This is an optimization exercise on Yosys and OpenROAD, whose aim is small area and a short achievable clock period, not a production implementation.
Where RTL was checked, it was by simulation tests only, not by an equivalence proof against the original.
The series may have gaps, and a smaller design here may also do less where the tests do not look.
No functional check of the RTL was part of run 10.
Power and IR drop assume default switching activity.

run_1/routing.png
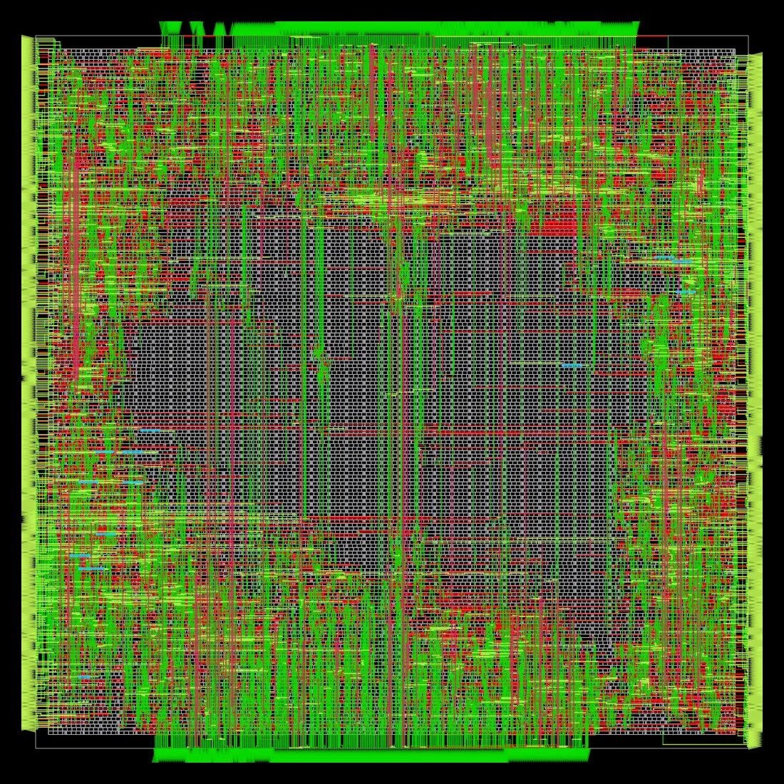
run_1/wires.png
Drawn at 1 px/um. Only two layers are drawn.
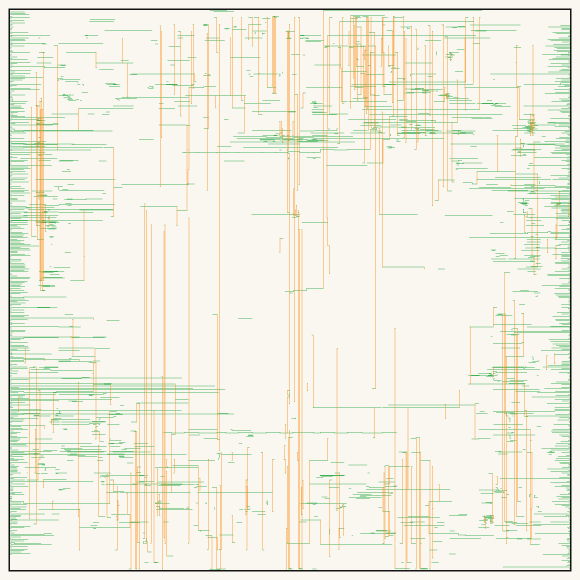
run_1/cell_density.png
Drawn at 0.5 px/um. The die is cut into 28 by 28 equal tiles; dark purple is low, yellow is high, 0 to 100% covered.
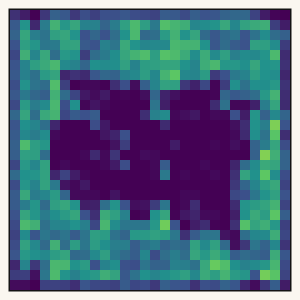
run_1/io_fan.png
Drawn at 1 px/um.
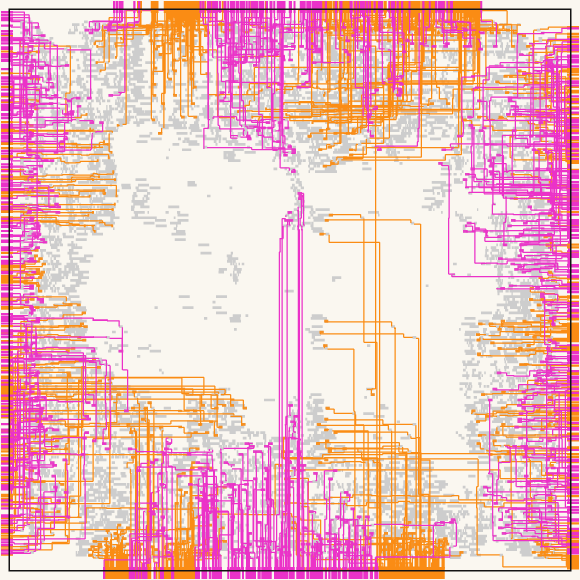
### design/flow/design.v
module adder #(
    parameter N = 512,                           
    parameter p = 512'h65b48e8f740f89bffc8ab0d15e3e4c4ab42d083aedc88c425afbfcc69322c9cda7aac6c567f35507516730cc1f0b4f25c2721bf457aca8351b81b90533c6c87b,  
    parameter word_size = 32,
    parameter chunks = N/word_size
    ) (
    input clk,
    input rst,
    input c_in,
    input wire [N-1:0] X, Y,
    output wire [N:0] Z,
    output reg done
);
reg state;
reg [N-1:0] sum;
integer i;
reg [word_size:0] sum_partials0 [0:chunks-1];
reg [word_size:0] sum_partials1 [0:chunks-1];
reg [chunks-1:0] carry;
assign Z[N-1:0] = sum[N-1:0];
assign Z[N] = carry[chunks-1];
always@ (posedge clk) begin
    if (rst) begin
        state <= 1'b0;
	done <= 1'b0;
    end
    else begin
        if (state) begin
            done <= 1'b1;
        end
        else begin
            for (i = 0; i < chunks; i = i + 1) begin
                sum_partials0[i] <= X[32*i + 31 -: 32] + Y[32*i + 31 -: 32];
		sum_partials1[i] <= X[32*i + 31 -: 32] + Y[32*i + 31 -: 32] + 1'b1;
            end
            state <= 1'b1;
        end
    end
end
always@(*) begin
    begin
            for (i = 0; i < chunks; i = i + 1) begin
                if (i==0) begin
			if (c_in) begin
				sum[31:0] = sum_partials1[0][31:0];
                    		carry [0] = sum_partials1[0][32];
			end
			else begin
                    		sum[31:0] = sum_partials0[0][31:0];
                    		carry [0] = sum_partials0[0][32];
			end
                end
                else begin
                    if (carry [i-1]) begin
                        carry [i] = sum_partials1[i][32];
                        sum[(i+1)*word_size-1 -: word_size] = sum_partials1[i][31:0];
                    end
                    else begin
                        carry [i] = sum_partials0[i][32];
                        sum[(i+1)*word_size-1 -: word_size] = sum_partials0[i][31:0];
                    end
                end
            end
    end
end
endmodule
### design/flow/run.sh
#!/bin/bash
# synth_recipe.tcl (not shown) runs the flow's synth.tcl, then flattens the netlist and writes it again
# the make line also repeats each setting of config.mk as NAME=value (left out here)
make -C /OpenROAD-flow-scripts/flow DESIGN_CONFIG=/design/flow/config.mk WORK_HOME=/design/flow/orfs CLKGATE_MAP_FILE= SYNTH_SCRIPT=/design/flow/synth_recipe.tcl finish
### design/flow/config.mk
export PLATFORM = sky130hd
export DESIGN_NAME = adder
export DESIGN_NICKNAME = adder
export VERILOG_FILES = /design/flow/design.v
export SDC_FILE = /design/flow/constraint.sdc
export NUM_CORES = 4
export LEC_CHECK = 0
export CAP_MARGIN = 20
export CORE_AREA = 10 10 550 550
export DIE_AREA = 0 0 560 560
export SLEW_MARGIN = 20
### design/flow/constraint.sdc
create_clock -name core_clock -period 10.0 [get_ports {clk}]
set_input_delay 2.0000 -clock core_clock [delete_from_list [all_inputs] [get_ports {clk}]]
set_output_delay 2.0000 -clock core_clock [all_outputs]
set_load 0.01 [all_outputs]
==> results_dict.tcl, run 1 <==
set metrics [dict create \
    grt_pass1_vias 64613 \
    hold_start "done$_SDFFE_PP0P_" \
    reg2reg_to "sum_partials0[1][21]$_DFFE_PP_" \
    pg_comb_w 0.00559 \
    crit_path_end_kind "primary output" \
    die-area_um2 314000 \
    syn_nets 8787 \
    num-nets-final 10365 \
    fin_area_um2 100000 \
    grt_pass1_wl_um 496000 \
    relSlewSlack_pct 20.3 \
    clk-power_w 0.00534 \
    setup_viol 0 \
    antenna_found_initial 128 \
    clkLatencyLatePin_ns 0.84 \
    ys_ff_latch 1058 \
    gp_congestion 0.990 \
    fillers 29165 \
    powerDensity_nw_per_um2 166 \
    synthArstFlopShare_pct 0 \
    cts_tree "done" \
    die_h_um 560 \
    dr.pass1.iters 7 \
    row_count 198 \
    reg2reg_depth 3 \
    cts-htree-levels 4 \
    crit_type "in2out" \
    crit_end "Z[434]" \
    hold_end "done$_SDFFE_PP0P_" \
    pwr-share-comb_pct 33.6 \
    required_ns 8.00 \
    power.total_w 0.0167 \
    worst_ep_arrival_time_ns 6.80 \
    grtUsageTotal_pct 21.7 \
    avgViaCountPerCell 5.09 \
    fin_skew_ns 0.0402 \
    hpwl_um 305000 \
    path_max_fanout 34 \
    drive_above_1_share_pct 8.39 \
    clkSlewWorstSetupHoldPaths_ns 0.06 \
    synth_cells 7216 \
    power_leader "registers" \
    grt-ovfl-total 0 \
    route.detailed.drc 0 \
    ys_warn_count 3 \
    drtAntennaViolNets 0 \
    cts_resized 0 \
    run_status "timing/DRC/antenna clean" \
    cts_root_buf "clkbuf_16" \
    layout_common_cells "clkdlybuf4s50_1 (1518), edfxtp_1 (1056), nand2_1 (662), xnor2_1 (606), ha_1 (528)" \
    hold_class "reg2reg" \
    numCtsBuffers 140 \
    die_x_um 560 \
    cts_setup_buffers 0 \
    p_int_w 0.0111 \
    rsz0062_at_grt "no" \
    r2r-start "state$_DFF_P_" \
    synthToLayoutAreaGrowth_pct 33.7 \
    power_frac_seq_pct 34.4 \
    ir_drop_mv 0.123 \
    avgSynthCellArea_um2 10.4 \
    ys_seq_area_share_pct 42.3 \
    cts_sinks 1058 \
    wl_um 361000 \
    fin_crit_sh_pct 88.0 \
    hold_viol 0 \
    syn_area_um2 75100 \
    dp_cells 12552 \
    tightest_slew_ns 1.16 \
    synth_top_flop_cell "edfxtp_1" \
    hold_path_depth 2 \
    max_freq_mhz 114 \
    startpoint_type "primary input" \
    mostFrequentLayoutCell "clkdlybuf4s50_1" \
    cap_violations 0 \
    pg_seq_w 0.00573 \
    min_period_ns 8.80 \
    synth_edf_count 1056 \
    leakage_nw 37.6 \
    final_cells 12920 \
    ctsLongestPathBuffers 4 \
    clock_power_share_pct 32.0 \
    grt_max_degree 148 \
    placed_area_um2 95400 \
    ys_types 102 \
    switching_share_pct 33.3 \
    drtIter0Drc 5636 \
    p_switching_w 0.00556 \
    reg2reg_setup_slack_ns 7.03 \
    slew_violations 0 \
    holdWs_ns 0.488 \
    startpoint "c_in" \
    hold_buffers 0 \
]
-- routing.png (at the start) --
Via Count: 65730
Detail Route met3 WL: 26400 um
metal2 WL: 174000 um
drt wl/cell: 28.0 um

-- wires.png (at the start) --
Green shows metal 3, wire length 26.4 mm. Orange shows metal 4, wire length 22.3 mm.

-- cell_density.png (at the start) --
0.60% of the tiles are over 75% full. 19% of the tiles are nearly empty. The mean over all tiles is 30%.
Initial Utilization: 25.8%
core footprint: 291000 um^2
Post-Route Utilization: 34.6%

-- io_fan.png (at the start) --
Magenta shows `X`, bits 512, direction input, edge 149 left, 140 right, 122 bottom, 101 top, end cells 528, wire 42.4 mm. Orange shows `Z`, bits 513, direction output, edge 156 top, 137 bottom, 121 right, 99 left, end cells 513, wire 46.4 mm.
Port Buf Inserts: 1540
I/O pin total: 1541

-- run 1: area by class of cell --
type	count	area [um^2]	share of cell area [%]
diodes	118	295	0.294
clock buffers	162	3650	3.63
clock inverters	88	1110	1.11
inverters	306	1150	1.14
multi-input cells	5687	41700	41.5
flip-flops and latches	1058	31800	31.6
well taps	3900	4880	4.86
repair buffers	1601	15900	15.8
-- run 1: critical path: stages --
cell and delay, ns:
buf_2 0.19, mux2i_4 0.26, buf_4 0.40, nand4_1 0.16, nand3_1 0.25, o221a_1 0.22, nor2_1 0.05, nand2_2 0.15
mux2i_4 0.30, mux2_2 0.42, nor2_4 0.26, mux2i_4 0.33, mux2i_4 0.37, buf_4 0.45, mux2_1 0.38, clkdlybuf4s50_1 0.51
-- run 1: routing by layer --
metal / up-vias / GRT usage, % / share of wire, %
met5: - / 0 / 0.048
met4: 26 / 11.9 / 6.2
met3: 631 / 5.12 / 7.3
met2: 3015 / 37.0 / 48
met1: 31789 / 25.0 / 38
li1: 30269 / - / -
-- run 1: per-stage QoR --
step | TNS [ns] | setup WS [ns] | util (%)
floorplan | -8435.80 | -7.99 | -
global placement | 0 | 1.08 | 32.8
detailed placement | 0 | 1.04 | 32.8
CTS | 0 | 1.02 | 34.5
global route | 0 | 0.909 | 34.5
finish | 0 | 1.20 | 34.6
-- run 1: synthesized netlist by cell type (all sizes together) (114+ instances only) --
library cell,instances,area [um^2]
a21o,271,2030
a21oi,443,2220
and3,114,713
clkbuf,143,537
edfxtp,1056,31700
ha,528,6610
inv,306,1150
mux2,424,4780
nand2,664,2490
nand2b,117,732
nand3,248,1240
nand4,139,870
nor2,374,1410
nor3,152,766
o21ai,244,1220
xnor2,606,5310
xor2,286,2500
-- run 1: kinds of logic (layout without fill, tap and decap cells) --
kind of cell / Yosys count / after routing / synth area share [%]
buffers and inverters: 471 / 2157 / 2.40
xor gates and xnor gates: 892 / 892 / 10.4
AOI/OAI and AO/OA: 1641 / 1641 / 14.6
other: 0 / 118 / 0
adders and majority gates: 544 / 544 / 9.23
muxes: 447 / 447 / 6.71
and+or+nand+nor: 2163 / 2163 / 14.3
DFF: 1058 / 1058 / 42.3
-- run 1: registers in the layout (all words and copies together), names as in the netlist --
| name | flops |
|---|---|
| sum_partials1 | 528 |
| done | 1 |
| sum_partials0 | 528 |
| state | 1 |
==> run 2: a larger rewrite; changed files in full <==
==> design/flow/design.v <==
module adder #(
    parameter N = 512,
    parameter p = 512'h65b48e8f740f89bffc8ab0d15e3e4c4ab42d083aedc88c425afbfcc69322c9cda7aac6c567f35507516730cc1f0b4f25c2721bf457aca8351b81b90533c6c87b,
    parameter word_size = 32,
    parameter chunks = N/word_size
    ) (
    input clk,
    input rst,
    input c_in,
    input wire [N-1:0] X, Y,
    output wire [N:0] Z,
    output reg done
);
reg state;
reg [511:0] bs;    
reg [255:0] bg;    
reg cr;           
reg [512:0] zr;
assign Z = zr;
always @(posedge clk) begin
    if (rst) begin
        state <= 1'b0;
        done <= 1'b0;
    end else begin
        state <= 1'b1;
        done <= state;
    end
end
integer i;
always @(posedge clk) begin
    cr <= c_in;
    for (i = 0; i < 256; i = i + 1)
        {bg[i], bs[2*i +: 2]} <= {1'b0, X[2*i +: 2]} + {1'b0, Y[2*i +: 2]};
end
wire [255:0] bp;
genvar j;
generate for (j = 0; j < 256; j = j + 1) begin : gp
    assign bp[j] = &bs[2*j +: 2];
end endgenerate
wire g0c = bg[0] | (bp[0] & cr);
wire pg1;
wire pg2;
wire pp2;
wire pg3;
wire pp3;
wire pg4;
wire pp4;
wire pg5;
wire pp5;
wire pg6;
wire pp6;
wire pg7;
wire pp7;
wire pg8;
wire pp8;
wire pg9;
wire pp9;
wire pg10;
wire pp10;
wire pg11;
wire pp11;
wire pg12;
wire pp12;
wire pg13;
wire pp13;
wire pg14;
wire pp14;
wire pg15;
wire pp15;
wire pg16;
wire pp16;
wire pg17;
wire pp17;
wire pg18;
wire pp18;
wire pg19;
wire pp19;
wire pg20;
wire pp20;
wire pg21;
wire pp21;
wire pg22;
wire pp22;
wire pg23;
wire pp23;
wire pg24;
wire pp24;
wire pg25;
wire pp25;
wire pg26;
wire pp26;
wire pg27;
wire pp27;
wire pg28;
wire pp28;
wire pg29;
wire pp29;
wire pg30;
wire pp30;
wire pg31;
wire pp31;
wire pg32;
wire pp32;
wire pg33;
wire pp33;
wire pg34;
wire pp34;
wire pg35;
wire pp35;
wire pg36;
wire pp36;
wire pg37;
wire pp37;
wire pg38;
wire pp38;
wire pg39;
wire pp39;
wire pg40;
wire pp40;
wire pg41;
wire pp41;
wire pg42;
wire pp42;
wire pg43;
wire pp43;
wire pg44;
wire pp44;
wire pg45;
wire pp45;
wire pg46;
wire pp46;
wire pg47;
wire pp47;
wire pg48;
wire pp48;
wire pg49;
wire pp49;
wire pg50;
wire pp50;
wire pg51;
wire pp51;
wire pg52;
wire pp52;
wire pg53;
wire pp53;
wire pg54;
wire pp54;
wire pg55;
wire pp55;
wire pg56;
wire pp56;
wire pg57;
wire pp57;
wire pg58;
wire pp58;
wire pg59;
wire pp59;
wire pg60;
wire pp60;
wire pg61;
wire pp61;
wire pg62;
wire pp62;
wire pg63;
wire pp63;
wire pg64;
wire pp64;
wire pg65;
wire pp65;
wire pg66;
wire pp66;
wire pg67;
wire pp67;
wire pg68;
wire pp68;
wire pg69;
wire pp69;
wire pg70;
wire pp70;
wire pg71;
wire pp71;
wire pg72;
wire pp72;
wire pg73;
wire pp73;
wire pg74;
wire pp74;
wire pg75;
wire pp75;
wire pg76;
wire pp76;
wire pg77;
wire pp77;
wire pg78;
wire pp78;
wire pg79;
wire pp79;
wire pg80;
wire pp80;
wire pg81;
wire pp81;
wire pg82;
wire pp82;
wire pg83;
wire pp83;
wire pg84;
wire pp84;
wire pg85;
wire pp85;
wire pg86;
wire pp86;
wire pg87;
wire pp87;
wire pg88;
wire pp88;
wire pg89;
wire pp89;
wire pg90;
wire pp90;
wire pg91;
wire pp91;
wire pg92;
wire pp92;
wire pg93;
wire pp93;
wire pg94;
wire pp94;
wire pg95;
wire pp95;
wire pg96;
wire pp96;
wire pg97;
wire pp97;
wire pg98;
wire pp98;
wire pg99;
wire pp99;
wire pg100;
wire pp100;
wire pg101;
wire pp101;
wire pg102;
wire pp102;
wire pg103;
wire pp103;
wire pg104;
wire pp104;
wire pg105;
wire pp105;
wire pg106;
wire pp106;
wire pg107;
wire pp107;
wire pg108;
wire pp108;
wire pg109;
wire pp109;
wire pg110;
wire pp110;
wire pg111;
wire pp111;
wire pg112;
wire pp112;
wire pg113;
wire pp113;
wire pg114;
wire pp114;
wire pg115;
wire pp115;
wire pg116;
wire pp116;
wire pg117;
wire pp117;
wire pg118;
wire pp118;
wire pg119;
wire pp119;
wire pg120;
wire pp120;
wire pg121;
wire pp121;
wire pg122;
wire pp122;
wire pg123;
wire pp123;
wire pg124;
wire pp124;
wire pg125;
wire pp125;
wire pg126;
wire pp126;
wire pg127;
wire pp127;
wire pg128;
wire pp128;
wire pg129;
wire pg130;
wire pp130;
wire pg131;
wire pp131;
wire pg132;
wire pp132;
wire pg133;
wire pp133;
wire pg134;
wire pp134;
wire pg135;
wire pp135;
wire pg136;
wire pp136;
wire pg137;
wire pp137;
wire pg138;
wire pp138;
wire pg139;
wire pp139;
wire pg140;
wire pp140;
wire pg141;
wire pp141;
wire pg142;
wire pp142;
wire pg143;
wire pp143;
wire pg144;
wire pp144;
wire pg145;
wire pp145;
wire pg146;
wire pp146;
wire pg147;
wire pp147;
wire pg148;
wire pp148;
wire pg149;
wire pp149;
wire pg150;
wire pp150;
wire pg151;
wire pp151;
wire pg152;
wire pp152;
wire pg153;
wire pp153;
wire pg154;
wire pp154;
wire pg155;
wire pp155;
wire pg156;
wire pp156;
wire pg157;
wire pp157;
wire pg158;
wire pp158;
wire pg159;
wire pp159;
wire pg160;
wire pp160;
wire pg161;
wire pp161;
wire pg162;
wire pp162;
wire pg163;
wire pp163;
wire pg164;
wire pp164;
wire pg165;
wire pp165;
wire pg166;
wire pp166;
wire pg167;
wire pp167;
wire pg168;
wire pp168;
wire pg169;
wire pp169;
wire pg170;
wire pp170;
wire pg171;
wire pp171;
wire pg172;
wire pp172;
wire pg173;
wire pp173;
wire pg174;
wire pp174;
wire pg175;
wire pp175;
wire pg176;
wire pp176;
wire pg177;
wire pp177;
wire pg178;
wire pp178;
wire pg179;
wire pp179;
wire pg180;
wire pp180;
wire pg181;
wire pp181;
wire pg182;
wire pp182;
wire pg183;
wire pp183;
wire pg184;
wire pp184;
wire pg185;
wire pp185;
wire pg186;
wire pp186;
wire pg187;
wire pp187;
wire pg188;
wire pp188;
wire pg189;
wire pp189;
wire pg190;
wire pp190;
wire pg191;
wire pp191;
wire pg192;
wire pp192;
wire pg193;
wire pg194;
wire pp194;
wire pg195;
wire pp195;
wire pg196;
wire pp196;
wire pg197;
wire pp197;
wire pg198;
wire pp198;
wire pg199;
wire pp199;
wire pg200;
wire pp200;
wire pg201;
wire pp201;
wire pg202;
wire pp202;
wire pg203;
wire pp203;
wire pg204;
wire pp204;
wire pg205;
wire pp205;
wire pg206;
wire pp206;
wire pg207;
wire pp207;
wire pg208;
wire pp208;
wire pg209;
wire pp209;
wire pg210;
wire pp210;
wire pg211;
wire pp211;
wire pg212;
wire pp212;
wire pg213;
wire pp213;
wire pg214;
wire pp214;
wire pg215;
wire pp215;
wire pg216;
wire pp216;
wire pg217;
wire pp217;
wire pg218;
wire pp218;
wire pg219;
wire pp219;
wire pg220;
wire pp220;
wire pg221;
wire pp221;
wire pg222;
wire pp222;
wire pg223;
wire pp223;
wire pg224;
wire pp224;
wire pg225;
wire pg226;
wire pp226;
wire pg227;
wire pp227;
wire pg228;
wire pp228;
wire pg229;
wire pp229;
wire pg230;
wire pp230;
wire pg231;
wire pp231;
wire pg232;
wire pp232;
wire pg233;
wire pp233;
wire pg234;
wire pp234;
wire pg235;
wire pp235;
wire pg236;
wire pp236;
wire pg237;
wire pp237;
wire pg238;
wire pp238;
wire pg239;
wire pp239;
wire pg240;
wire pp240;
wire pg241;
wire pg242;
wire pp242;
wire pg243;
wire pp243;
wire pg244;
wire pp244;
wire pg245;
wire pp245;
wire pg246;
wire pp246;
wire pg247;
wire pp247;
wire pg248;
wire pp248;
wire pg249;
wire pg250;
wire pp250;
wire pg251;
wire pp251;
wire pg252;
wire pp252;
wire pg253;
wire pg254;
wire pp254;
wire pg255;
wire pg256;
wire pg257;
wire pg258;
wire pg259;
wire pg260;
wire pg261;
wire pg262;
wire pg263;
wire pg264;
wire pg265;
wire pg266;
wire pg267;
wire pg268;
wire pg269;
wire pg270;
wire pg271;
wire pg272;
wire pg273;
wire pg274;
wire pg275;
wire pg276;
wire pg277;
wire pg278;
wire pg279;
wire pg280;
wire pg281;
wire pg282;
wire pg283;
wire pg284;
wire pg285;
wire pg286;
wire pg287;
wire pg288;
wire pg289;
wire pg290;
wire pg291;
wire pg292;
wire pg293;
wire pg294;
wire pg295;
wire pg296;
wire pg297;
wire pg298;
wire pg299;
wire pg300;
wire pg301;
wire pg302;
wire pg303;
wire pg304;
wire pg305;
wire pg306;
wire pg307;
wire pg308;
wire pg309;
wire pg310;
wire pg311;
wire pg312;
wire pg313;
wire pg314;
wire pg315;
wire pg316;
wire pg317;
wire pg318;
wire pg319;
wire pg320;
wire pg321;
wire pg322;
wire pg323;
wire pg324;
wire pg325;
wire pg326;
wire pg327;
wire pg328;
wire pg329;
wire pg330;
wire pg331;
wire pg332;
wire pg333;
wire pg334;
wire pg335;
wire pg336;
wire pg337;
wire pg338;
wire pg339;
wire pg340;
wire pg341;
wire pg342;
wire pg343;
wire pg344;
wire pg345;
wire pg346;
wire pg347;
wire pg348;
wire pg349;
wire pg350;
wire pg351;
wire pg352;
wire pg353;
wire pg354;
wire pg355;
wire pg356;
wire pg357;
wire pg358;
wire pg359;
wire pg360;
wire pg361;
wire pg362;
wire pg363;
wire pg364;
wire pg365;
wire pg366;
wire pg367;
wire pg368;
wire pg369;
wire pg370;
wire pg371;
wire pg372;
wire pg373;
wire pg374;
wire pg375;
wire pg376;
wire pg377;
wire pg378;
wire pg379;
wire pg380;
wire pg381;
wire pg382;
wire pg383;
wire pg384;
wire pg385;
wire pg386;
wire pg387;
wire pg388;
wire pg389;
wire pg390;
wire pg391;
wire pg392;
wire pg393;
wire pg394;
wire pg395;
wire pg396;
wire pg397;
wire pg398;
wire pg399;
wire pg400;
wire pg401;
wire pg402;
wire pg403;
wire pg404;
wire pg405;
wire pg406;
wire pg407;
wire pg408;
wire pg409;
wire pg410;
wire pg411;
wire pg412;
wire pg413;
wire pg414;
wire pg415;
wire pg416;
wire pg417;
wire pg418;
wire pg419;
wire pg420;
wire pg421;
wire pg422;
wire pg423;
wire pg424;
wire pg425;
wire pg426;
wire pg427;
wire pg428;
wire pg429;
wire pg430;
wire pg431;
wire pg432;
wire pg433;
wire pg434;
wire pg435;
wire pg436;
wire pg437;
wire pg438;
wire pg439;
wire pg440;
wire pg441;
wire pg442;
wire pg443;
wire pg444;
wire pg445;
wire pg446;
wire pg447;
wire pg448;
wire pg449;
wire pg450;
wire pg451;
wire pg452;
wire pg453;
wire pg454;
wire pg455;
wire pg456;
wire pg457;
wire pg458;
wire pg459;
wire pg460;
wire pg461;
wire pg462;
wire pg463;
wire pg464;
wire pg465;
wire pg466;
wire pg467;
wire pg468;
wire pg469;
wire pg470;
wire pg471;
wire pg472;
wire pg473;
wire pg474;
wire pg475;
wire pg476;
wire pg477;
wire pg478;
wire pg479;
wire pg480;
wire pg481;
wire pg482;
wire pg483;
wire pg484;
wire pg485;
wire pg486;
wire pg487;
wire pg488;
wire pg489;
wire pg490;
wire pg491;
wire pg492;
wire pg493;
wire pg494;
wire pg495;
wire pg496;
wire pg497;
wire pg498;
wire pg499;
wire pg500;
wire pg501;
wire pg502;
assign pg1 = bg[1] | (bp[1] & g0c);
assign pg2 = bg[3] | (bp[3] & bg[2]);
assign pp2 = bp[3] & bp[2];
assign pg3 = bg[5] | (bp[5] & bg[4]);
assign pp3 = bp[5] & bp[4];
assign pg4 = bg[7] | (bp[7] & bg[6]);
assign pp4 = bp[7] & bp[6];
assign pg5 = bg[9] | (bp[9] & bg[8]);
assign pp5 = bp[9] & bp[8];
assign pg6 = bg[11] | (bp[11] & bg[10]);
assign pp6 = bp[11] & bp[10];
assign pg7 = bg[13] | (bp[13] & bg[12]);
assign pp7 = bp[13] & bp[12];
assign pg8 = bg[15] | (bp[15] & bg[14]);
assign pp8 = bp[15] & bp[14];
assign pg9 = bg[17] | (bp[17] & bg[16]);
assign pp9 = bp[17] & bp[16];
assign pg10 = bg[19] | (bp[19] & bg[18]);
assign pp10 = bp[19] & bp[18];
assign pg11 = bg[21] | (bp[21] & bg[20]);
assign pp11 = bp[21] & bp[20];
assign pg12 = bg[23] | (bp[23] & bg[22]);
assign pp12 = bp[23] & bp[22];
assign pg13 = bg[25] | (bp[25] & bg[24]);
assign pp13 = bp[25] & bp[24];
assign pg14 = bg[27] | (bp[27] & bg[26]);
assign pp14 = bp[27] & bp[26];
assign pg15 = bg[29] | (bp[29] & bg[28]);
assign pp15 = bp[29] & bp[28];
assign pg16 = bg[31] | (bp[31] & bg[30]);
assign pp16 = bp[31] & bp[30];
assign pg17 = bg[33] | (bp[33] & bg[32]);
assign pp17 = bp[33] & bp[32];
assign pg18 = bg[35] | (bp[35] & bg[34]);
assign pp18 = bp[35] & bp[34];
assign pg19 = bg[37] | (bp[37] & bg[36]);
assign pp19 = bp[37] & bp[36];
assign pg20 = bg[39] | (bp[39] & bg[38]);
assign pp20 = bp[39] & bp[38];
assign pg21 = bg[41] | (bp[41] & bg[40]);
assign pp21 = bp[41] & bp[40];
assign pg22 = bg[43] | (bp[43] & bg[42]);
assign pp22 = bp[43] & bp[42];
assign pg23 = bg[45] | (bp[45] & bg[44]);
assign pp23 = bp[45] & bp[44];
assign pg24 = bg[47] | (bp[47] & bg[46]);
assign pp24 = bp[47] & bp[46];
assign pg25 = bg[49] | (bp[49] & bg[48]);
assign pp25 = bp[49] & bp[48];
assign pg26 = bg[51] | (bp[51] & bg[50]);
assign pp26 = bp[51] & bp[50];
assign pg27 = bg[53] | (bp[53] & bg[52]);
assign pp27 = bp[53] & bp[52];
assign pg28 = bg[55] | (bp[55] & bg[54]);
assign pp28 = bp[55] & bp[54];
assign pg29 = bg[57] | (bp[57] & bg[56]);
assign pp29 = bp[57] & bp[56];
assign pg30 = bg[59] | (bp[59] & bg[58]);
assign pp30 = bp[59] & bp[58];
assign pg31 = bg[61] | (bp[61] & bg[60]);
assign pp31 = bp[61] & bp[60];
assign pg32 = bg[63] | (bp[63] & bg[62]);
assign pp32 = bp[63] & bp[62];
assign pg33 = bg[65] | (bp[65] & bg[64]);
assign pp33 = bp[65] & bp[64];
assign pg34 = bg[67] | (bp[67] & bg[66]);
assign pp34 = bp[67] & bp[66];
assign pg35 = bg[69] | (bp[69] & bg[68]);
assign pp35 = bp[69] & bp[68];
assign pg36 = bg[71] | (bp[71] & bg[70]);
assign pp36 = bp[71] & bp[70];
assign pg37 = bg[73] | (bp[73] & bg[72]);
assign pp37 = bp[73] & bp[72];
assign pg38 = bg[75] | (bp[75] & bg[74]);
assign pp38 = bp[75] & bp[74];
assign pg39 = bg[77] | (bp[77] & bg[76]);
assign pp39 = bp[77] & bp[76];
assign pg40 = bg[79] | (bp[79] & bg[78]);
assign pp40 = bp[79] & bp[78];
assign pg41 = bg[81] | (bp[81] & bg[80]);
assign pp41 = bp[81] & bp[80];
assign pg42 = bg[83] | (bp[83] & bg[82]);
assign pp42 = bp[83] & bp[82];
assign pg43 = bg[85] | (bp[85] & bg[84]);
assign pp43 = bp[85] & bp[84];
assign pg44 = bg[87] | (bp[87] & bg[86]);
assign pp44 = bp[87] & bp[86];
assign pg45 = bg[89] | (bp[89] & bg[88]);
assign pp45 = bp[89] & bp[88];
assign pg46 = bg[91] | (bp[91] & bg[90]);
assign pp46 = bp[91] & bp[90];
assign pg47 = bg[93] | (bp[93] & bg[92]);
assign pp47 = bp[93] & bp[92];
assign pg48 = bg[95] | (bp[95] & bg[94]);
assign pp48 = bp[95] & bp[94];
assign pg49 = bg[97] | (bp[97] & bg[96]);
assign pp49 = bp[97] & bp[96];
assign pg50 = bg[99] | (bp[99] & bg[98]);
assign pp50 = bp[99] & bp[98];
assign pg51 = bg[101] | (bp[101] & bg[100]);
assign pp51 = bp[101] & bp[100];
assign pg52 = bg[103] | (bp[103] & bg[102]);
assign pp52 = bp[103] & bp[102];
assign pg53 = bg[105] | (bp[105] & bg[104]);
assign pp53 = bp[105] & bp[104];
assign pg54 = bg[107] | (bp[107] & bg[106]);
assign pp54 = bp[107] & bp[106];
assign pg55 = bg[109] | (bp[109] & bg[108]);
assign pp55 = bp[109] & bp[108];
assign pg56 = bg[111] | (bp[111] & bg[110]);
assign pp56 = bp[111] & bp[110];
assign pg57 = bg[113] | (bp[113] & bg[112]);
assign pp57 = bp[113] & bp[112];
assign pg58 = bg[115] | (bp[115] & bg[114]);
assign pp58 = bp[115] & bp[114];
assign pg59 = bg[117] | (bp[117] & bg[116]);
assign pp59 = bp[117] & bp[116];
assign pg60 = bg[119] | (bp[119] & bg[118]);
assign pp60 = bp[119] & bp[118];
assign pg61 = bg[121] | (bp[121] & bg[120]);
assign pp61 = bp[121] & bp[120];
assign pg62 = bg[123] | (bp[123] & bg[122]);
assign pp62 = bp[123] & bp[122];
assign pg63 = bg[125] | (bp[125] & bg[124]);
assign pp63 = bp[125] & bp[124];
assign pg64 = bg[127] | (bp[127] & bg[126]);
assign pp64 = bp[127] & bp[126];
assign pg65 = bg[129] | (bp[129] & bg[128]);
assign pp65 = bp[129] & bp[128];
assign pg66 = bg[131] | (bp[131] & bg[130]);
assign pp66 = bp[131] & bp[130];
assign pg67 = bg[133] | (bp[133] & bg[132]);
assign pp67 = bp[133] & bp[132];
assign pg68 = bg[135] | (bp[135] & bg[134]);
assign pp68 = bp[135] & bp[134];
assign pg69 = bg[137] | (bp[137] & bg[136]);
assign pp69 = bp[137] & bp[136];
assign pg70 = bg[139] | (bp[139] & bg[138]);
assign pp70 = bp[139] & bp[138];
assign pg71 = bg[141] | (bp[141] & bg[140]);
assign pp71 = bp[141] & bp[140];
assign pg72 = bg[143] | (bp[143] & bg[142]);
assign pp72 = bp[143] & bp[142];
assign pg73 = bg[145] | (bp[145] & bg[144]);
assign pp73 = bp[145] & bp[144];
assign pg74 = bg[147] | (bp[147] & bg[146]);
assign pp74 = bp[147] & bp[146];
assign pg75 = bg[149] | (bp[149] & bg[148]);
assign pp75 = bp[149] & bp[148];
assign pg76 = bg[151] | (bp[151] & bg[150]);
assign pp76 = bp[151] & bp[150];
assign pg77 = bg[153] | (bp[153] & bg[152]);
assign pp77 = bp[153] & bp[152];
assign pg78 = bg[155] | (bp[155] & bg[154]);
assign pp78 = bp[155] & bp[154];
assign pg79 = bg[157] | (bp[157] & bg[156]);
assign pp79 = bp[157] & bp[156];
assign pg80 = bg[159] | (bp[159] & bg[158]);
assign pp80 = bp[159] & bp[158];
assign pg81 = bg[161] | (bp[161] & bg[160]);
assign pp81 = bp[161] & bp[160];
assign pg82 = bg[163] | (bp[163] & bg[162]);
assign pp82 = bp[163] & bp[162];
assign pg83 = bg[165] | (bp[165] & bg[164]);
assign pp83 = bp[165] & bp[164];
assign pg84 = bg[167] | (bp[167] & bg[166]);
assign pp84 = bp[167] & bp[166];
assign pg85 = bg[169] | (bp[169] & bg[168]);
assign pp85 = bp[169] & bp[168];
assign pg86 = bg[171] | (bp[171] & bg[170]);
assign pp86 = bp[171] & bp[170];
assign pg87 = bg[173] | (bp[173] & bg[172]);
assign pp87 = bp[173] & bp[172];
assign pg88 = bg[175] | (bp[175] & bg[174]);
assign pp88 = bp[175] & bp[174];
assign pg89 = bg[177] | (bp[177] & bg[176]);
assign pp89 = bp[177] & bp[176];
assign pg90 = bg[179] | (bp[179] & bg[178]);
assign pp90 = bp[179] & bp[178];
assign pg91 = bg[181] | (bp[181] & bg[180]);
assign pp91 = bp[181] & bp[180];
assign pg92 = bg[183] | (bp[183] & bg[182]);
assign pp92 = bp[183] & bp[182];
assign pg93 = bg[185] | (bp[185] & bg[184]);
assign pp93 = bp[185] & bp[184];
assign pg94 = bg[187] | (bp[187] & bg[186]);
assign pp94 = bp[187] & bp[186];
assign pg95 = bg[189] | (bp[189] & bg[188]);
assign pp95 = bp[189] & bp[188];
assign pg96 = bg[191] | (bp[191] & bg[190]);
assign pp96 = bp[191] & bp[190];
assign pg97 = bg[193] | (bp[193] & bg[192]);
assign pp97 = bp[193] & bp[192];
assign pg98 = bg[195] | (bp[195] & bg[194]);
assign pp98 = bp[195] & bp[194];
assign pg99 = bg[197] | (bp[197] & bg[196]);
assign pp99 = bp[197] & bp[196];
assign pg100 = bg[199] | (bp[199] & bg[198]);
assign pp100 = bp[199] & bp[198];
assign pg101 = bg[201] | (bp[201] & bg[200]);
assign pp101 = bp[201] & bp[200];
assign pg102 = bg[203] | (bp[203] & bg[202]);
assign pp102 = bp[203] & bp[202];
assign pg103 = bg[205] | (bp[205] & bg[204]);
assign pp103 = bp[205] & bp[204];
assign pg104 = bg[207] | (bp[207] & bg[206]);
assign pp104 = bp[207] & bp[206];
assign pg105 = bg[209] | (bp[209] & bg[208]);
assign pp105 = bp[209] & bp[208];
assign pg106 = bg[211] | (bp[211] & bg[210]);
assign pp106 = bp[211] & bp[210];
assign pg107 = bg[213] | (bp[213] & bg[212]);
assign pp107 = bp[213] & bp[212];
assign pg108 = bg[215] | (bp[215] & bg[214]);
assign pp108 = bp[215] & bp[214];
assign pg109 = bg[217] | (bp[217] & bg[216]);
assign pp109 = bp[217] & bp[216];
assign pg110 = bg[219] | (bp[219] & bg[218]);
assign pp110 = bp[219] & bp[218];
assign pg111 = bg[221] | (bp[221] & bg[220]);
assign pp111 = bp[221] & bp[220];
assign pg112 = bg[223] | (bp[223] & bg[222]);
assign pp112 = bp[223] & bp[222];
assign pg113 = bg[225] | (bp[225] & bg[224]);
assign pp113 = bp[225] & bp[224];
assign pg114 = bg[227] | (bp[227] & bg[226]);
assign pp114 = bp[227] & bp[226];
assign pg115 = bg[229] | (bp[229] & bg[228]);
assign pp115 = bp[229] & bp[228];
assign pg116 = bg[231] | (bp[231] & bg[230]);
assign pp116 = bp[231] & bp[230];
assign pg117 = bg[233] | (bp[233] & bg[232]);
assign pp117 = bp[233] & bp[232];
assign pg118 = bg[235] | (bp[235] & bg[234]);
assign pp118 = bp[235] & bp[234];
assign pg119 = bg[237] | (bp[237] & bg[236]);
assign pp119 = bp[237] & bp[236];
assign pg120 = bg[239] | (bp[239] & bg[238]);
assign pp120 = bp[239] & bp[238];
assign pg121 = bg[241] | (bp[241] & bg[240]);
assign pp121 = bp[241] & bp[240];
assign pg122 = bg[243] | (bp[243] & bg[242]);
assign pp122 = bp[243] & bp[242];
assign pg123 = bg[245] | (bp[245] & bg[244]);
assign pp123 = bp[245] & bp[244];
assign pg124 = bg[247] | (bp[247] & bg[246]);
assign pp124 = bp[247] & bp[246];
assign pg125 = bg[249] | (bp[249] & bg[248]);
assign pp125 = bp[249] & bp[248];
assign pg126 = bg[251] | (bp[251] & bg[250]);
assign pp126 = bp[251] & bp[250];
assign pg127 = bg[253] | (bp[253] & bg[252]);
assign pp127 = bp[253] & bp[252];
assign pg128 = bg[255] | (bp[255] & bg[254]);
assign pp128 = bp[255] & bp[254];
assign pg129 = pg2 | (pp2 & pg1);
assign pg130 = pg4 | (pp4 & pg3);
assign pp130 = pp4 & pp3;
assign pg131 = pg6 | (pp6 & pg5);
assign pp131 = pp6 & pp5;
assign pg132 = pg8 | (pp8 & pg7);
assign pp132 = pp8 & pp7;
assign pg133 = pg10 | (pp10 & pg9);
assign pp133 = pp10 & pp9;
assign pg134 = pg12 | (pp12 & pg11);
assign pp134 = pp12 & pp11;
assign pg135 = pg14 | (pp14 & pg13);
assign pp135 = pp14 & pp13;
assign pg136 = pg16 | (pp16 & pg15);
assign pp136 = pp16 & pp15;
assign pg137 = pg18 | (pp18 & pg17);
assign pp137 = pp18 & pp17;
assign pg138 = pg20 | (pp20 & pg19);
assign pp138 = pp20 & pp19;
assign pg139 = pg22 | (pp22 & pg21);
assign pp139 = pp22 & pp21;
assign pg140 = pg24 | (pp24 & pg23);
assign pp140 = pp24 & pp23;
assign pg141 = pg26 | (pp26 & pg25);
assign pp141 = pp26 & pp25;
assign pg142 = pg28 | (pp28 & pg27);
assign pp142 = pp28 & pp27;
assign pg143 = pg30 | (pp30 & pg29);
assign pp143 = pp30 & pp29;
assign pg144 = pg32 | (pp32 & pg31);
assign pp144 = pp32 & pp31;
assign pg145 = pg34 | (pp34 & pg33);
assign pp145 = pp34 & pp33;
assign pg146 = pg36 | (pp36 & pg35);
assign pp146 = pp36 & pp35;
assign pg147 = pg38 | (pp38 & pg37);
assign pp147 = pp38 & pp37;
assign pg148 = pg40 | (pp40 & pg39);
assign pp148 = pp40 & pp39;
assign pg149 = pg42 | (pp42 & pg41);
assign pp149 = pp42 & pp41;
assign pg150 = pg44 | (pp44 & pg43);
assign pp150 = pp44 & pp43;
assign pg151 = pg46 | (pp46 & pg45);
assign pp151 = pp46 & pp45;
assign pg152 = pg48 | (pp48 & pg47);
assign pp152 = pp48 & pp47;
assign pg153 = pg50 | (pp50 & pg49);
assign pp153 = pp50 & pp49;
assign pg154 = pg52 | (pp52 & pg51);
assign pp154 = pp52 & pp51;
assign pg155 = pg54 | (pp54 & pg53);
assign pp155 = pp54 & pp53;
assign pg156 = pg56 | (pp56 & pg55);
assign pp156 = pp56 & pp55;
assign pg157 = pg58 | (pp58 & pg57);
assign pp157 = pp58 & pp57;
assign pg158 = pg60 | (pp60 & pg59);
assign pp158 = pp60 & pp59;
assign pg159 = pg62 | (pp62 & pg61);
assign pp159 = pp62 & pp61;
assign pg160 = pg64 | (pp64 & pg63);
assign pp160 = pp64 & pp63;
assign pg161 = pg66 | (pp66 & pg65);
assign pp161 = pp66 & pp65;
assign pg162 = pg68 | (pp68 & pg67);
assign pp162 = pp68 & pp67;
assign pg163 = pg70 | (pp70 & pg69);
assign pp163 = pp70 & pp69;
assign pg164 = pg72 | (pp72 & pg71);
assign pp164 = pp72 & pp71;
assign pg165 = pg74 | (pp74 & pg73);
assign pp165 = pp74 & pp73;
assign pg166 = pg76 | (pp76 & pg75);
assign pp166 = pp76 & pp75;
assign pg167 = pg78 | (pp78 & pg77);
assign pp167 = pp78 & pp77;
assign pg168 = pg80 | (pp80 & pg79);
assign pp168 = pp80 & pp79;
assign pg169 = pg82 | (pp82 & pg81);
assign pp169 = pp82 & pp81;
assign pg170 = pg84 | (pp84 & pg83);
assign pp170 = pp84 & pp83;
assign pg171 = pg86 | (pp86 & pg85);
assign pp171 = pp86 & pp85;
assign pg172 = pg88 | (pp88 & pg87);
assign pp172 = pp88 & pp87;
assign pg173 = pg90 | (pp90 & pg89);
assign pp173 = pp90 & pp89;
assign pg174 = pg92 | (pp92 & pg91);
assign pp174 = pp92 & pp91;
assign pg175 = pg94 | (pp94 & pg93);
assign pp175 = pp94 & pp93;
assign pg176 = pg96 | (pp96 & pg95);
assign pp176 = pp96 & pp95;
assign pg177 = pg98 | (pp98 & pg97);
assign pp177 = pp98 & pp97;
assign pg178 = pg100 | (pp100 & pg99);
assign pp178 = pp100 & pp99;
assign pg179 = pg102 | (pp102 & pg101);
assign pp179 = pp102 & pp101;
assign pg180 = pg104 | (pp104 & pg103);
assign pp180 = pp104 & pp103;
assign pg181 = pg106 | (pp106 & pg105);
assign pp181 = pp106 & pp105;
assign pg182 = pg108 | (pp108 & pg107);
assign pp182 = pp108 & pp107;
assign pg183 = pg110 | (pp110 & pg109);
assign pp183 = pp110 & pp109;
assign pg184 = pg112 | (pp112 & pg111);
assign pp184 = pp112 & pp111;
assign pg185 = pg114 | (pp114 & pg113);
assign pp185 = pp114 & pp113;
assign pg186 = pg116 | (pp116 & pg115);
assign pp186 = pp116 & pp115;
assign pg187 = pg118 | (pp118 & pg117);
assign pp187 = pp118 & pp117;
assign pg188 = pg120 | (pp120 & pg119);
assign pp188 = pp120 & pp119;
assign pg189 = pg122 | (pp122 & pg121);
assign pp189 = pp122 & pp121;
assign pg190 = pg124 | (pp124 & pg123);
assign pp190 = pp124 & pp123;
assign pg191 = pg126 | (pp126 & pg125);
assign pp191 = pp126 & pp125;
assign pg192 = pg128 | (pp128 & pg127);
assign pp192 = pp128 & pp127;
assign pg193 = pg130 | (pp130 & pg129);
assign pg194 = pg132 | (pp132 & pg131);
assign pp194 = pp132 & pp131;
assign pg195 = pg134 | (pp134 & pg133);
assign pp195 = pp134 & pp133;
assign pg196 = pg136 | (pp136 & pg135);
assign pp196 = pp136 & pp135;
assign pg197 = pg138 | (pp138 & pg137);
assign pp197 = pp138 & pp137;
assign pg198 = pg140 | (pp140 & pg139);
assign pp198 = pp140 & pp139;
assign pg199 = pg142 | (pp142 & pg141);
assign pp199 = pp142 & pp141;
assign pg200 = pg144 | (pp144 & pg143);
assign pp200 = pp144 & pp143;
assign pg201 = pg146 | (pp146 & pg145);
assign pp201 = pp146 & pp145;
assign pg202 = pg148 | (pp148 & pg147);
assign pp202 = pp148 & pp147;
assign pg203 = pg150 | (pp150 & pg149);
assign pp203 = pp150 & pp149;
assign pg204 = pg152 | (pp152 & pg151);
assign pp204 = pp152 & pp151;
assign pg205 = pg154 | (pp154 & pg153);
assign pp205 = pp154 & pp153;
assign pg206 = pg156 | (pp156 & pg155);
assign pp206 = pp156 & pp155;
assign pg207 = pg158 | (pp158 & pg157);
assign pp207 = pp158 & pp157;
assign pg208 = pg160 | (pp160 & pg159);
assign pp208 = pp160 & pp159;
assign pg209 = pg162 | (pp162 & pg161);
assign pp209 = pp162 & pp161;
assign pg210 = pg164 | (pp164 & pg163);
assign pp210 = pp164 & pp163;
assign pg211 = pg166 | (pp166 & pg165);
assign pp211 = pp166 & pp165;
assign pg212 = pg168 | (pp168 & pg167);
assign pp212 = pp168 & pp167;
assign pg213 = pg170 | (pp170 & pg169);
assign pp213 = pp170 & pp169;
assign pg214 = pg172 | (pp172 & pg171);
assign pp214 = pp172 & pp171;
assign pg215 = pg174 | (pp174 & pg173);
assign pp215 = pp174 & pp173;
assign pg216 = pg176 | (pp176 & pg175);
assign pp216 = pp176 & pp175;
assign pg217 = pg178 | (pp178 & pg177);
assign pp217 = pp178 & pp177;
assign pg218 = pg180 | (pp180 & pg179);
assign pp218 = pp180 & pp179;
assign pg219 = pg182 | (pp182 & pg181);
assign pp219 = pp182 & pp181;
assign pg220 = pg184 | (pp184 & pg183);
assign pp220 = pp184 & pp183;
assign pg221 = pg186 | (pp186 & pg185);
assign pp221 = pp186 & pp185;
assign pg222 = pg188 | (pp188 & pg187);
assign pp222 = pp188 & pp187;
assign pg223 = pg190 | (pp190 & pg189);
assign pp223 = pp190 & pp189;
assign pg224 = pg192 | (pp192 & pg191);
assign pp224 = pp192 & pp191;
assign pg225 = pg194 | (pp194 & pg193);
assign pg226 = pg196 | (pp196 & pg195);
assign pp226 = pp196 & pp195;
assign pg227 = pg198 | (pp198 & pg197);
assign pp227 = pp198 & pp197;
assign pg228 = pg200 | (pp200 & pg199);
assign pp228 = pp200 & pp199;
assign pg229 = pg202 | (pp202 & pg201);
assign pp229 = pp202 & pp201;
assign pg230 = pg204 | (pp204 & pg203);
assign pp230 = pp204 & pp203;
assign pg231 = pg206 | (pp206 & pg205);
assign pp231 = pp206 & pp205;
assign pg232 = pg208 | (pp208 & pg207);
assign pp232 = pp208 & pp207;
assign pg233 = pg210 | (pp210 & pg209);
assign pp233 = pp210 & pp209;
assign pg234 = pg212 | (pp212 & pg211);
assign pp234 = pp212 & pp211;
assign pg235 = pg214 | (pp214 & pg213);
assign pp235 = pp214 & pp213;
assign pg236 = pg216 | (pp216 & pg215);
assign pp236 = pp216 & pp215;
assign pg237 = pg218 | (pp218 & pg217);
assign pp237 = pp218 & pp217;
assign pg238 = pg220 | (pp220 & pg219);
assign pp238 = pp220 & pp219;
assign pg239 = pg222 | (pp222 & pg221);
assign pp239 = pp222 & pp221;
assign pg240 = pg224 | (pp224 & pg223);
assign pp240 = pp224 & pp223;
assign pg241 = pg226 | (pp226 & pg225);
assign pg242 = pg228 | (pp228 & pg227);
assign pp242 = pp228 & pp227;
assign pg243 = pg230 | (pp230 & pg229);
assign pp243 = pp230 & pp229;
assign pg244 = pg232 | (pp232 & pg231);
assign pp244 = pp232 & pp231;
assign pg245 = pg234 | (pp234 & pg233);
assign pp245 = pp234 & pp233;
assign pg246 = pg236 | (pp236 & pg235);
assign pp246 = pp236 & pp235;
assign pg247 = pg238 | (pp238 & pg237);
assign pp247 = pp238 & pp237;
assign pg248 = pg240 | (pp240 & pg239);
assign pp248 = pp240 & pp239;
assign pg249 = pg242 | (pp242 & pg241);
assign pg250 = pg244 | (pp244 & pg243);
assign pp250 = pp244 & pp243;
assign pg251 = pg246 | (pp246 & pg245);
assign pp251 = pp246 & pp245;
assign pg252 = pg248 | (pp248 & pg247);
assign pp252 = pp248 & pp247;
assign pg253 = pg250 | (pp250 & pg249);
assign pg254 = pg252 | (pp252 & pg251);
assign pp254 = pp252 & pp251;
assign pg255 = pg254 | (pp254 & pg253);
assign pg256 = pg251 | (pp251 & pg253);
assign pg257 = pg243 | (pp243 & pg249);
assign pg258 = pg245 | (pp245 & pg253);
assign pg259 = pg247 | (pp247 & pg256);
assign pg260 = pg227 | (pp227 & pg241);
assign pg261 = pg229 | (pp229 & pg249);
assign pg262 = pg231 | (pp231 & pg257);
assign pg263 = pg233 | (pp233 & pg253);
assign pg264 = pg235 | (pp235 & pg258);
assign pg265 = pg237 | (pp237 & pg256);
assign pg266 = pg239 | (pp239 & pg259);
assign pg267 = pg195 | (pp195 & pg225);
assign pg268 = pg197 | (pp197 & pg241);
assign pg269 = pg199 | (pp199 & pg260);
assign pg270 = pg201 | (pp201 & pg249);
assign pg271 = pg203 | (pp203 & pg261);
assign pg272 = pg205 | (pp205 & pg257);
assign pg273 = pg207 | (pp207 & pg262);
assign pg274 = pg209 | (pp209 & pg253);
assign pg275 = pg211 | (pp211 & pg263);
assign pg276 = pg213 | (pp213 & pg258);
assign pg277 = pg215 | (pp215 & pg264);
assign pg278 = pg217 | (pp217 & pg256);
assign pg279 = pg219 | (pp219 & pg265);
assign pg280 = pg221 | (pp221 & pg259);
assign pg281 = pg223 | (pp223 & pg266);
assign pg282 = pg131 | (pp131 & pg193);
assign pg283 = pg133 | (pp133 & pg225);
assign pg284 = pg135 | (pp135 & pg267);
assign pg285 = pg137 | (pp137 & pg241);
assign pg286 = pg139 | (pp139 & pg268);
assign pg287 = pg141 | (pp141 & pg260);
assign pg288 = pg143 | (pp143 & pg269);
assign pg289 = pg145 | (pp145 & pg249);
assign pg290 = pg147 | (pp147 & pg270);
assign pg291 = pg149 | (pp149 & pg261);
assign pg292 = pg151 | (pp151 & pg271);
assign pg293 = pg153 | (pp153 & pg257);
assign pg294 = pg155 | (pp155 & pg272);
assign pg295 = pg157 | (pp157 & pg262);
assign pg296 = pg159 | (pp159 & pg273);
assign pg297 = pg161 | (pp161 & pg253);
assign pg298 = pg163 | (pp163 & pg274);
assign pg299 = pg165 | (pp165 & pg263);
assign pg300 = pg167 | (pp167 & pg275);
assign pg301 = pg169 | (pp169 & pg258);
assign pg302 = pg171 | (pp171 & pg276);
assign pg303 = pg173 | (pp173 & pg264);
assign pg304 = pg175 | (pp175 & pg277);
assign pg305 = pg177 | (pp177 & pg256);
assign pg306 = pg179 | (pp179 & pg278);
assign pg307 = pg181 | (pp181 & pg265);
assign pg308 = pg183 | (pp183 & pg279);
assign pg309 = pg185 | (pp185 & pg259);
assign pg310 = pg187 | (pp187 & pg280);
assign pg311 = pg189 | (pp189 & pg266);
assign pg312 = pg191 | (pp191 & pg281);
assign pg313 = pg3 | (pp3 & pg129);
assign pg314 = pg5 | (pp5 & pg193);
assign pg315 = pg7 | (pp7 & pg282);
assign pg316 = pg9 | (pp9 & pg225);
assign pg317 = pg11 | (pp11 & pg283);
assign pg318 = pg13 | (pp13 & pg267);
assign pg319 = pg15 | (pp15 & pg284);
assign pg320 = pg17 | (pp17 & pg241);
assign pg321 = pg19 | (pp19 & pg285);
assign pg322 = pg21 | (pp21 & pg268);
assign pg323 = pg23 | (pp23 & pg286);
assign pg324 = pg25 | (pp25 & pg260);
assign pg325 = pg27 | (pp27 & pg287);
assign pg326 = pg29 | (pp29 & pg269);
assign pg327 = pg31 | (pp31 & pg288);
assign pg328 = pg33 | (pp33 & pg249);
assign pg329 = pg35 | (pp35 & pg289);
assign pg330 = pg37 | (pp37 & pg270);
assign pg331 = pg39 | (pp39 & pg290);
assign pg332 = pg41 | (pp41 & pg261);
assign pg333 = pg43 | (pp43 & pg291);
assign pg334 = pg45 | (pp45 & pg271);
assign pg335 = pg47 | (pp47 & pg292);
assign pg336 = pg49 | (pp49 & pg257);
assign pg337 = pg51 | (pp51 & pg293);
assign pg338 = pg53 | (pp53 & pg272);
assign pg339 = pg55 | (pp55 & pg294);
assign pg340 = pg57 | (pp57 & pg262);
assign pg341 = pg59 | (pp59 & pg295);
assign pg342 = pg61 | (pp61 & pg273);
assign pg343 = pg63 | (pp63 & pg296);
assign pg344 = pg65 | (pp65 & pg253);
assign pg345 = pg67 | (pp67 & pg297);
assign pg346 = pg69 | (pp69 & pg274);
assign pg347 = pg71 | (pp71 & pg298);
assign pg348 = pg73 | (pp73 & pg263);
assign pg349 = pg75 | (pp75 & pg299);
assign pg350 = pg77 | (pp77 & pg275);
assign pg351 = pg79 | (pp79 & pg300);
assign pg352 = pg81 | (pp81 & pg258);
assign pg353 = pg83 | (pp83 & pg301);
assign pg354 = pg85 | (pp85 & pg276);
assign pg355 = pg87 | (pp87 & pg302);
assign pg356 = pg89 | (pp89 & pg264);
assign pg357 = pg91 | (pp91 & pg303);
assign pg358 = pg93 | (pp93 & pg277);
assign pg359 = pg95 | (pp95 & pg304);
assign pg360 = pg97 | (pp97 & pg256);
assign pg361 = pg99 | (pp99 & pg305);
assign pg362 = pg101 | (pp101 & pg278);
assign pg363 = pg103 | (pp103 & pg306);
assign pg364 = pg105 | (pp105 & pg265);
assign pg365 = pg107 | (pp107 & pg307);
assign pg366 = pg109 | (pp109 & pg279);
assign pg367 = pg111 | (pp111 & pg308);
assign pg368 = pg113 | (pp113 & pg259);
assign pg369 = pg115 | (pp115 & pg309);
assign pg370 = pg117 | (pp117 & pg280);
assign pg371 = pg119 | (pp119 & pg310);
assign pg372 = pg121 | (pp121 & pg266);
assign pg373 = pg123 | (pp123 & pg311);
assign pg374 = pg125 | (pp125 & pg281);
assign pg375 = pg127 | (pp127 & pg312);
assign pg376 = bg[2] | (bp[2] & pg1);
assign pg377 = bg[4] | (bp[4] & pg129);
assign pg378 = bg[6] | (bp[6] & pg313);
assign pg379 = bg[8] | (bp[8] & pg193);
assign pg380 = bg[10] | (bp[10] & pg314);
assign pg381 = bg[12] | (bp[12] & pg282);
assign pg382 = bg[14] | (bp[14] & pg315);
assign pg383 = bg[16] | (bp[16] & pg225);
assign pg384 = bg[18] | (bp[18] & pg316);
assign pg385 = bg[20] | (bp[20] & pg283);
assign pg386 = bg[22] | (bp[22] & pg317);
assign pg387 = bg[24] | (bp[24] & pg267);
assign pg388 = bg[26] | (bp[26] & pg318);
assign pg389 = bg[28] | (bp[28] & pg284);
assign pg390 = bg[30] | (bp[30] & pg319);
assign pg391 = bg[32] | (bp[32] & pg241);
assign pg392 = bg[34] | (bp[34] & pg320);
assign pg393 = bg[36] | (bp[36] & pg285);
assign pg394 = bg[38] | (bp[38] & pg321);
assign pg395 = bg[40] | (bp[40] & pg268);
assign pg396 = bg[42] | (bp[42] & pg322);
assign pg397 = bg[44] | (bp[44] & pg286);
assign pg398 = bg[46] | (bp[46] & pg323);
assign pg399 = bg[48] | (bp[48] & pg260);
assign pg400 = bg[50] | (bp[50] & pg324);
assign pg401 = bg[52] | (bp[52] & pg287);
assign pg402 = bg[54] | (bp[54] & pg325);
assign pg403 = bg[56] | (bp[56] & pg269);
assign pg404 = bg[58] | (bp[58] & pg326);
assign pg405 = bg[60] | (bp[60] & pg288);
assign pg406 = bg[62] | (bp[62] & pg327);
assign pg407 = bg[64] | (bp[64] & pg249);
assign pg408 = bg[66] | (bp[66] & pg328);
assign pg409 = bg[68] | (bp[68] & pg289);
assign pg410 = bg[70] | (bp[70] & pg329);
assign pg411 = bg[72] | (bp[72] & pg270);
assign pg412 = bg[74] | (bp[74] & pg330);
assign pg413 = bg[76] | (bp[76] & pg290);
assign pg414 = bg[78] | (bp[78] & pg331);
assign pg415 = bg[80] | (bp[80] & pg261);
assign pg416 = bg[82] | (bp[82] & pg332);
assign pg417 = bg[84] | (bp[84] & pg291);
assign pg418 = bg[86] | (bp[86] & pg333);
assign pg419 = bg[88] | (bp[88] & pg271);
assign pg420 = bg[90] | (bp[90] & pg334);
assign pg421 = bg[92] | (bp[92] & pg292);
assign pg422 = bg[94] | (bp[94] & pg335);
assign pg423 = bg[96] | (bp[96] & pg257);
assign pg424 = bg[98] | (bp[98] & pg336);
assign pg425 = bg[100] | (bp[100] & pg293);
assign pg426 = bg[102] | (bp[102] & pg337);
assign pg427 = bg[104] | (bp[104] & pg272);
assign pg428 = bg[106] | (bp[106] & pg338);
assign pg429 = bg[108] | (bp[108] & pg294);
assign pg430 = bg[110] | (bp[110] & pg339);
assign pg431 = bg[112] | (bp[112] & pg262);
assign pg432 = bg[114] | (bp[114] & pg340);
assign pg433 = bg[116] | (bp[116] & pg295);
assign pg434 = bg[118] | (bp[118] & pg341);
assign pg435 = bg[120] | (bp[120] & pg273);
assign pg436 = bg[122] | (bp[122] & pg342);
assign pg437 = bg[124] | (bp[124] & pg296);
assign pg438 = bg[126] | (bp[126] & pg343);
assign pg439 = bg[128] | (bp[128] & pg253);
assign pg440 = bg[130] | (bp[130] & pg344);
assign pg441 = bg[132] | (bp[132] & pg297);
assign pg442 = bg[134] | (bp[134] & pg345);
assign pg443 = bg[136] | (bp[136] & pg274);
assign pg444 = bg[138] | (bp[138] & pg346);
assign pg445 = bg[140] | (bp[140] & pg298);
assign pg446 = bg[142] | (bp[142] & pg347);
assign pg447 = bg[144] | (bp[144] & pg263);
assign pg448 = bg[146] | (bp[146] & pg348);
assign pg449 = bg[148] | (bp[148] & pg299);
assign pg450 = bg[150] | (bp[150] & pg349);
assign pg451 = bg[152] | (bp[152] & pg275);
assign pg452 = bg[154] | (bp[154] & pg350);
assign pg453 = bg[156] | (bp[156] & pg300);
assign pg454 = bg[158] | (bp[158] & pg351);
assign pg455 = bg[160] | (bp[160] & pg258);
assign pg456 = bg[162] | (bp[162] & pg352);
assign pg457 = bg[164] | (bp[164] & pg301);
assign pg458 = bg[166] | (bp[166] & pg353);
assign pg459 = bg[168] | (bp[168] & pg276);
assign pg460 = bg[170] | (bp[170] & pg354);
assign pg461 = bg[172] | (bp[172] & pg302);
assign pg462 = bg[174] | (bp[174] & pg355);
assign pg463 = bg[176] | (bp[176] & pg264);
assign pg464 = bg[178] | (bp[178] & pg356);
assign pg465 = bg[180] | (bp[180] & pg303);
assign pg466 = bg[182] | (bp[182] & pg357);
assign pg467 = bg[184] | (bp[184] & pg277);
assign pg468 = bg[186] | (bp[186] & pg358);
assign pg469 = bg[188] | (bp[188] & pg304);
assign pg470 = bg[190] | (bp[190] & pg359);
assign pg471 = bg[192] | (bp[192] & pg256);
assign pg472 = bg[194] | (bp[194] & pg360);
assign pg473 = bg[196] | (bp[196] & pg305);
assign pg474 = bg[198] | (bp[198] & pg361);
assign pg475 = bg[200] | (bp[200] & pg278);
assign pg476 = bg[202] | (bp[202] & pg362);
assign pg477 = bg[204] | (bp[204] & pg306);
assign pg478 = bg[206] | (bp[206] & pg363);
assign pg479 = bg[208] | (bp[208] & pg265);
assign pg480 = bg[210] | (bp[210] & pg364);
assign pg481 = bg[212] | (bp[212] & pg307);
assign pg482 = bg[214] | (bp[214] & pg365);
assign pg483 = bg[216] | (bp[216] & pg279);
assign pg484 = bg[218] | (bp[218] & pg366);
assign pg485 = bg[220] | (bp[220] & pg308);
assign pg486 = bg[222] | (bp[222] & pg367);
assign pg487 = bg[224] | (bp[224] & pg259);
assign pg488 = bg[226] | (bp[226] & pg368);
assign pg489 = bg[228] | (bp[228] & pg309);
assign pg490 = bg[230] | (bp[230] & pg369);
assign pg491 = bg[232] | (bp[232] & pg280);
assign pg492 = bg[234] | (bp[234] & pg370);
assign pg493 = bg[236] | (bp[236] & pg310);
assign pg494 = bg[238] | (bp[238] & pg371);
assign pg495 = bg[240] | (bp[240] & pg266);
assign pg496 = bg[242] | (bp[242] & pg372);
assign pg497 = bg[244] | (bp[244] & pg311);
assign pg498 = bg[246] | (bp[246] & pg373);
assign pg499 = bg[248] | (bp[248] & pg281);
assign pg500 = bg[250] | (bp[250] & pg374);
assign pg501 = bg[252] | (bp[252] & pg312);
assign pg502 = bg[254] | (bp[254] & pg375);
wire [256:0] bc;
assign bc[0] = cr;
assign bc[1] = g0c;
assign bc[2] = pg1;
assign bc[3] = pg376;
assign bc[4] = pg129;
assign bc[5] = pg377;
assign bc[6] = pg313;
assign bc[7] = pg378;
assign bc[8] = pg193;
assign bc[9] = pg379;
assign bc[10] = pg314;
assign bc[11] = pg380;
assign bc[12] = pg282;
assign bc[13] = pg381;
assign bc[14] = pg315;
assign bc[15] = pg382;
assign bc[16] = pg225;
assign bc[17] = pg383;
assign bc[18] = pg316;
assign bc[19] = pg384;
assign bc[20] = pg283;
assign bc[21] = pg385;
assign bc[22] = pg317;
assign bc[23] = pg386;
assign bc[24] = pg267;
assign bc[25] = pg387;
assign bc[26] = pg318;
assign bc[27] = pg388;
assign bc[28] = pg284;
assign bc[29] = pg389;
assign bc[30] = pg319;
assign bc[31] = pg390;
assign bc[32] = pg241;
assign bc[33] = pg391;
assign bc[34] = pg320;
assign bc[35] = pg392;
assign bc[36] = pg285;
assign bc[37] = pg393;
assign bc[38] = pg321;
assign bc[39] = pg394;
assign bc[40] = pg268;
assign bc[41] = pg395;
assign bc[42] = pg322;
assign bc[43] = pg396;
assign bc[44] = pg286;
assign bc[45] = pg397;
assign bc[46] = pg323;
assign bc[47] = pg398;
assign bc[48] = pg260;
assign bc[49] = pg399;
assign bc[50] = pg324;
assign bc[51] = pg400;
assign bc[52] = pg287;
assign bc[53] = pg401;
assign bc[54] = pg325;
assign bc[55] = pg402;
assign bc[56] = pg269;
assign bc[57] = pg403;
assign bc[58] = pg326;
assign bc[59] = pg404;
assign bc[60] = pg288;
assign bc[61] = pg405;
assign bc[62] = pg327;
assign bc[63] = pg406;
assign bc[64] = pg249;
assign bc[65] = pg407;
assign bc[66] = pg328;
assign bc[67] = pg408;
assign bc[68] = pg289;
assign bc[69] = pg409;
assign bc[70] = pg329;
assign bc[71] = pg410;
assign bc[72] = pg270;
assign bc[73] = pg411;
assign bc[74] = pg330;
assign bc[75] = pg412;
assign bc[76] = pg290;
assign bc[77] = pg413;
assign bc[78] = pg331;
assign bc[79] = pg414;
assign bc[80] = pg261;
assign bc[81] = pg415;
assign bc[82] = pg332;
assign bc[83] = pg416;
assign bc[84] = pg291;
assign bc[85] = pg417;
assign bc[86] = pg333;
assign bc[87] = pg418;
assign bc[88] = pg271;
assign bc[89] = pg419;
assign bc[90] = pg334;
assign bc[91] = pg420;
assign bc[92] = pg292;
assign bc[93] = pg421;
assign bc[94] = pg335;
assign bc[95] = pg422;
assign bc[96] = pg257;
assign bc[97] = pg423;
assign bc[98] = pg336;
assign bc[99] = pg424;
assign bc[100] = pg293;
assign bc[101] = pg425;
assign bc[102] = pg337;
assign bc[103] = pg426;
assign bc[104] = pg272;
assign bc[105] = pg427;
assign bc[106] = pg338;
assign bc[107] = pg428;
assign bc[108] = pg294;
assign bc[109] = pg429;
assign bc[110] = pg339;
assign bc[111] = pg430;
assign bc[112] = pg262;
assign bc[113] = pg431;
assign bc[114] = pg340;
assign bc[115] = pg432;
assign bc[116] = pg295;
assign bc[117] = pg433;
assign bc[118] = pg341;
assign bc[119] = pg434;
assign bc[120] = pg273;
assign bc[121] = pg435;
assign bc[122] = pg342;
assign bc[123] = pg436;
assign bc[124] = pg296;
assign bc[125] = pg437;
assign bc[126] = pg343;
assign bc[127] = pg438;
assign bc[128] = pg253;
assign bc[129] = pg439;
assign bc[130] = pg344;
assign bc[131] = pg440;
assign bc[132] = pg297;
assign bc[133] = pg441;
assign bc[134] = pg345;
assign bc[135] = pg442;
assign bc[136] = pg274;
assign bc[137] = pg443;
assign bc[138] = pg346;
assign bc[139] = pg444;
assign bc[140] = pg298;
assign bc[141] = pg445;
assign bc[142] = pg347;
assign bc[143] = pg446;
assign bc[144] = pg263;
assign bc[145] = pg447;
assign bc[146] = pg348;
assign bc[147] = pg448;
assign bc[148] = pg299;
assign bc[149] = pg449;
assign bc[150] = pg349;
assign bc[151] = pg450;
assign bc[152] = pg275;
assign bc[153] = pg451;
assign bc[154] = pg350;
assign bc[155] = pg452;
assign bc[156] = pg300;
assign bc[157] = pg453;
assign bc[158] = pg351;
assign bc[159] = pg454;
assign bc[160] = pg258;
assign bc[161] = pg455;
assign bc[162] = pg352;
assign bc[163] = pg456;
assign bc[164] = pg301;
assign bc[165] = pg457;
assign bc[166] = pg353;
assign bc[167] = pg458;
assign bc[168] = pg276;
assign bc[169] = pg459;
assign bc[170] = pg354;
assign bc[171] = pg460;
assign bc[172] = pg302;
assign bc[173] = pg461;
assign bc[174] = pg355;
assign bc[175] = pg462;
assign bc[176] = pg264;
assign bc[177] = pg463;
assign bc[178] = pg356;
assign bc[179] = pg464;
assign bc[180] = pg303;
assign bc[181] = pg465;
assign bc[182] = pg357;
assign bc[183] = pg466;
assign bc[184] = pg277;
assign bc[185] = pg467;
assign bc[186] = pg358;
assign bc[187] = pg468;
assign bc[188] = pg304;
assign bc[189] = pg469;
assign bc[190] = pg359;
assign bc[191] = pg470;
assign bc[192] = pg256;
assign bc[193] = pg471;
assign bc[194] = pg360;
assign bc[195] = pg472;
assign bc[196] = pg305;
assign bc[197] = pg473;
assign bc[198] = pg361;
assign bc[199] = pg474;
assign bc[200] = pg278;
assign bc[201] = pg475;
assign bc[202] = pg362;
assign bc[203] = pg476;
assign bc[204] = pg306;
assign bc[205] = pg477;
assign bc[206] = pg363;
assign bc[207] = pg478;
assign bc[208] = pg265;
assign bc[209] = pg479;
assign bc[210] = pg364;
assign bc[211] = pg480;
assign bc[212] = pg307;
assign bc[213] = pg481;
assign bc[214] = pg365;
assign bc[215] = pg482;
assign bc[216] = pg279;
assign bc[217] = pg483;
assign bc[218] = pg366;
assign bc[219] = pg484;
assign bc[220] = pg308;
assign bc[221] = pg485;
assign bc[222] = pg367;
assign bc[223] = pg486;
assign bc[224] = pg259;
assign bc[225] = pg487;
assign bc[226] = pg368;
assign bc[227] = pg488;
assign bc[228] = pg309;
assign bc[229] = pg489;
assign bc[230] = pg369;
assign bc[231] = pg490;
assign bc[232] = pg280;
assign bc[233] = pg491;
assign bc[234] = pg370;
assign bc[235] = pg492;
assign bc[236] = pg310;
assign bc[237] = pg493;
assign bc[238] = pg371;
assign bc[239] = pg494;
assign bc[240] = pg266;
assign bc[241] = pg495;
assign bc[242] = pg372;
assign bc[243] = pg496;
assign bc[244] = pg311;
assign bc[245] = pg497;
assign bc[246] = pg373;
assign bc[247] = pg498;
assign bc[248] = pg281;
assign bc[249] = pg499;
assign bc[250] = pg374;
assign bc[251] = pg500;
assign bc[252] = pg312;
assign bc[253] = pg501;
assign bc[254] = pg375;
assign bc[255] = pg502;
assign bc[256] = pg255;
always @(posedge clk) begin
    if (!done) begin
        for (i = 0; i < 256; i = i + 1)
            zr[2*i +: 2] <= bs[2*i +: 2] + bc[i];
        zr[512] <= bc[256];
    end
end
endmodule
==> design/flow/config.mk <==
export PLATFORM = sky130hd
export DESIGN_NAME = adder
export DESIGN_NICKNAME = adder
export VERILOG_FILES = /design/flow/design.v
export SDC_FILE = /design/flow/constraint.sdc
export NUM_CORES = 4
export LEC_CHECK = 0
export CAP_MARGIN = 20
export CORE_MARGIN = 2
export CORE_UTILIZATION = 50
export SLEW_MARGIN = 20
==> run 2 against run 1 <==
  * The run now fails in I/O pin placement (3_2_place_iop)
  * Synthesized area shrank 32%
  * Synthesized cell count shrank 54%
==> results_dict.tcl, run 2 <==
set metrics [dict create \
    synth_top_flop_cell "dfxtp_1" \
    row_count 116 \
    initial_utilization_pct 50.6 \
    yosysMostFrequentCell "dfxtp_1" \
    yosys.area.top_type "dfxtp_1" \
    synthTopCellsByArea "dfxtp_1 (30%), edfxtp_1 (30%), ha_1 (13%)" \
    error_line "[ERROR PPL-0024] Number of IO pins (1541) exceeds maximum number of available positions (1164). Increase the die perimeter from 1290.36um to 2095.76um." \
    ys_types 76 \
    synth_top_area_share_pct 30.4 \
    avgSynthCellArea_um2 15.3 \
    ys_warn_count 1 \
    die_x_um 323 \
    synth_common_cells "dfxtp_1 (771), edfxtp_1 (513), ha_1 (512)" \
    ys_seq_area_share_pct 60.8 \
    synth_edf_count 513 \
    die_h_um 323 \
    syn_area_um2 50700 \
    syn_nets 5110 \
    stop_stage "I/O pin placement (3_2_place_iop)" \
    synthArstFlopShare_pct 0 \
    run_status "did not finish" \
    ys_ff_latch 1284 \
    synth_cells 3315 \
]
-- run 2: cell count changes after synthesis, sizes merged, moves of 143 or more --
cell,previous run,this run
dfxtp,2,771
xnor2,606,0
edfxtp,1056,513
nand2,664,150
mux2,424,0
a21oi,443,59
nor2,374,69
a21o,271,14
inv,306,61
fa,16,256
nand3,248,27
o21ai,244,60
clkbuf,143,0
-- run 2: cells by family after synthesis --
| logic type | count (synthesis) | synth area share [%] |
|---|---|---|
| compound gates | 491 | 7.15 |
| buf+inv | 61 | 0.451 |
| simple gates | 455 | 4.49 |
| xor+xnor | 256 | 4.42 |
| fa+ha+maj | 768 | 22.7 |
| flops | 1284 | 60.8 |
==> inputs of run 3 (changes only) <==
--- a/design/flow/config.mk
+++ b/design/flow/config.mk
@@ -7,2 +7,3 @@
 export LEC_CHECK = 0
+export ABC_CLOCK_PERIOD_IN_PS = 3000
 export CAP_MARGIN = 20
==> run 3 against run 2 <==
  * The run again fails in I/O pin placement (3_2_place_iop)
  * Synthesized cell count did not move
  * Synthesized area did not move
==> results_dict.tcl, run 3 <==
set metrics [dict create \
    run_status "did not finish" \
    initial_utilization_pct 50.6 \
    error_line "[ERROR PPL-0024] Number of IO pins (1541) exceeds maximum number of available positions (1164). Increase the die perimeter from 1290.36um to 2095.76um." \
    syn_area_um2 50700 \
    yosys.area.top_type "dfxtp_1" \
    ys_seq_area_share_pct 60.8 \
    yosysMostFrequentCell "dfxtp_1" \
    synthTopCellsByArea "dfxtp_1 (30%), edfxtp_1 (30%), ha_1 (13%)" \
    synth_edf_count 513 \
    synth_top_area_share_pct 30.4 \
    synth_top_flop_cell "dfxtp_1" \
    synth_cells 3315 \
    syn_nets 5110 \
    synthArstFlopShare_pct 0 \
    die_h_um 323 \
    ys_warn_count 1 \
    stop_stage "I/O pin placement (3_2_place_iop)" \
    avgSynthCellArea_um2 15.3 \
    synth_common_cells "dfxtp_1 (771), edfxtp_1 (513), ha_1 (512)" \
    ys_types 76 \
    die_x_um 323 \
    ys_ff_latch 1284 \
    row_count 116 \
]
-- run 3: cell counts after synthesis --
No cell type changed its count.
-- run 3: cells by family after synthesis --
kind of cell               count (synthesis)  share of synthesized area [%]
DFF                                     1284                           60.8
adders and majority gates                768                           22.7
AOI/OAI and AO/OA                        491                           7.15
and+or+nand+nor                          455                           4.49
xor gates and xnor gates                 256                           4.42
buffers and inverters                     61                          0.451
==> inputs of run 4 (changes only) <==
--- a/design/flow/config.mk
+++ b/design/flow/config.mk
@@ -7,6 +7,5 @@
 export LEC_CHECK = 0
-export ABC_CLOCK_PERIOD_IN_PS = 3000
 export CAP_MARGIN = 20
-export CORE_MARGIN = 2
-export CORE_UTILIZATION = 50
+export CORE_AREA = 10 10 530 530
+export DIE_AREA = 0 0 540 540
 export SLEW_MARGIN = 20
run_4/io_fan.png
Drawn at 1 px/um.
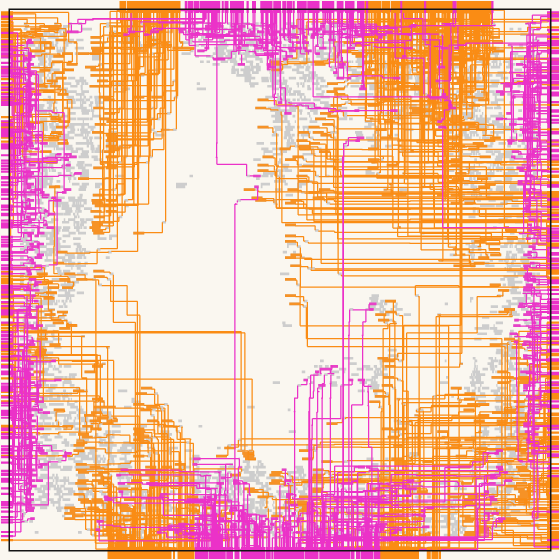
Orange shows `Z`, bits 513, direction output, edge 184 top, 132 right, 129 bottom, 68 left, end cells 513, wire 80.6 mm. Magenta shows `X`, bits 512, direction input, edge 148 left, 139 bottom, 114 right, 111 top, end cells 512, wire 38.7 mm.

==> run 4 against run 3 <==
  * Now clean on timing, DRC and antenna
  * Synthesized cell count did not move
  * Synthesized area did not move
==> results_dict.tcl, run 4 <==
set metrics [dict create \
    startpoint "bs[69]$_DFF_P_" \
    cap_violations 0 \
    numCtsBuffers 159 \
    syn_area_um2 50700 \
    fillers 27147 \
    cts-htree-levels 4 \
    reg2reg_to "zr[174]$_DFFE_PN_" \
    startpoint_type "flip-flop" \
    hold_buffers 0 \
    cts_tree "done" \
    placed_area_um2 70800 \
    cp.depth 13 \
    hold_class "reg2reg" \
    synthToLayoutAreaGrowth_pct 49.9 \
    yosysMostFrequentCell "dfxtp_1" \
    synth_common_cells "dfxtp_1 (771), edfxtp_1 (513), ha_1 (512)" \
    synthArstFlopShare_pct 0 \
    slew_violations 0 \
    clock_power_share_pct 35.2 \
    cp_num_buf_inv 0 \
    ios 1541 \
    pwr-share-comb_pct 22.0 \
    hpwl_um 251000 \
    regMostFlops "zr" \
    leakage_nw 30.0 \
    num-nets-final 6829 \
    switching_share_pct 30.2 \
    ctsLongestPathBuffers 4 \
    crit_end "zr[174]$_DFFE_PN_" \
    largest_reg_flops 513 \
    max_freq_mhz 194 \
    setup_viol 0 \
    die_h_um 540 \
    grt_max_degree 148 \
    num_vias 35442 \
    crit_chain "nand2_1, nor3_1, nand3_1, nor4_1, nand4_1, a211oi_2, nor2_1, o21bai_2, a21oi_1, o21bai_1, a31o_2, a31o_2, ha_1" \
    synth_edf_count 513 \
    dr.pass1.iters 5 \
    wl_um 285000 \
    holdWs_ns 0.455 \
    ys_ff_latch 1284 \
    final_cells 8732 \
    crit_path_end_kind "flip-flop" \
    dp_slack_ns 4.76 \
    ir_drop_mv 0.116 \
    clkSlewWorstSetupHoldPaths_ns 0.07 \
    grt_pass1_wl_um 369000 \
    tightest_slew_ns 1.09 \
    reg2reg_setup_slack_ns 4.83 \
    fin_crit_sh_pct 51.7 \
    ys_seq_area_share_pct 60.8 \
    fin_util_pct 28.3 \
    synth_cells 3315 \
    p_switching_w 0.00497 \
    min_period_ns 5.17 \
    grtUsageTotal_pct 18.7 \
    antenna_found_initial 125 \
    yosys.area.top_type "dfxtp_1" \
    power_frac_seq_pct 42.8 \
    crit_top_cell "a31o_2" \
    io_buffers 1540 \
    dp_cells 8425 \
    cp_slowest_cell "a211oi_2" \
    p_int_w 0.0115 \
    powerDensity_nw_per_um2 216 \
    avgViaCountPerCell 4.06 \
    fin_skew_ns 0.0702 \
    cts_setup_buffers 0 \
    run_status "timing/DRC/antenna clean" \
    ys_warn_count 1 \
    clkLatencyLatePin_ns 0.83 \
    die_x_um 540 \
    cts_sinks 1284 \
    avgSynthCellArea_um2 15.3 \
    cp_slowest_stage_delay_ns 0.79 \
    synth_top_flop_cell "dfxtp_1" \
    hold_start "state$_DFF_P_" \
    cts_root_buf "clkbuf_16" \
    worst_ep_arrival_time_ns 5.72 \
    syn_nets 5110 \
    route.detailed.drc 0 \
    hold_viol 0 \
    reg2reg_depth 13 \
    r2r-start "bs[69]$_DFF_P_" \
    mostFrequentLayoutCell "clkdlybuf4s50_1" \
    grt_pass1_vias 38169 \
    rsz0062_at_grt "no" \
    drive_above_1_share_pct 8.23 \
    drtIter0Drc 2475 \
    initial_utilization_pct 18.9 \
    synth_top_area_share_pct 30.4 \
    critPathTopFamily "compound AO/OA/AOI/OAI gates" \
    wl_per_cell_um 32.6 \
    row_count 190 \
    grt-ovfl-total 0 \
    required_ns 10.56 \
    setup_slack_ns 4.83 \
    setup_tns_ns 0 \
    crit_type "reg2reg" \
    relSlewSlack_pct 27.6 \
    ys_types 76 \
    cts_resized 0 \
    synthTopCellsByArea "dfxtp_1 (30%), edfxtp_1 (30%), ha_1 (13%)" \
    die-area_um2 292000 \
]
run_4/cell_density.png
The die is cut into 27 by 27 equal tiles; dark purple is low, yellow is high, 0 to 100% covered.
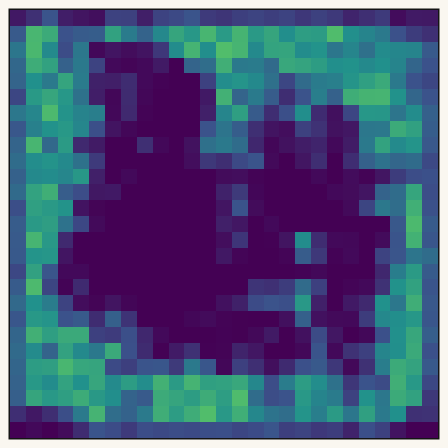
The mean over all tiles is 25%. The emptiest ninth of the die: middle. 24% of the tiles are nearly empty. The fullest tile reaches 70%.

[run 4: cell counts after synthesis]
Identical to the previous run, type by type.
[run 4: worst reg2reg max path, stage by stage (launching register included)]
cell and delay (ns):
dfxtp_1 0.44, nand2_1 0.13, nor3_1 0.72, nand3_1 0.37, nor4_1 0.36, nand4_1 0.31
a211oi_2 0.79, nor2_1 0.22, o21bai_2 0.48, a21oi_1 0.25, o21bai_1 0.25, a31o_2 0.21
a31o_2 0.16, ha_1 0.22
[run 4: how the worst min path moves through the flow]
stage | cells past startpoint | endpoint | slack, ns
2_1_floorplan | 1 | done$_SDFF_PP0_ | 0.41
3_3_place_gp | 1 | done$_SDFF_PP0_ | 0.43
3_5_place_dp | 1 | done$_SDFF_PP0_ | 0.42
4_1_cts | 1 | done$_SDFF_PP0_ | 0.45
5_1_grt | 1 | done$_SDFF_PP0_ | 0.46
6_report | 1 | done$_SDFF_PP0_ | 0.45
[run 4: cells by family (layout without fill, tap and decap cells)]
group	Yosys count	count (layout)	share of synthesized area (%)
flip-flops	1284	1284	60.8
adder cells (fa/ha/maj)	768	768	22.7
AO/OA/AOI/OAI	491	491	7.15
AND/OR/NAND/NOR	455	455	4.49
XOR/XNOR	256	256	4.42
buffers and inverters	61	1901	0.451
other	0	25	0
[run 4: final cells by class]
class,instances,area (um^2),area share [%]
Inverter,61,233,0.306
Sequential cell,1284,30800,40.5
Antenna cell,25,62.6,0.0822
Tap cell,3552,4440,5.84
Multi-Input combinational cell,1970,19700,25.9
Clock buffer,210,4550,5.99
Clock inverter,72,654,0.860
Timing Repair Buffer,1558,15600,20.5
[run 4: per-layer routing]
| layer | wire length (um) | vias to the layer above | track usage [%] |
|---|---|---|---|
| li1 | - | 15770 | - |
| met3 | 25500 | 378 | 6.91 |
| met5 | 204 | - | 0 |
| met1 | 113000 | 17600 | 21.8 |
| met2 | 138000 | 1660 | 32.4 |
| met4 | 8820 | 34 | 4.91 |
[run 4: power groups by stage]
stage	clock network, W	registers (W)	logic (W)
after global routing	0.00615	0.00711	0.00386
final	0.00579	0.00704	0.00362
after detailed placement	0	0.00713	0.00371
after CTS	0.00596	0.00704	0.00374
after global placement	0	0.00713	0.00372
after floorplan	0	0.00714	0.000766
==> inputs of run 5 (changes only) <==
--- a/design/flow/config.mk
+++ b/design/flow/config.mk
@@ -7,2 +7,3 @@
 export LEC_CHECK = 0
+export ABC_CLOCK_PERIOD_IN_PS = 3000
 export CAP_MARGIN = 20
run_5/metal_density.png
The die is cut into 27 by 27 equal tiles; dark purple is low, yellow is high, scaled to the fullest tile. Values are wire area over tile area, all layers added.
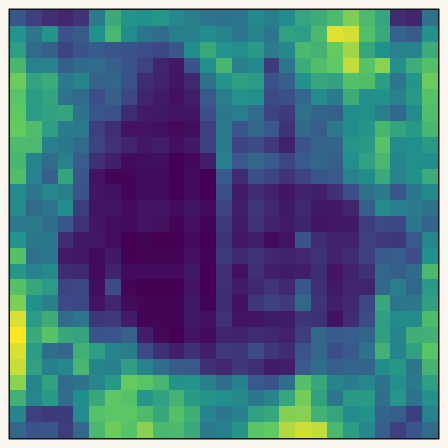
4.7% of the tiles are nearly empty. 25% of the tiles are over half the peak. The fullest tile reaches 0.47. The densest ninth of the die: top right. The mean over all tiles is 0.16. The emptiest ninth of the die: middle.

==> run 5 against run 4 <==
  * Sequential share of layout area did not move
  * Count of clock-buffer cells in the layout is the same
  * Non-clock buffer count unchanged
  * Synthesized area is the same
  * Worst hold slack unchanged
  * Largest power group unchanged
==> results_dict.tcl, run 5 <==
set metrics [dict create \
    numCtsBuffers 159 \
    avgViaCountPerCell 4.06 \
    cts_resized 0 \
    crit_top_cell "a31o_2" \
    synth_common_cells "dfxtp_1 (771), edfxtp_1 (513), ha_1 (512)" \
    cp_slowest_stage_delay_ns 0.79 \
    reg2reg_depth 13 \
    die_x_um 540 \
    path_max_fanout 4 \
    grt_max_degree 148 \
    num-nets-final 6829 \
    startpoint_type "flip-flop" \
    wl_per_cell_um 32.6 \
    reg2reg_to "zr[174]$_DFFE_PN_" \
    hold_class "reg2reg" \
    cp_slowest_cell "a211oi_2" \
    synth_cells 3315 \
    hpwl_um 251000 \
    tightest_slew_ns 1.09 \
    r2r-start "bs[69]$_DFF_P_" \
    setup_tns_ns 0 \
    syn_area_um2 50700 \
    route.detailed.drc 0 \
    grt_pass1_vias 38169 \
    die-area_um2 292000 \
    hold_path_depth 1 \
    core_area_um2 269000 \
    cap_violations 0 \
    slew_violations 0 \
    grtUsageTotal_pct 18.7 \
    hold_start "state$_DFF_P_" \
    avgSynthCellArea_um2 15.3 \
    antenna_found_initial 125 \
    largest_reg_flops 513 \
    worst_ep_arrival_time_ns 5.72 \
    cts_root_buf "clkbuf_16" \
    run_status "timing/DRC/antenna clean" \
    clkSlewWorstSetupHoldPaths_ns 0.07 \
    hold_end "done$_SDFF_PP0_" \
    max_freq_mhz 194 \
    row_count 190 \
    critPathTopFamily "compound AO/OA/AOI/OAI gates" \
    gp_congestion 0.987 \
    min_period_ns 5.17 \
    setup_viol 0 \
    crit_chain "nand2_1, nor3_1, nand3_1, nor4_1, nand4_1, a211oi_2, nor2_1, o21bai_2, a21oi_1, o21bai_1, a31o_2, a31o_2, ha_1" \
]
run_5/wires.png
Drawn at 1 px/um. Only two layers are drawn.
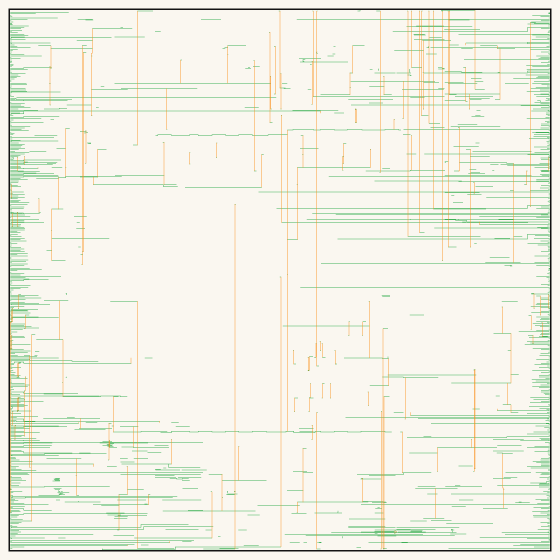
Green shows metal 3, wire length 25.5 mm. Orange shows metal 4, wire length 8820 um.
final wirelength: 285000 um
Via Count: 35442

==> run 5: cell counts in the layout (fill, tap and decap cells not counted) <==
Identical to the previous run, type by type.
==> run 5: final cells by class <==
cell class                      instances  area [um^2]  share of cell area, %
Tap cell                             3552         4440                   5.84
Clock buffer                          210         4550                   5.99
Inverter                               61          233                  0.306
Antenna cell                           25         62.6                 0.0822
Multi-Input combinational cell       1970        19700                   25.9
Timing Repair Buffer                 1558        15600                   20.5
Sequential cell                      1284        30800                   40.5
Clock inverter                         72          654                  0.860
==> run 5: how the worst max path moves through the flow <==
stage,to,slack (ns),cells past startpoint
global route,zr[175]$_DFFE_PN_,4.71,14
detailed placement,zr[174]$_DFFE_PN_,4.76,13
finish,zr[174]$_DFFE_PN_,4.83,13
global placement,zr[174]$_DFFE_PN_,4.87,13
CTS,zr[174]$_DFFE_PN_,4.73,13
floorplan,zr[0]$_DFFE_PN_,1.48,1
==> run 5: cell families (layout without fill, tap and decap cells) <==
family	Yosys count	in the layout	share of synthesized area [%]
other cells	0	25	0
compound gates	491	491	7.15
simple gates	455	455	4.49
flops	1284	1284	60.8
fa+ha+maj	768	768	22.7
xor+xnor	256	256	4.42
buf+inv	61	1901	0.451
==> run 5: layer usage <==
| layer | global-route usage, % | part of all wire, % |
|---|---|---|
| met5 | 0 | 0.072 |
| met4 | 4.91 | 3.1 |
| met3 | 6.91 | 8.9 |
| met2 | 32.4 | 48 |
| met1 | 21.8 | 40 |
==> run 5: metrics by stage <==
step / cell area [um^2] / hold WS [ns] / std cells / utilization [%] / power [W]
global route: 76000 / 0.461 / 8718 / 28.3 / 0.0171
detailed placement: 70800 / 0.424 / 8425 / 26.4 / 0.0108
floorplan: 50800 / 0.414 / 3315 / - / 0.00791
finish: 76100 / 0.455 / 8732 / 28.3 / 0.0165
CTS: 76000 / 0.451 / 8707 / 28.3 / 0.0167
global placement: 70800 / 0.425 / 8425 / 26.4 / 0.0108
==> run 5: power breakdown <==
part	total (W)	switching [W]	internal (W)
combinational	0.00362	0.00198	0.00165
clock	0.00579	0.00239	0.00340
sequential	0.00704	0.000613	0.00643
==> inputs of run 6 (changes only) <==
--- a/design/flow/config.mk
+++ b/design/flow/config.mk
@@ -7,3 +7,2 @@
 export LEC_CHECK = 0
-export ABC_CLOCK_PERIOD_IN_PS = 3000
 export CAP_MARGIN = 20
@@ -11,2 +10,3 @@
 export DIE_AREA = 0 0 540 540
+export SETUP_SLACK_MARGIN = 5
 export SLEW_MARGIN = 20
run_6/wires.png
Drawn at 1 px/um. Only two layers are drawn.
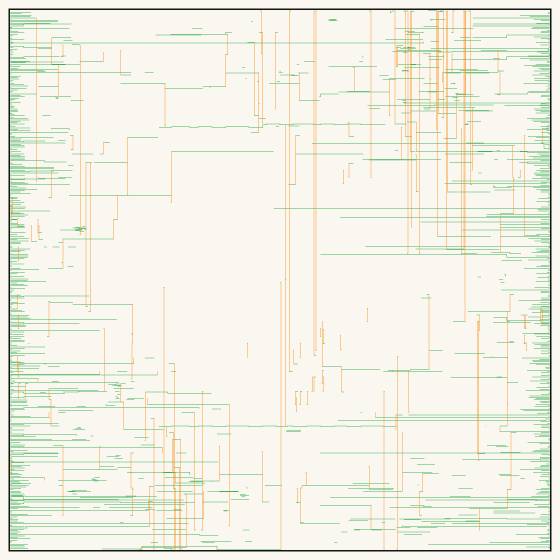
Orange shows metal 4, wire length 10700 um. Green shows metal 3, wire length 23.7 mm.

==> run 6 against run 5 <==
  * Still clean on timing, DRC and antenna
  * Synthesized cell count unchanged
  * Maximum frequency up 11%
  * Worst setup slack improved by 0.52 ns
  * Critical path type unchanged
  * Largest power group unchanged
==> results_dict.tcl, run 6 <==
set metrics [dict create \
    dp_slack_ns 4.77 \
    slew_violations 0 \
    hold_buffers 0 \
    setup_tns_ns 0 \
    drive_above_1_share_pct 8.33 \
    die-area_um2 292000 \
    grt_pass1_wl_um 372000 \
    final_cells 8734 \
    grtUsageTotal_pct 18.9 \
    run_status "timing/DRC/antenna clean" \
    num-nets-final 6830 \
    fin_skew_ns 0.0624 \
    grt_max_degree 137 \
    syn_area_um2 50700 \
    power_frac_seq_pct 42.6 \
    hold_path_depth 1 \
    required_ns 10.57 \
    busiest_layer "met2" \
    fin_util_pct 28.3 \
    use_met3_pct 6.08 \
    gp_congestion 0.945 \
    crit_type "reg2reg" \
    largest_reg_flops 513 \
    startpoint_type "flip-flop" \
    synthArstFlopShare_pct 0 \
    use_met1_pct 22.4 \
    reg2reg_depth 12 \
    initial_utilization_pct 18.9 \
    grt_pass1_vias 38317 \
    cts-htree-levels 4 \
    ys_types 76 \
    synthTopCellsByArea "dfxtp_1 (30%), edfxtp_1 (30%), ha_1 (13%)" \
    syn_nets 5110 \
    avgViaCountPerCell 4.07 \
    synth_cells 3315 \
    avgSynthCellArea_um2 15.3 \
    relSlewSlack_pct 16.6 \
    path_max_fanout 7 \
    cts_sinks 1284 \
    ys_warn_count 1 \
    io_buffers 1540 \
    grt-ovfl-total 0 \
    num_vias 35531 \
    setup_viol 0 \
]
run_6/cell_density.png
The die is cut into 27 by 27 equal tiles; dark purple is low, yellow is high, 0 to 100% covered.
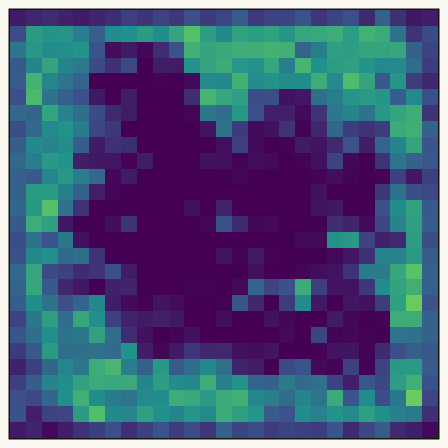
The fullest tile reaches 77%. 0.30% of the tiles are over 75% full. 23% of the tiles are nearly empty. The densest ninth of the die: top right. The mean over all tiles is 25%. The emptiest ninth of the die: middle.

## run 6: cell count changes in the layout (fill, tap and decap cells not counted), moves of 3 or more
cell / change
clkinv_1: +6
clkinv_2: -7
clkinvlp_4: +5
inv_6: -4
inv_8: +3
nor3_1: -3
nor3_2: +3
## run 6: cell type report
class	instances	area, um^2	share of cell area, %
sequential	1284	30800	40.5
timing repair buffer	1558	15600	20.5
multi-input combinational	1970	19800	26.0
clock inverter	78	722	0.948
tap	3552	4440	5.84
inverter	61	233	0.306
antenna	23	57.6	0.0756
clock buffer	208	4480	5.89
## run 6: worst max-delay path: stages, from the launching register on
cell and delay [ns]:
dfxtp_1 0.38, nand4_1 0.23, nor4_1 0.79, inv_1 0.29, o21bai_1 0.30, a41oi_2 0.50
or2_1 0.44, a21o_1 0.24, o31ai_4 0.17, a21o_2 0.28, a21oi_1 0.16, o311ai_1 0.33
ha_1 0.29
## run 6: kinds of logic (layout without fill, tap and decap cells)
kind of cell / after synthesis / count (layout) / synth area share (%)
flops: 1284 / 1284 / 60.8
fa+ha+maj: 768 / 768 / 22.7
compound gates: 491 / 491 / 7.15
simple gates: 455 / 455 / 4.49
xor+xnor: 256 / 256 / 4.42
buf+inv: 61 / 1905 / 0.451
other cells: 0 / 23 / 0
## run 6: power by group through the flow
stage / registers, W / logic, W / clock network, W
floorplan: 0.00714 / 0.000766 / 0
CTS: 0.00703 / 0.00377 / 0.00598
global route: 0.00711 / 0.00389 / 0.00618
finish: 0.00703 / 0.00364 / 0.00581
global placement: 0.00712 / 0.00374 / 0
detailed placement: 0.00712 / 0.00374 / 0
## run 6: final timing paths
path                       endpoint       startpoint  slack (ns)
hold reg to reg     done$_SDFF_PP0_    state$_DFF_P_        0.44
hold / removal      done$_SDFF_PP0_    state$_DFF_P_        0.44
setup reg to reg  zr[494]$_DFFE_PN_  bs[279]$_DFF_P_        5.35
setup / recovery  zr[494]$_DFFE_PN_  bs[279]$_DFF_P_        5.35
## run 6: repair_timing
| action | 4_1_cts | 5_1_grt |
|---|---|---|
| setup endpoints to repair | 42 | 18 |
| pin swaps | 0 | 1 |
| setup buffers | 2 | 2 |
| resized for setup | 6 | 5 |
## run 6: per-layer routing
metal	part of all wire, %	routed length (um)
met3	8.2	23700
met2	48	138000
met5	0.12	344
met4	3.7	10700
met1	40	115000
==> inputs of run 7 (changes only) <==
==> design/flow/flow/run.sh (new file) <==
#!/bin/bash
set -euo pipefail
MARGIN=${MARGIN:-6.5}
bash standard.sh \
  "BUFFER_PORTS_ARGS=-buffer_cell sky130_fd_sc_hd__buf_2" \
  "SETUP_SLACK_MARGIN=$MARGIN" \
  finish > standard.log 2>&1
==> design/flow/standard.sh (new file) <==
#!/bin/bash
# synth_recipe.tcl (not shown) runs the flow's synth.tcl, then flattens the netlist and writes it again
# the make line also repeats each setting of config.mk as NAME=value (left out here)
make -C /OpenROAD-flow-scripts/flow DESIGN_CONFIG=/design/flow/config.mk WORK_HOME=/design/flow/orfs CLKGATE_MAP_FILE= SYNTH_SCRIPT=/design/flow/synth_recipe.tcl "${@:-finish}"
--- a/design/flow/config.mk
+++ b/design/flow/config.mk
@@ -10,3 +10,2 @@
 export DIE_AREA = 0 0 540 540
-export SETUP_SLACK_MARGIN = 5
 export SLEW_MARGIN = 20
removed: design/flow/run.sh
run_7/metal_density.png
The die is cut into 27 by 27 equal tiles; dark purple is low, yellow is high, scaled to the fullest tile. Values are wire area over tile area, all layers added.
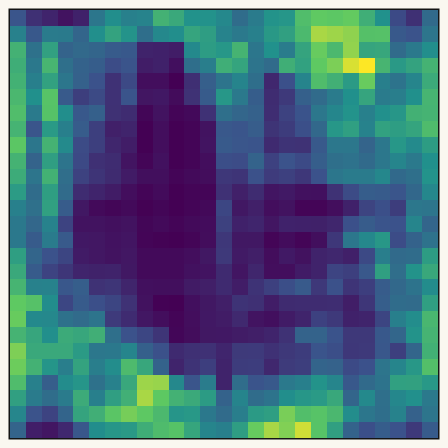
The fullest tile reaches 0.51. The mean over all tiles is 0.17. 4.9% of the tiles are nearly empty. The emptiest ninth of the die: middle.
final wirelength: 291000 um
Via Count: 36982
Global Route Usage Sum: 18.9%
drt wl/cell: 32.6 um

==> run 7 against run 6 <==
  * Clock power grew 3%
  * Worst hold slack lost 0.0058 ns
  * Critical path type unchanged
  * Maximum frequency grew 12%
  * Design area shrank 0.24%
  * Still clean
  * First-iteration DRC count grew 9.2%
  * Total power grew 2.0%
  * Synthesized cell count is the same
  * Sequential power grew 2%
  * Largest power group unchanged
  * Wire length grew 1.3%
==> results_dict.tcl, run 7 <==
set metrics [dict create \
    run_status "timing/DRC/antenna clean" \
    tightest_slew_ns 1.09 \
    antenna_found_initial 130 \
    leakage_nw 32.0 \
    synth_top_flop_cell "dfxtp_1" \
    ys_types 76 \
    synthToLayoutAreaGrowth_pct 49.6 \
    fillers 27359 \
    synth_top_area_share_pct 30.4 \
    numCtsBuffers 160 \
    grt_max_degree 104 \
    min_period_ns 4.16 \
    fin_util_pct 28.3 \
    clkLatencyLatePin_ns 0.84 \
    relSlewSlack_pct 26.8 \
    drive_above_1_share_pct 48.8 \
    layout_common_cells "buf_2 (1379), dfxtp_1 (740), edfxtp_1 (513), ha_1 (336), fa_1 (256)" \
    hold_viol 0 \
    setup_tns_ns 0 \
    syn_nets 5110 \
    synth_edf_count 513 \
    slew_violations 0 \
    ios 1541 \
    crit_type "reg2reg" \
    placed_area_um2 63100 \
    ctsLongestPathBuffers 4 \
    die_x_um 540 \
    grt-ovfl-total 0 \
    cts_sinks 1284 \
    cp_slowest_stage_delay_ns 0.39 \
    crit_chain "a311oi_4, o31ai_4, a21oi_2, o21ai_2, a2111oi_4, buf_6, o21ai_2, a221o_2, buf_12, o21ai_4, buf_12, and2_4, buf_12, inv_12, a31oi_4, o211ai_1, a41o_1, ha_4, xor2_1" \
    core_area_um2 269000 \
    fin_area_um2 75900 \
    crit_top_cell "buf_12" \
    avgViaCountPerCell 4.14 \
    fin_skew_ns 0.0824 \
    ir_drop_mv 0.112 \
    synthTopCellsByArea "dfxtp_1 (30%), edfxtp_1 (30%), ha_1 (13%)" \
    clkSlewWorstSetupHoldPaths_ns 0.06 \
    cts_root_buf "clkbuf_16" \
    die_h_um 540 \
    hold_class "reg2reg" \
    ys_seq_area_share_pct 60.8 \
    required_ns 10.52 \
    cp_slowest_cell "a221o_2" \
    mostFrequentLayoutCell "buf_2" \
    cts_tree "done" \
    route.detailed.drc 0 \
    powerDensity_nw_per_um2 221 \
    synth_cells 3315 \
    cp_num_buf_inv 5 \
    drtIter0Drc 2507 \
    startpoint_type "flip-flop" \
    hpwl_um 251000 \
    max_freq_mhz 241 \
    dr.pass1.iters 5 \
    power.total_w 0.0168 \
    synthArstFlopShare_pct 0 \
    syn_area_um2 50700 \
    top_layer "met5" \
    die-area_um2 292000 \
    io_buffers 1540 \
    ys_ff_latch 1284 \
    yosys.area.top_type "dfxtp_1" \
    hold_buffers 0 \
    crit_path_end_kind "flip-flop" \
    setup_viol 0 \
    critPathTopFamily "compound AO/OA/AOI/OAI gates" \
    fin_crit_sh_pct 41.6 \
    largest_reg_flops 513 \
    cts-htree-levels 4 \
    regArea_um2 30900 \
    grt_pass1_vias 39459 \
]
run_7/wires.png
Drawn at 1 px/um. Only two layers are drawn.
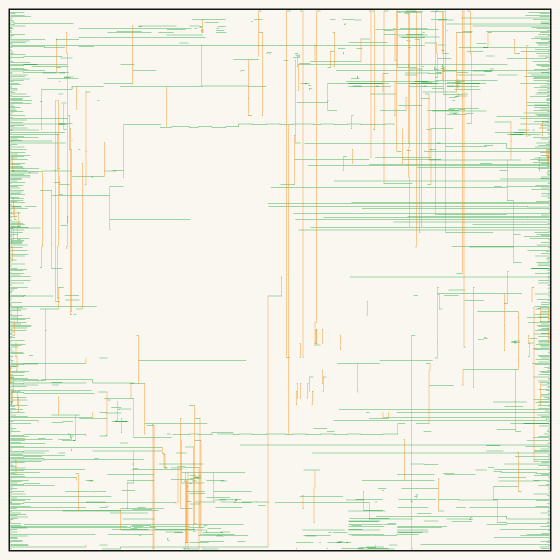
Green shows metal 3, wire length 26.2 mm. Orange shows metal 4, wire length 11000 um.

## run 7: cell type report
cell class	count	area share [%]
Multi-Input combinational cell	1970	32.0
Sequential cell	1284	40.7
Inverter	61	0.349
Clock buffer	221	6.17
Clock inverter	64	0.936
Antenna cell	49	0.161
Timing Repair Buffer	1736	13.9
Tap cell	3552	5.85
## run 7: path summary, 6_finish.rpt
check                                    start           endpoint  slack [ns]  cells after the start
worst min-delay path             state$_DFF_P_    done$_SDFF_PP0_        0.44                      1
worst min register to register   state$_DFF_P_    done$_SDFF_PP0_        0.44                      1
worst max-delay path            bg[80]$_DFF_P_  zr[383]$_DFFE_PN_        5.84                     19
worst max register to register  bg[80]$_DFF_P_  zr[383]$_DFFE_PN_        5.84                     19
## run 7: stage by stage
stage / std cells / hold slack (ns)
global route: 8918 / 0.457
global placement: 8425 / 0.421
CTS: 8811 / 0.435
floorplan: 3315 / 0.414
finish: 8937 / 0.435
detailed placement: 8425 / 0.424
## run 7: cells by family (layout without fill, tap and decap cells)
kind of cell | Yosys count | count (layout) | share of synthesized area (%)
adder cells (fa/ha/maj) | 768 | 768 | 22.7
AND/OR/NAND/NOR | 455 | 455 | 4.49
XOR/XNOR | 256 | 256 | 4.42
AO/OA/AOI/OAI | 491 | 491 | 7.15
other | 0 | 49 | 0
flip-flops | 1284 | 1284 | 60.8
buffers and inverters | 61 | 2082 | 0.451
## run 7: timing repair
| action | in CTS | in global routing |
|---|---|---|
| setup endpoints to repair | 604 | 493 |
| gates resized for setup | 722 | 409 |
| pin swaps | 157 | 164 |
| buffers inserted | 101 | 77 |
## run 7: worst reg2reg max path, stage by stage (launching register included)
cell and delay, ns:
dfxtp_2 0.33, a311oi_4 0.36, o31ai_4 0.12, a21oi_2 0.21
o21ai_2 0.12, a2111oi_4 0.37, buf_6 0.19, o21ai_2 0.06
a221o_2 0.39, buf_12 0.15, o21ai_4 0.15, buf_12 0.13
and2_4 0.19, buf_12 0.12, inv_12 0.04, a31oi_4 0.28
o211ai_1 0.15, a41o_1 0.24, ha_4 0.16, xor2_1 0.14
## run 7: power by group
part	leakage [nW]	internal, W	switching [W]
clock	2.66	0.00356	0.00244
sequential	11.7	0.00643	0.000710
combinational	17.6	0.00151	0.00216
total	32.0	0.0115	0.00530
## run 7: routing by layer
layer,vias to the layer above,global-route usage (%)
met5,-,0
met4,46,6.05
met3,452,6.76
met2,1868,32.2
met1,18539,22.2
li1,16077,-
==> inputs of run 8 (changes only) <==
--- a/design/flow/flow/run.sh
+++ b/design/flow/flow/run.sh
@@ -2,3 +2,3 @@
 set -euo pipefail
-MARGIN=${MARGIN:-6.5}
+MARGIN=${MARGIN:-6.3}
 bash standard.sh \
--- a/design/flow/config.mk
+++ b/design/flow/config.mk
@@ -7,2 +7,3 @@
 export LEC_CHECK = 0
+export ABC_AREA = 1
 export CAP_MARGIN = 20
run_8/routing.png
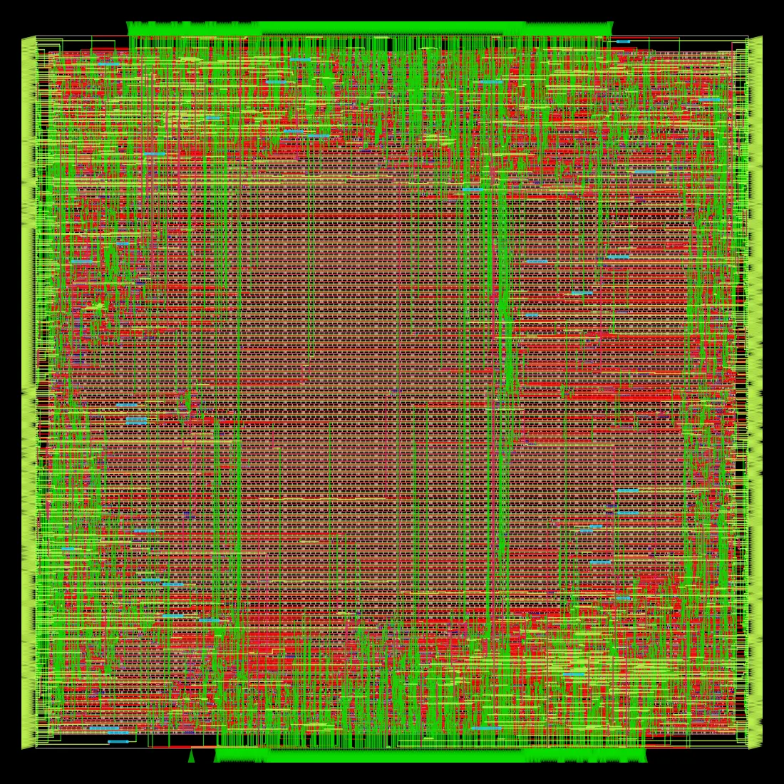
drt wl/cell: 29.2 um
Detail Route met3 WL: 29500 um
metal2 WL: 121000 um
final wirelength: 265000 um
M1 WL: 107000 um

==> run 8 against run 7 <==
  * Still clean
  * Via count is 1.9% lower
  * Critical path depth rose by 3
  * Die area unchanged
  * Core utilization shrank 2.4 points
  * Clock skew down 0.030 ns
  * Sequential cell count unchanged
  * Largest cell class unchanged
==> results_dict.tcl, run 8 <==
set metrics [dict create \
    synthArstFlopShare_pct 0 \
    clk-power_w 0.00576 \
    reg2reg_setup_slack_ns 6.35 \
    die_h_um 540 \
    reg2reg_to "zr[259]$_DFFE_PN_" \
    path_max_fanout 5 \
    crit_chain "nand3_2, nand2_2, nand2_2, nand2_4, nand2_4, nand2_4, nand2_4, nand2_8, nand2_4, nand2_8, nand2_4, nand2_8, nand2_4, nand2_8, nand2_4, nand2_8, buf_4, buf_4, nand3_1, nand2_1, ha_1, xor2_1" \
    syn_nets 5383 \
    top_layer "met5" \
    fin_area_um2 69400 \
    grt-ovfl-total 0 \
    antenna_found_initial 209 \
    dr.pass1.iters 5 \
    grtUsageTotal_pct 17.3 \
    pg_comb_w 0.00277 \
    grt_pass1_wl_um 345000 \
    ys_types 43 \
    power_frac_seq_pct 45.1 \
    yosys.area.top_type "dfxtp_1" \
    ir_drop_mv 0.108 \
    mostFrequentLayoutCell "buf_2" \
    leakage_nw 31.8 \
    fin_crit_sh_pct 36.5 \
    run_status "timing/DRC/antenna clean" \
    hpwl_um 232000 \
    layout_common_cells "buf_2 (1536), dfxtp_1 (766), edfxtp_1 (513), ha_1 (509), nand2_1 (348)" \
    fillers 28111 \
    cts_root_buf "clkbuf_16" \
    core_area_um2 269000 \
    p_switching_w 0.00473 \
    required_ns 10.47 \
    final_cells 9073 \
    hold_start "state$_DFF_P_" \
    power_leader "registers" \
    clock_power_share_pct 37.1 \
    fin_skew_ns 0.0527 \
    row_count 190 \
    ctsLongestPathBuffers 4 \
    tightest_slew_ns 1.07 \
    synth_top_flop_cell "dfxtp_1" \
    critPathTopFamily "simple AND/OR/NAND/NOR gates" \
    regMostFlops "zr" \
    cap_violations 0 \
    placed_area_um2 63300 \
    drtIter0Drc 2661 \
    gp_congestion 1.02 \
    grt_max_degree 128 \
    cp_slowest_stage_delay_ns 0.78 \
    avgViaCountPerCell 4.00 \
    avgSynthCellArea_um2 14.2 \
    synthTopCellsByArea "dfxtp_1 (30%), edfxtp_1 (30%), ha_1 (13%)" \
    ys_warn_count 1 \
    setup_tns_ns 0 \
    num-nets-final 7117 \
    synth_top_area_share_pct 30.2 \
    route.detailed.drc 0 \
    cts-htree-levels 4 \
    synth_cells 3588 \
    pwr-share-comb_pct 17.8 \
    drtAntennaViolNets 0 \
    clkSlewWorstSetupHoldPaths_ns 0.06 \
    rsz0062_at_grt "yes" \
    die-area_um2 292000 \
    hold_buffers 0 \
    ys_seq_area_share_pct 60.4 \
    worst_ep_arrival_time_ns 4.12 \
    dp_cells 8687 \
    crit_top_cell "nand2_4" \
    clkLatencyLatePin_ns 0.82 \
    hold_viol 0 \
    crit_type "reg2reg" \
    min_period_ns 3.65 \
    reg2reg_depth 22 \
    startpoint "bs[0]$_DFF_P_" \
    crit_path_end_kind "flip-flop" \
    hold_end "done$_SDFF_PP0_" \
]
run_8/io_fan.png
Drawn at 1 px/um.
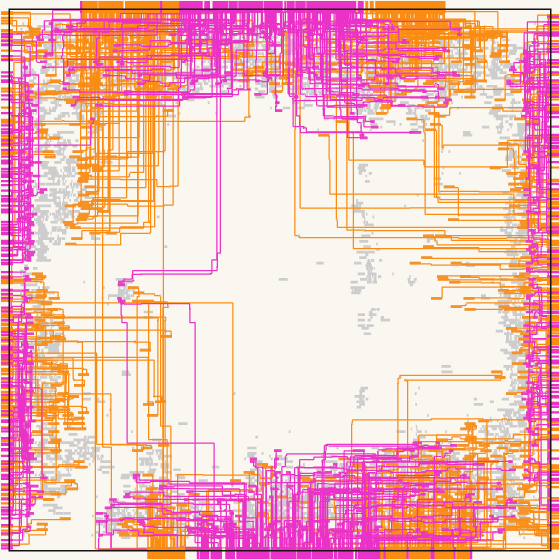
Orange shows `Z`, bits 513, direction output, edge 173 top, 125 right, 123 bottom, 92 left, end cells 513, wire 59.1 mm. Magenta shows `X`, bits 512, direction input, edge 154 top, 154 bottom, 112 left, 92 right, end cells 512, wire 45.7 mm.

## run 8: metrics by stage
step / power [W] / util [%] / hold slack (ns) / setup slack (ns)
2_1_floorplan: 0.00789 / - / 0.381 / 1.56
3_3_place_gp: 0.00983 / 23.6 / 0.385 / 4.79
3_5_place_dp: 0.00985 / 23.6 / 0.388 / 5.16
4_1_cts: 0.0157 / 25.6 / 0.397 / 6.25
5_1_grt: 0.0162 / 25.8 / 0.401 / 6.23
6_report: 0.0155 / 25.8 / 0.397 / 6.35
## run 8: cells by family after synthesis
kind of cell | Yosys count | share of synthesized area, %
fa+ha+maj | 768 | 22.6
flops | 1284 | 60.4
xor+xnor | 256 | 4.39
compound gates | 312 | 4.34
simple gates | 707 | 6.43
buf+inv | 261 | 1.92
## run 8: per-layer routing
layer | GRT usage, % | up-vias
met5 | 0 | -
met4 | 3.88 | 76
met3 | 7.11 | 434
met2 | 28.2 | 1918
met1 | 21.5 | 17832
li1 | - | 16025
## run 8: worst max-delay path by stage
stage / to / slack [ns] / depth (start not counted)
6_report: zr[259]$_DFFE_PN_ / 6.35 / 22
5_1_grt: zr[187]$_DFFE_PN_ / 6.23 / 23
4_1_cts: zr[383]$_DFFE_PN_ / 6.25 / 30
3_5_place_dp: zr[383]$_DFFE_PN_ / 5.16 / 26
3_3_place_gp: zr[303]$_DFFE_PN_ / 4.79 / 20
2_1_floorplan: zr[0]$_DFFE_PN_ / 1.56 / 1
## run 8: worst min-delay path, cell delays in order, from the launching register on
cell,delay [ns]
dfxtp_1,0.29
inv_1,0.04
nor2_1,0.03
## run 8: cell type report
| class | count | area (um^2) | area share [%] |
|---|---|---|---|
| sequential | 1284 | 30800 | 44.4 |
| multi-input combinational | 2043 | 19800 | 28.5 |
| timing repair buffer | 1577 | 8060 | 11.6 |
| clock buffer | 227 | 4580 | 6.59 |
| tap | 3552 | 4440 | 6.40 |
| inverter | 261 | 983 | 1.42 |
| clock inverter | 53 | 547 | 0.788 |
| antenna | 76 | 190 | 0.274 |
## run 8: what timing repair did
| action | in CTS | in global routing |
|---|---|---|
| pin swaps | 11 | 28 |
| resized for setup | 49 | 63 |
| cloned | 0 | 0 |
| endpoints found under the setup margin | 310 | 144 |
| buffers inserted | 13 | 17 |
==> inputs of run 9 (changes only) <==
==> design/flow/flow/run.sh (replaced) <==
#!/bin/bash
set -euo pipefail
MARGIN=${MARGIN:-6.5}
bash standard.sh \
  "BUFFER_PORTS_ARGS=-buffer_cell sky130_fd_sc_hd__buf_1" \
  "SETUP_SLACK_MARGIN=$MARGIN" \
  finish > standard.log 2>&1
--- a/design/flow/config.mk
+++ b/design/flow/config.mk
@@ -10,2 +10,4 @@
 export CORE_AREA = 10 10 530 530
+export CTS_CLUSTER_DIAMETER = 80
+export CTS_CLUSTER_SIZE = 30
 export DIE_AREA = 0 0 540 540
run_9/metal_density.png
The die is cut into 27 by 27 equal tiles; dark purple is low, yellow is high, scaled to the fullest tile. Values are wire area over tile area, all layers added.
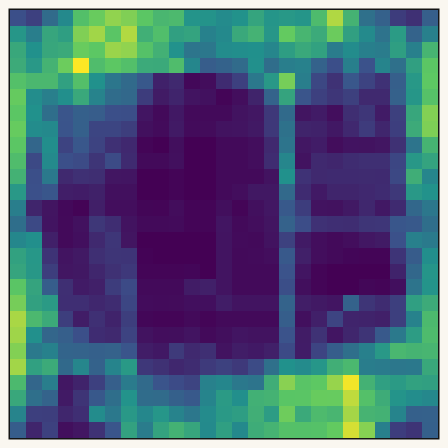
7.8% of the tiles are nearly empty. The mean over all tiles is 0.15. The emptiest ninth of the die: middle. 25% of the tiles are over half the peak.

==> run 9 against run 8 <==
  * Synthesized area did not move
  * Via count fell by 0.22%
  * Sequential share of layout area rose by 0.67 points
  * Core utilization fell by 0.38 points
  * Cell count fell by 0.94%
  * Register-to-register slack got worse by 0.06 ns
  * Critical path depth rose by 4
  * Maximum frequency fell by 1.7%
  * Worst setup slack got worse by 0.062 ns
  * Largest power group unchanged
==> results_dict.tcl, run 9 <==
set metrics [dict create \
    run_status "timing/DRC/antenna clean" \
    ys_warn_count 1 \
    fillers 28246 \
    dr.pass1.iters 5 \
    use_met3_pct 7.14 \
    critPathTopFamily "simple AND/OR/NAND/NOR gates" \
    cts-htree-levels 3 \
    hold_viol 0 \
    synthTopCellsByArea "dfxtp_1 (30%), edfxtp_1 (30%), ha_1 (13%)" \
    worst_ep_arrival_time_ns 4.20 \
    startpoint_type "flip-flop" \
    grt-ovfl-total 0 \
    num-nets-final 7110 \
    path_max_fanout 4 \
    ys_ff_latch 1284 \
    grt_pass1_vias 37320 \
    syn_area_um2 51100 \
    switching_share_pct 33.7 \
    synthToLayoutAreaGrowth_pct 33.8 \
    layout_common_cells "buf_1 (1363), dfxtp_1 (758), edfxtp_1 (513), ha_1 (427), nand2_1 (322)" \
    r2r-start "bs[150]$_DFF_P_" \
    cp.depth 26 \
    powerDensity_nw_per_um2 205 \
    drive_above_1_share_pct 15.4 \
    p_switching_w 0.00472 \
    yosys.area.top_type "dfxtp_1" \
    clkLatencyLatePin_ns 0.76 \
    synthArstFlopShare_pct 0 \
    placed_area_um2 61400 \
    ys_types 43 \
    met3WireLength_um 28100 \
    drtAntennaViolNets 0 \
    yosysMostFrequentCell "dfxtp_1" \
    max_freq_mhz 269 \
    grt_max_degree 119 \
    regMostFlops "zr" \
    setup_tns_ns 0 \
    wl_met2_um 119000 \
    cts_tree "done" \
    initial_utilization_pct 19.0 \
    reg2reg_setup_slack_ns 6.28 \
    startpoint "bs[150]$_DFF_P_" \
    wl_um 263000 \
    wl_met1_um 107000 \
    required_ns 10.49 \
    use_met2_pct 27.5 \
    die-area_um2 292000 \
    die_x_um 540 \
    route.detailed.drc 0 \
    p_int_w 0.00928 \
    mostFrequentLayoutCell "buf_1" \
    clkSlewWorstSetupHoldPaths_ns 0.11 \
    row_count 190 \
    fin_skew_ns 0.0825 \
    cts_sinks 1284 \
    synth_cells 3588 \
    numCtsBuffers 82 \
    antenna_found_initial 156 \
    ctsLongestPathBuffers 3 \
    slew_violations 0 \
    cp_slowest_stage_delay_ns 0.35 \
    grtUsageTotal_pct 17.2 \
    cts_root_buf "clkbuf_16" \
    tightest_slew_ns 0.956 \
    avgSynthCellArea_um2 14.2 \
    grt_pass1_wl_um 342000 \
    crit_end "zr[503]$_DFFE_PN_" \
    ir_drop_mv 0.110 \
    busiest_layer "met2" \
    largest_reg_flops 513 \
    reg2reg_to "zr[503]$_DFFE_PN_" \
    hold_class "reg2reg" \
    cap_violations 0 \
    synth_edf_count 513 \
    ys_seq_area_share_pct 60.4 \
    setup_viol 0 \
    synth_common_cells "dfxtp_1 (771), edfxtp_1 (513), ha_1 (512)" \
    wl_per_cell_um 29.3 \
    cp_num_buf_inv 2 \
    hpwl_um 231000 \
    crit_type "reg2reg" \
    die_h_um 540 \
    syn_nets 5383 \
    synth_top_flop_cell "dfxtp_1" \
    pwr-share-comb_pct 20.5 \
    avgViaCountPerCell 4.03 \
    fin_crit_sh_pct 37.2 \
    min_period_ns 3.72 \
    top_layer "met5" \
    power_frac_seq_pct 50.3 \
    crit_path_end_kind "flip-flop" \
    ios 1541 \
]
run_9/io_fan.png
Drawn at 1 px/um.
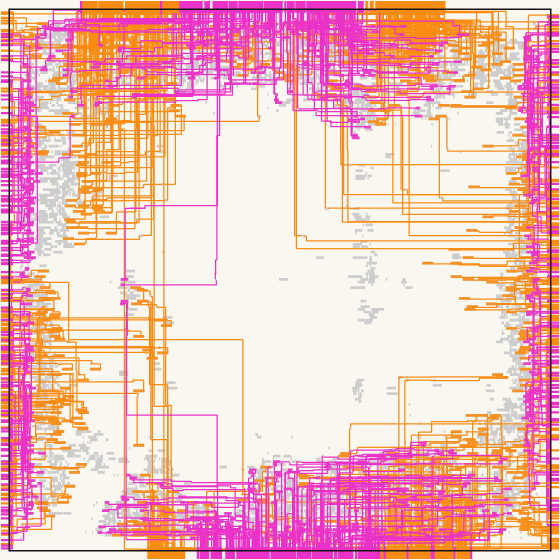
Orange shows `Z`, bits 513, direction output, edge 173 top, 125 right, 123 bottom, 92 left, end cells 513, wire 59.0 mm. Magenta shows `X`, bits 512, direction input, edge 154 top, 154 bottom, 112 left, 92 right, end cells 512, wire 45.1 mm.

==> run 9: final cells by class <==
| cell class | instances | area (um^2) | area share, % |
|---|---|---|---|
| Sequential cell | 1284 | 30900 | 45.1 |
| Tap cell | 3552 | 4440 | 6.50 |
| Inverter | 261 | 996 | 1.46 |
| Clock inverter | 64 | 1040 | 1.52 |
| Multi-Input combinational cell | 2043 | 21300 | 31.2 |
| Antenna cell | 51 | 128 | 0.187 |
| Timing Repair Buffer | 1643 | 7420 | 10.9 |
| Clock buffer | 90 | 2180 | 3.18 |
==> run 9: how the worst min path moves through the flow <==
| stage | from | cells after the start | end | slack [ns] |
|---|---|---|---|---|
| floorplan | state$_DFF_P_ | 2 | done$_SDFF_PP0_ | 0.38 |
| global placement | state$_DFF_P_ | 2 | done$_SDFF_PP0_ | 0.39 |
| detailed placement | state$_DFF_P_ | 2 | done$_SDFF_PP0_ | 0.39 |
| CTS | state$_DFF_P_ | 2 | done$_SDFF_PP0_ | 0.40 |
| global route | state$_DFF_P_ | 2 | done$_SDFF_PP0_ | 0.42 |
| finish | state$_DFF_P_ | 2 | done$_SDFF_PP0_ | 0.40 |
==> run 9: timing repair <==
action                                  CTS  global route
setup buffers                            58            36
resized for setup                       471           281
hold buffers                              0             0
pin swaps                                45            67
endpoints found under the setup margin  511           303
==> run 9: stage by stage <==
| step | cells | utilization (%) | worst slack (ns) | hold WS, ns | power (W) |
|---|---|---|---|---|---|
| after floorplan | 3588 | - | 1.56 | 0.381 | 0.00789 |
| after detailed placement | 8689 | 22.9 | 5.20 | 0.386 | 0.00968 |
| after global routing | 8945 | 25.4 | 6.07 | 0.424 | 0.0146 |
| final | 8988 | 25.5 | 6.28 | 0.402 | 0.0140 |
| after CTS | 8901 | 24.8 | 6.25 | 0.400 | 0.0140 |
| after global placement | 8689 | 22.9 | 4.83 | 0.387 | 0.00966 |
==> run 9: logic make-up after synthesis <==
family          Yosys count  share of synthesized area (%)
flops                  1284                           60.4
buf+inv                 261                           1.92
compound gates          312                           4.34
xor+xnor                256                           4.39
fa+ha+maj               768                           22.6
simple gates            707                           6.43
==> run 9: power groups by stage <==
stage	sequential [W]	clock [W]	combinational (W)
finish	0.00704	0.00409	0.00286
CTS	0.00702	0.00422	0.00280
detailed placement	0.00711	0	0.00256
global route	0.00711	0.00439	0.00312
floorplan	0.00712	0	0.000773
global placement	0.00712	0	0.00254
==> run 10: too many edits to list; what changed since run 9 <==
design/flow/design.v: 1804 -> 1737 lines; modules unchanged: 0
  adder: edited, 1804 -> 1737 lines
==> design/flow/flow/run.sh (replaced) <==
#!/bin/bash
set -euo pipefail
MARGIN=${MARGIN:-6.3}
bash standard.sh \
  "BUFFER_PORTS_ARGS=-buffer_cell sky130_fd_sc_hd__buf_2" \
  "SETUP_SLACK_MARGIN=$MARGIN" \
  finish > standard.log 2>&1
--- a/design/flow/config.mk
+++ b/design/flow/config.mk
@@ -9,6 +9,4 @@
 export CAP_MARGIN = 20
 export CORE_AREA = 10 10 530 530
-export CTS_CLUSTER_DIAMETER = 80
-export CTS_CLUSTER_SIZE = 30
 export DIE_AREA = 0 0 540 540
 export SLEW_MARGIN = 20
run_10/cell_density.png
The die is cut into 27 by 27 equal tiles; dark purple is low, yellow is high, 0 to 100% covered.
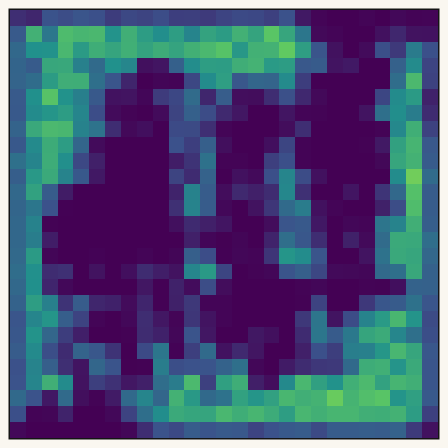
The mean over all tiles is 24%. The emptiest ninth of the die: middle. The densest ninth of the die: bottom right. 28% of the tiles are nearly empty. The fullest tile reaches 78%. 0.40% of the tiles are over 75% full.
Initial Utilization: 21.0%
core footprint: 269000 um^2
Post-Route Utilization: 27.4%

==> run 10 against run 9 <==
  * Still clean
  * Register-to-register slack improved by 0.24 ns
  * Cell count increased by 19%
  * Synthesized area increased by 10%
  * First-iteration DRC count decreased by 24%
  * Core utilization increased by 2.0 points
  * Critical endpoint is now Z[174]
  * Largest cell class unchanged
  * Highest routed layer unchanged
==> results_dict.tcl, run 10 <==
set metrics [dict create \
    setup_viol 0 \
    cts_tree "done" \
    avgViaCountPerCell 3.77 \
    ios 1541 \
    antenna_found_initial 121 \
    die_h_um 540 \
    hold_class "reg2reg" \
    yosys.area.top_type "edfxtp_1" \
    drive_above_1_share_pct 29.0 \
    grt_pass1_vias 42836 \
    powerDensity_nw_per_um2 204 \
    grt-ovfl-total 0 \
    clkLatencyLatePin_ns 0.84 \
    regArea_um2 28300 \
    ys_types 38 \
    yosysMostFrequentCell "inv_1" \
    cap_violations 0 \
    wl_um 288000 \
    setup_tns_ns 0 \
    holdWs_ns 0.399 \
    hold_buffers 0 \
    drtAntennaViolNets 0 \
    rsz0062_at_grt "yes" \
    avgSynthCellArea_um2 10.6 \
    mostFrequentLayoutCell "inv_1" \
    slew_violations 0 \
    dr.pass1.iters 5 \
    synthArstFlopShare_pct 0 \
    ys_warn_count 1 \
    io_buffers 1540 \
    startpoint_type "flip-flop" \
    tightest_slew_ns 1.03 \
    min_period_ns 3.53 \
    gp_congestion 0.976 \
    setup_slack_ns 6.47 \
    ir_drop_mv 0.109 \
    num_vias 40367 \
    route.detailed.drc 0 \
    cp_slowest_cell "edfxtp_1" \
    grt_pass1_wl_um 376000 \
    largest_reg_flops 513 \
    clkSlewWorstSetupHoldPaths_ns 0.06 \
    numCtsBuffers 147 \
    grt_max_degree 137 \
    crit_type "reg2out" \
    drtIter0Drc 2127 \
    required_ns 8.00 \
    max_freq_mhz 283 \
    crit_chain "buf_2" \
    cp_slowest_stage_delay_ns 0.42 \
    ctsLongestPathBuffers 4 \
    grtUsageTotal_pct 19.0 \
    critPathTopFamily "flip-flops" \
    hold_viol 0 \
    synthToLayoutAreaGrowth_pct 30.7 \
    cp_num_buf_inv 1 \
    die-area_um2 292000 \
    ys_seq_area_share_pct 50.2 \
    dp_slack_ns 5.90 \
    run_status "timing/DRC/antenna clean" \
    ys_ff_latch 1156 \
    power.total_w 0.0150 \
    layout_common_cells "inv_1 (1649), buf_2 (1540), nand2_1 (883), dfxtp_1 (641), edfxtp_1 (513)" \
    fin_crit_sh_pct 35.3 \
    row_count 190 \
    synthTopCellsByArea "edfxtp_1 (27%), dfxtp_1 (23%), fa_1 (14%)" \
    cts_root_buf "clkbuf_16" \
    relSlewSlack_pct 31.6 \
    multi_input_area_um2 21800 \
    cts-htree-levels 4 \
    wl_per_cell_um 26.8 \
    cts_sinks 1156 \
    worst_ep_arrival_time_ns 1.53 \
    die_x_um 540 \
    synth_edf_count 513 \
    num-nets-final 8925 \
    leakage_nw 38.6 \
    regMostFlops "zr" \
    synth_cells 5307 \
    hpwl_um 259000 \
    syn_area_um2 56300 \
    synth_common_cells "inv_1 (1650), nand2_1 (900), dfxtp_1 (643)" \
    synth_top_flop_cell "dfxtp_1" \
    crit_path_end_kind "primary output" \
    path_max_fanout 1 \
    fin_skew_ns 0.116 \
    synth_top_area_share_pct 27.3 \
    fillers 28629 \
    syn_nets 7230 \
]
run_10/io_fan.png
Drawn at 1 px/um.
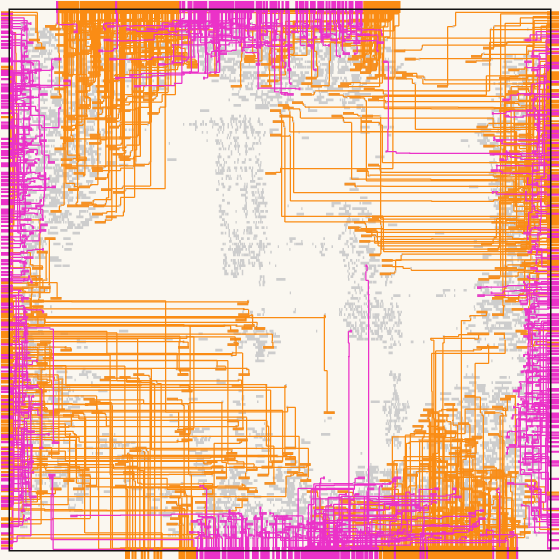
Magenta shows `X`, bits 512, direction input, edge 141 left, 129 right, 128 bottom, 114 top, end cells 512, wire 29.3 mm. Orange shows `Z`, bits 513, direction output, edge 158 top, 150 bottom, 113 right, 92 left, end cells 513, wire 69.7 mm.

-- run 10: changes by cell type after synthesis, sizes merged, moves of 44 or more --
cell / before / now
nand3: 107 / 28
o21ai: 56 / 12
nand4: 74 / 17
dfxtp: 771 / 643
a31o: 86 / 0
nand2: 395 / 972
inv: 261 / 1715
nor2: 88 / 273
fa: 256 / 384
xor2: 256 / 128
-- run 10: final timing paths --
kind,from,endpoint,slack (ns),cells after the start
max,zr[174]$_DFFE_PN_,Z[174],6.47,1
min,state$_DFF_P_,done$_SDFF_PP0_,0.40,2
max reg2reg,bs[212]$_DFF_P_,zr[435]$_DFFE_PN_,6.52,18
min reg2reg,state$_DFF_P_,done$_SDFF_PP0_,0.40,2
-- run 10: area by class of cell --
cell class	count	area share, %
antenna	53	0.180
clock buffer	195	5.64
clock inverter	65	0.863
inverter	1717	8.76
multi-input combinational	2434	29.5
sequential	1156	38.4
tap	3552	6.03
timing repair buffer	1546	10.6
-- run 10: through the flow --
stage	instances	instance area (um^2)
after floorplan	5307	56300
after global placement	10404	68600
after detailed placement	10404	68600
after CTS	10664	73400
after global routing	10681	73500
final	10718	73600
-- run 10: layer usage --
layer | up-vias | share of wire (%) | global-route usage (%)
met5 | - | 0.057 | 0
met4 | 26 | 3.2 | 5.28
met2 | 1493 | 48 | 33.2
met1 | 19370 | 40 | 22.1
li1 | 19086 | - | -
met3 | 392 | 8.3 | 6.42
-- run 10: logic make-up after synthesis --
| logic type | count (synthesis) | synth area share, % |
|---|---|---|
| compound gates | 101 | 1.12 |
| fa+ha+maj | 896 | 25.0 |
| buf+inv | 1717 | 11.4 |
| xor+xnor | 128 | 1.99 |
| flops | 1156 | 50.2 |
| simple gates | 1309 | 10.2 |
-- run 10: timing repair --
action,4_1_cts,5_1_grt
pin swaps,0,1
resized for setup,15,25
setup buffers,0,1
setup endpoints to repair,25,43
-- run 10: where the power goes --
group          switching (W)  internal (W)
Sequential          0.000436       0.00596
Clock                0.00217       0.00315
Combinational        0.00222       0.00108
Total                0.00483        0.0102

[re-timing with driven ports]
Ports are ideal in the flow. The routed layouts listed here were re-timed in OpenROAD. Step 1 sets driving cells, clkbuf_16 on the clock port and buf_2 on the other inputs (assumed; they add their load-dependent delay and slew). Step 2 times the ports against the registers' clock, not the clock port: input delays grow and output delays shrink by t, the midpoint of the rising clock arrivals with the driver on. a / b / c = ideal / step 1 / step 2; a / b = the first two.
run | t, ns | setup WS [ns] | worst slew at a driven data input, ns
run 1 | 0.904 | 1.202 / 1.022 / 1.022 | 0.42
run 4 | 0.884 | 4.833 / 4.833 / 4.833 | 0.33
run 5 | 0.884 | 4.833 / 4.833 / 4.833 | 0.33
run 6 | 0.891 | 5.355 / 5.355 / 5.355 | 0.34
run 7 | 0.891 | 5.845 / 5.845 / 5.845 | 0.36
run 8 | 0.881 | 6.346 / 6.294 / 6.346 | 0.45
run 9 | 0.808 | 6.284 / 6.284 / 6.284 | 0.40
run 10 | 0.886 | 6.471 / 6.371 / 6.165 | 0.24
After both steps every run listed still meets setup and hold. For run 10, which loses most, drivers alone change the setup slack by -0.100 ns; drivers and shift together by -0.306 ns.
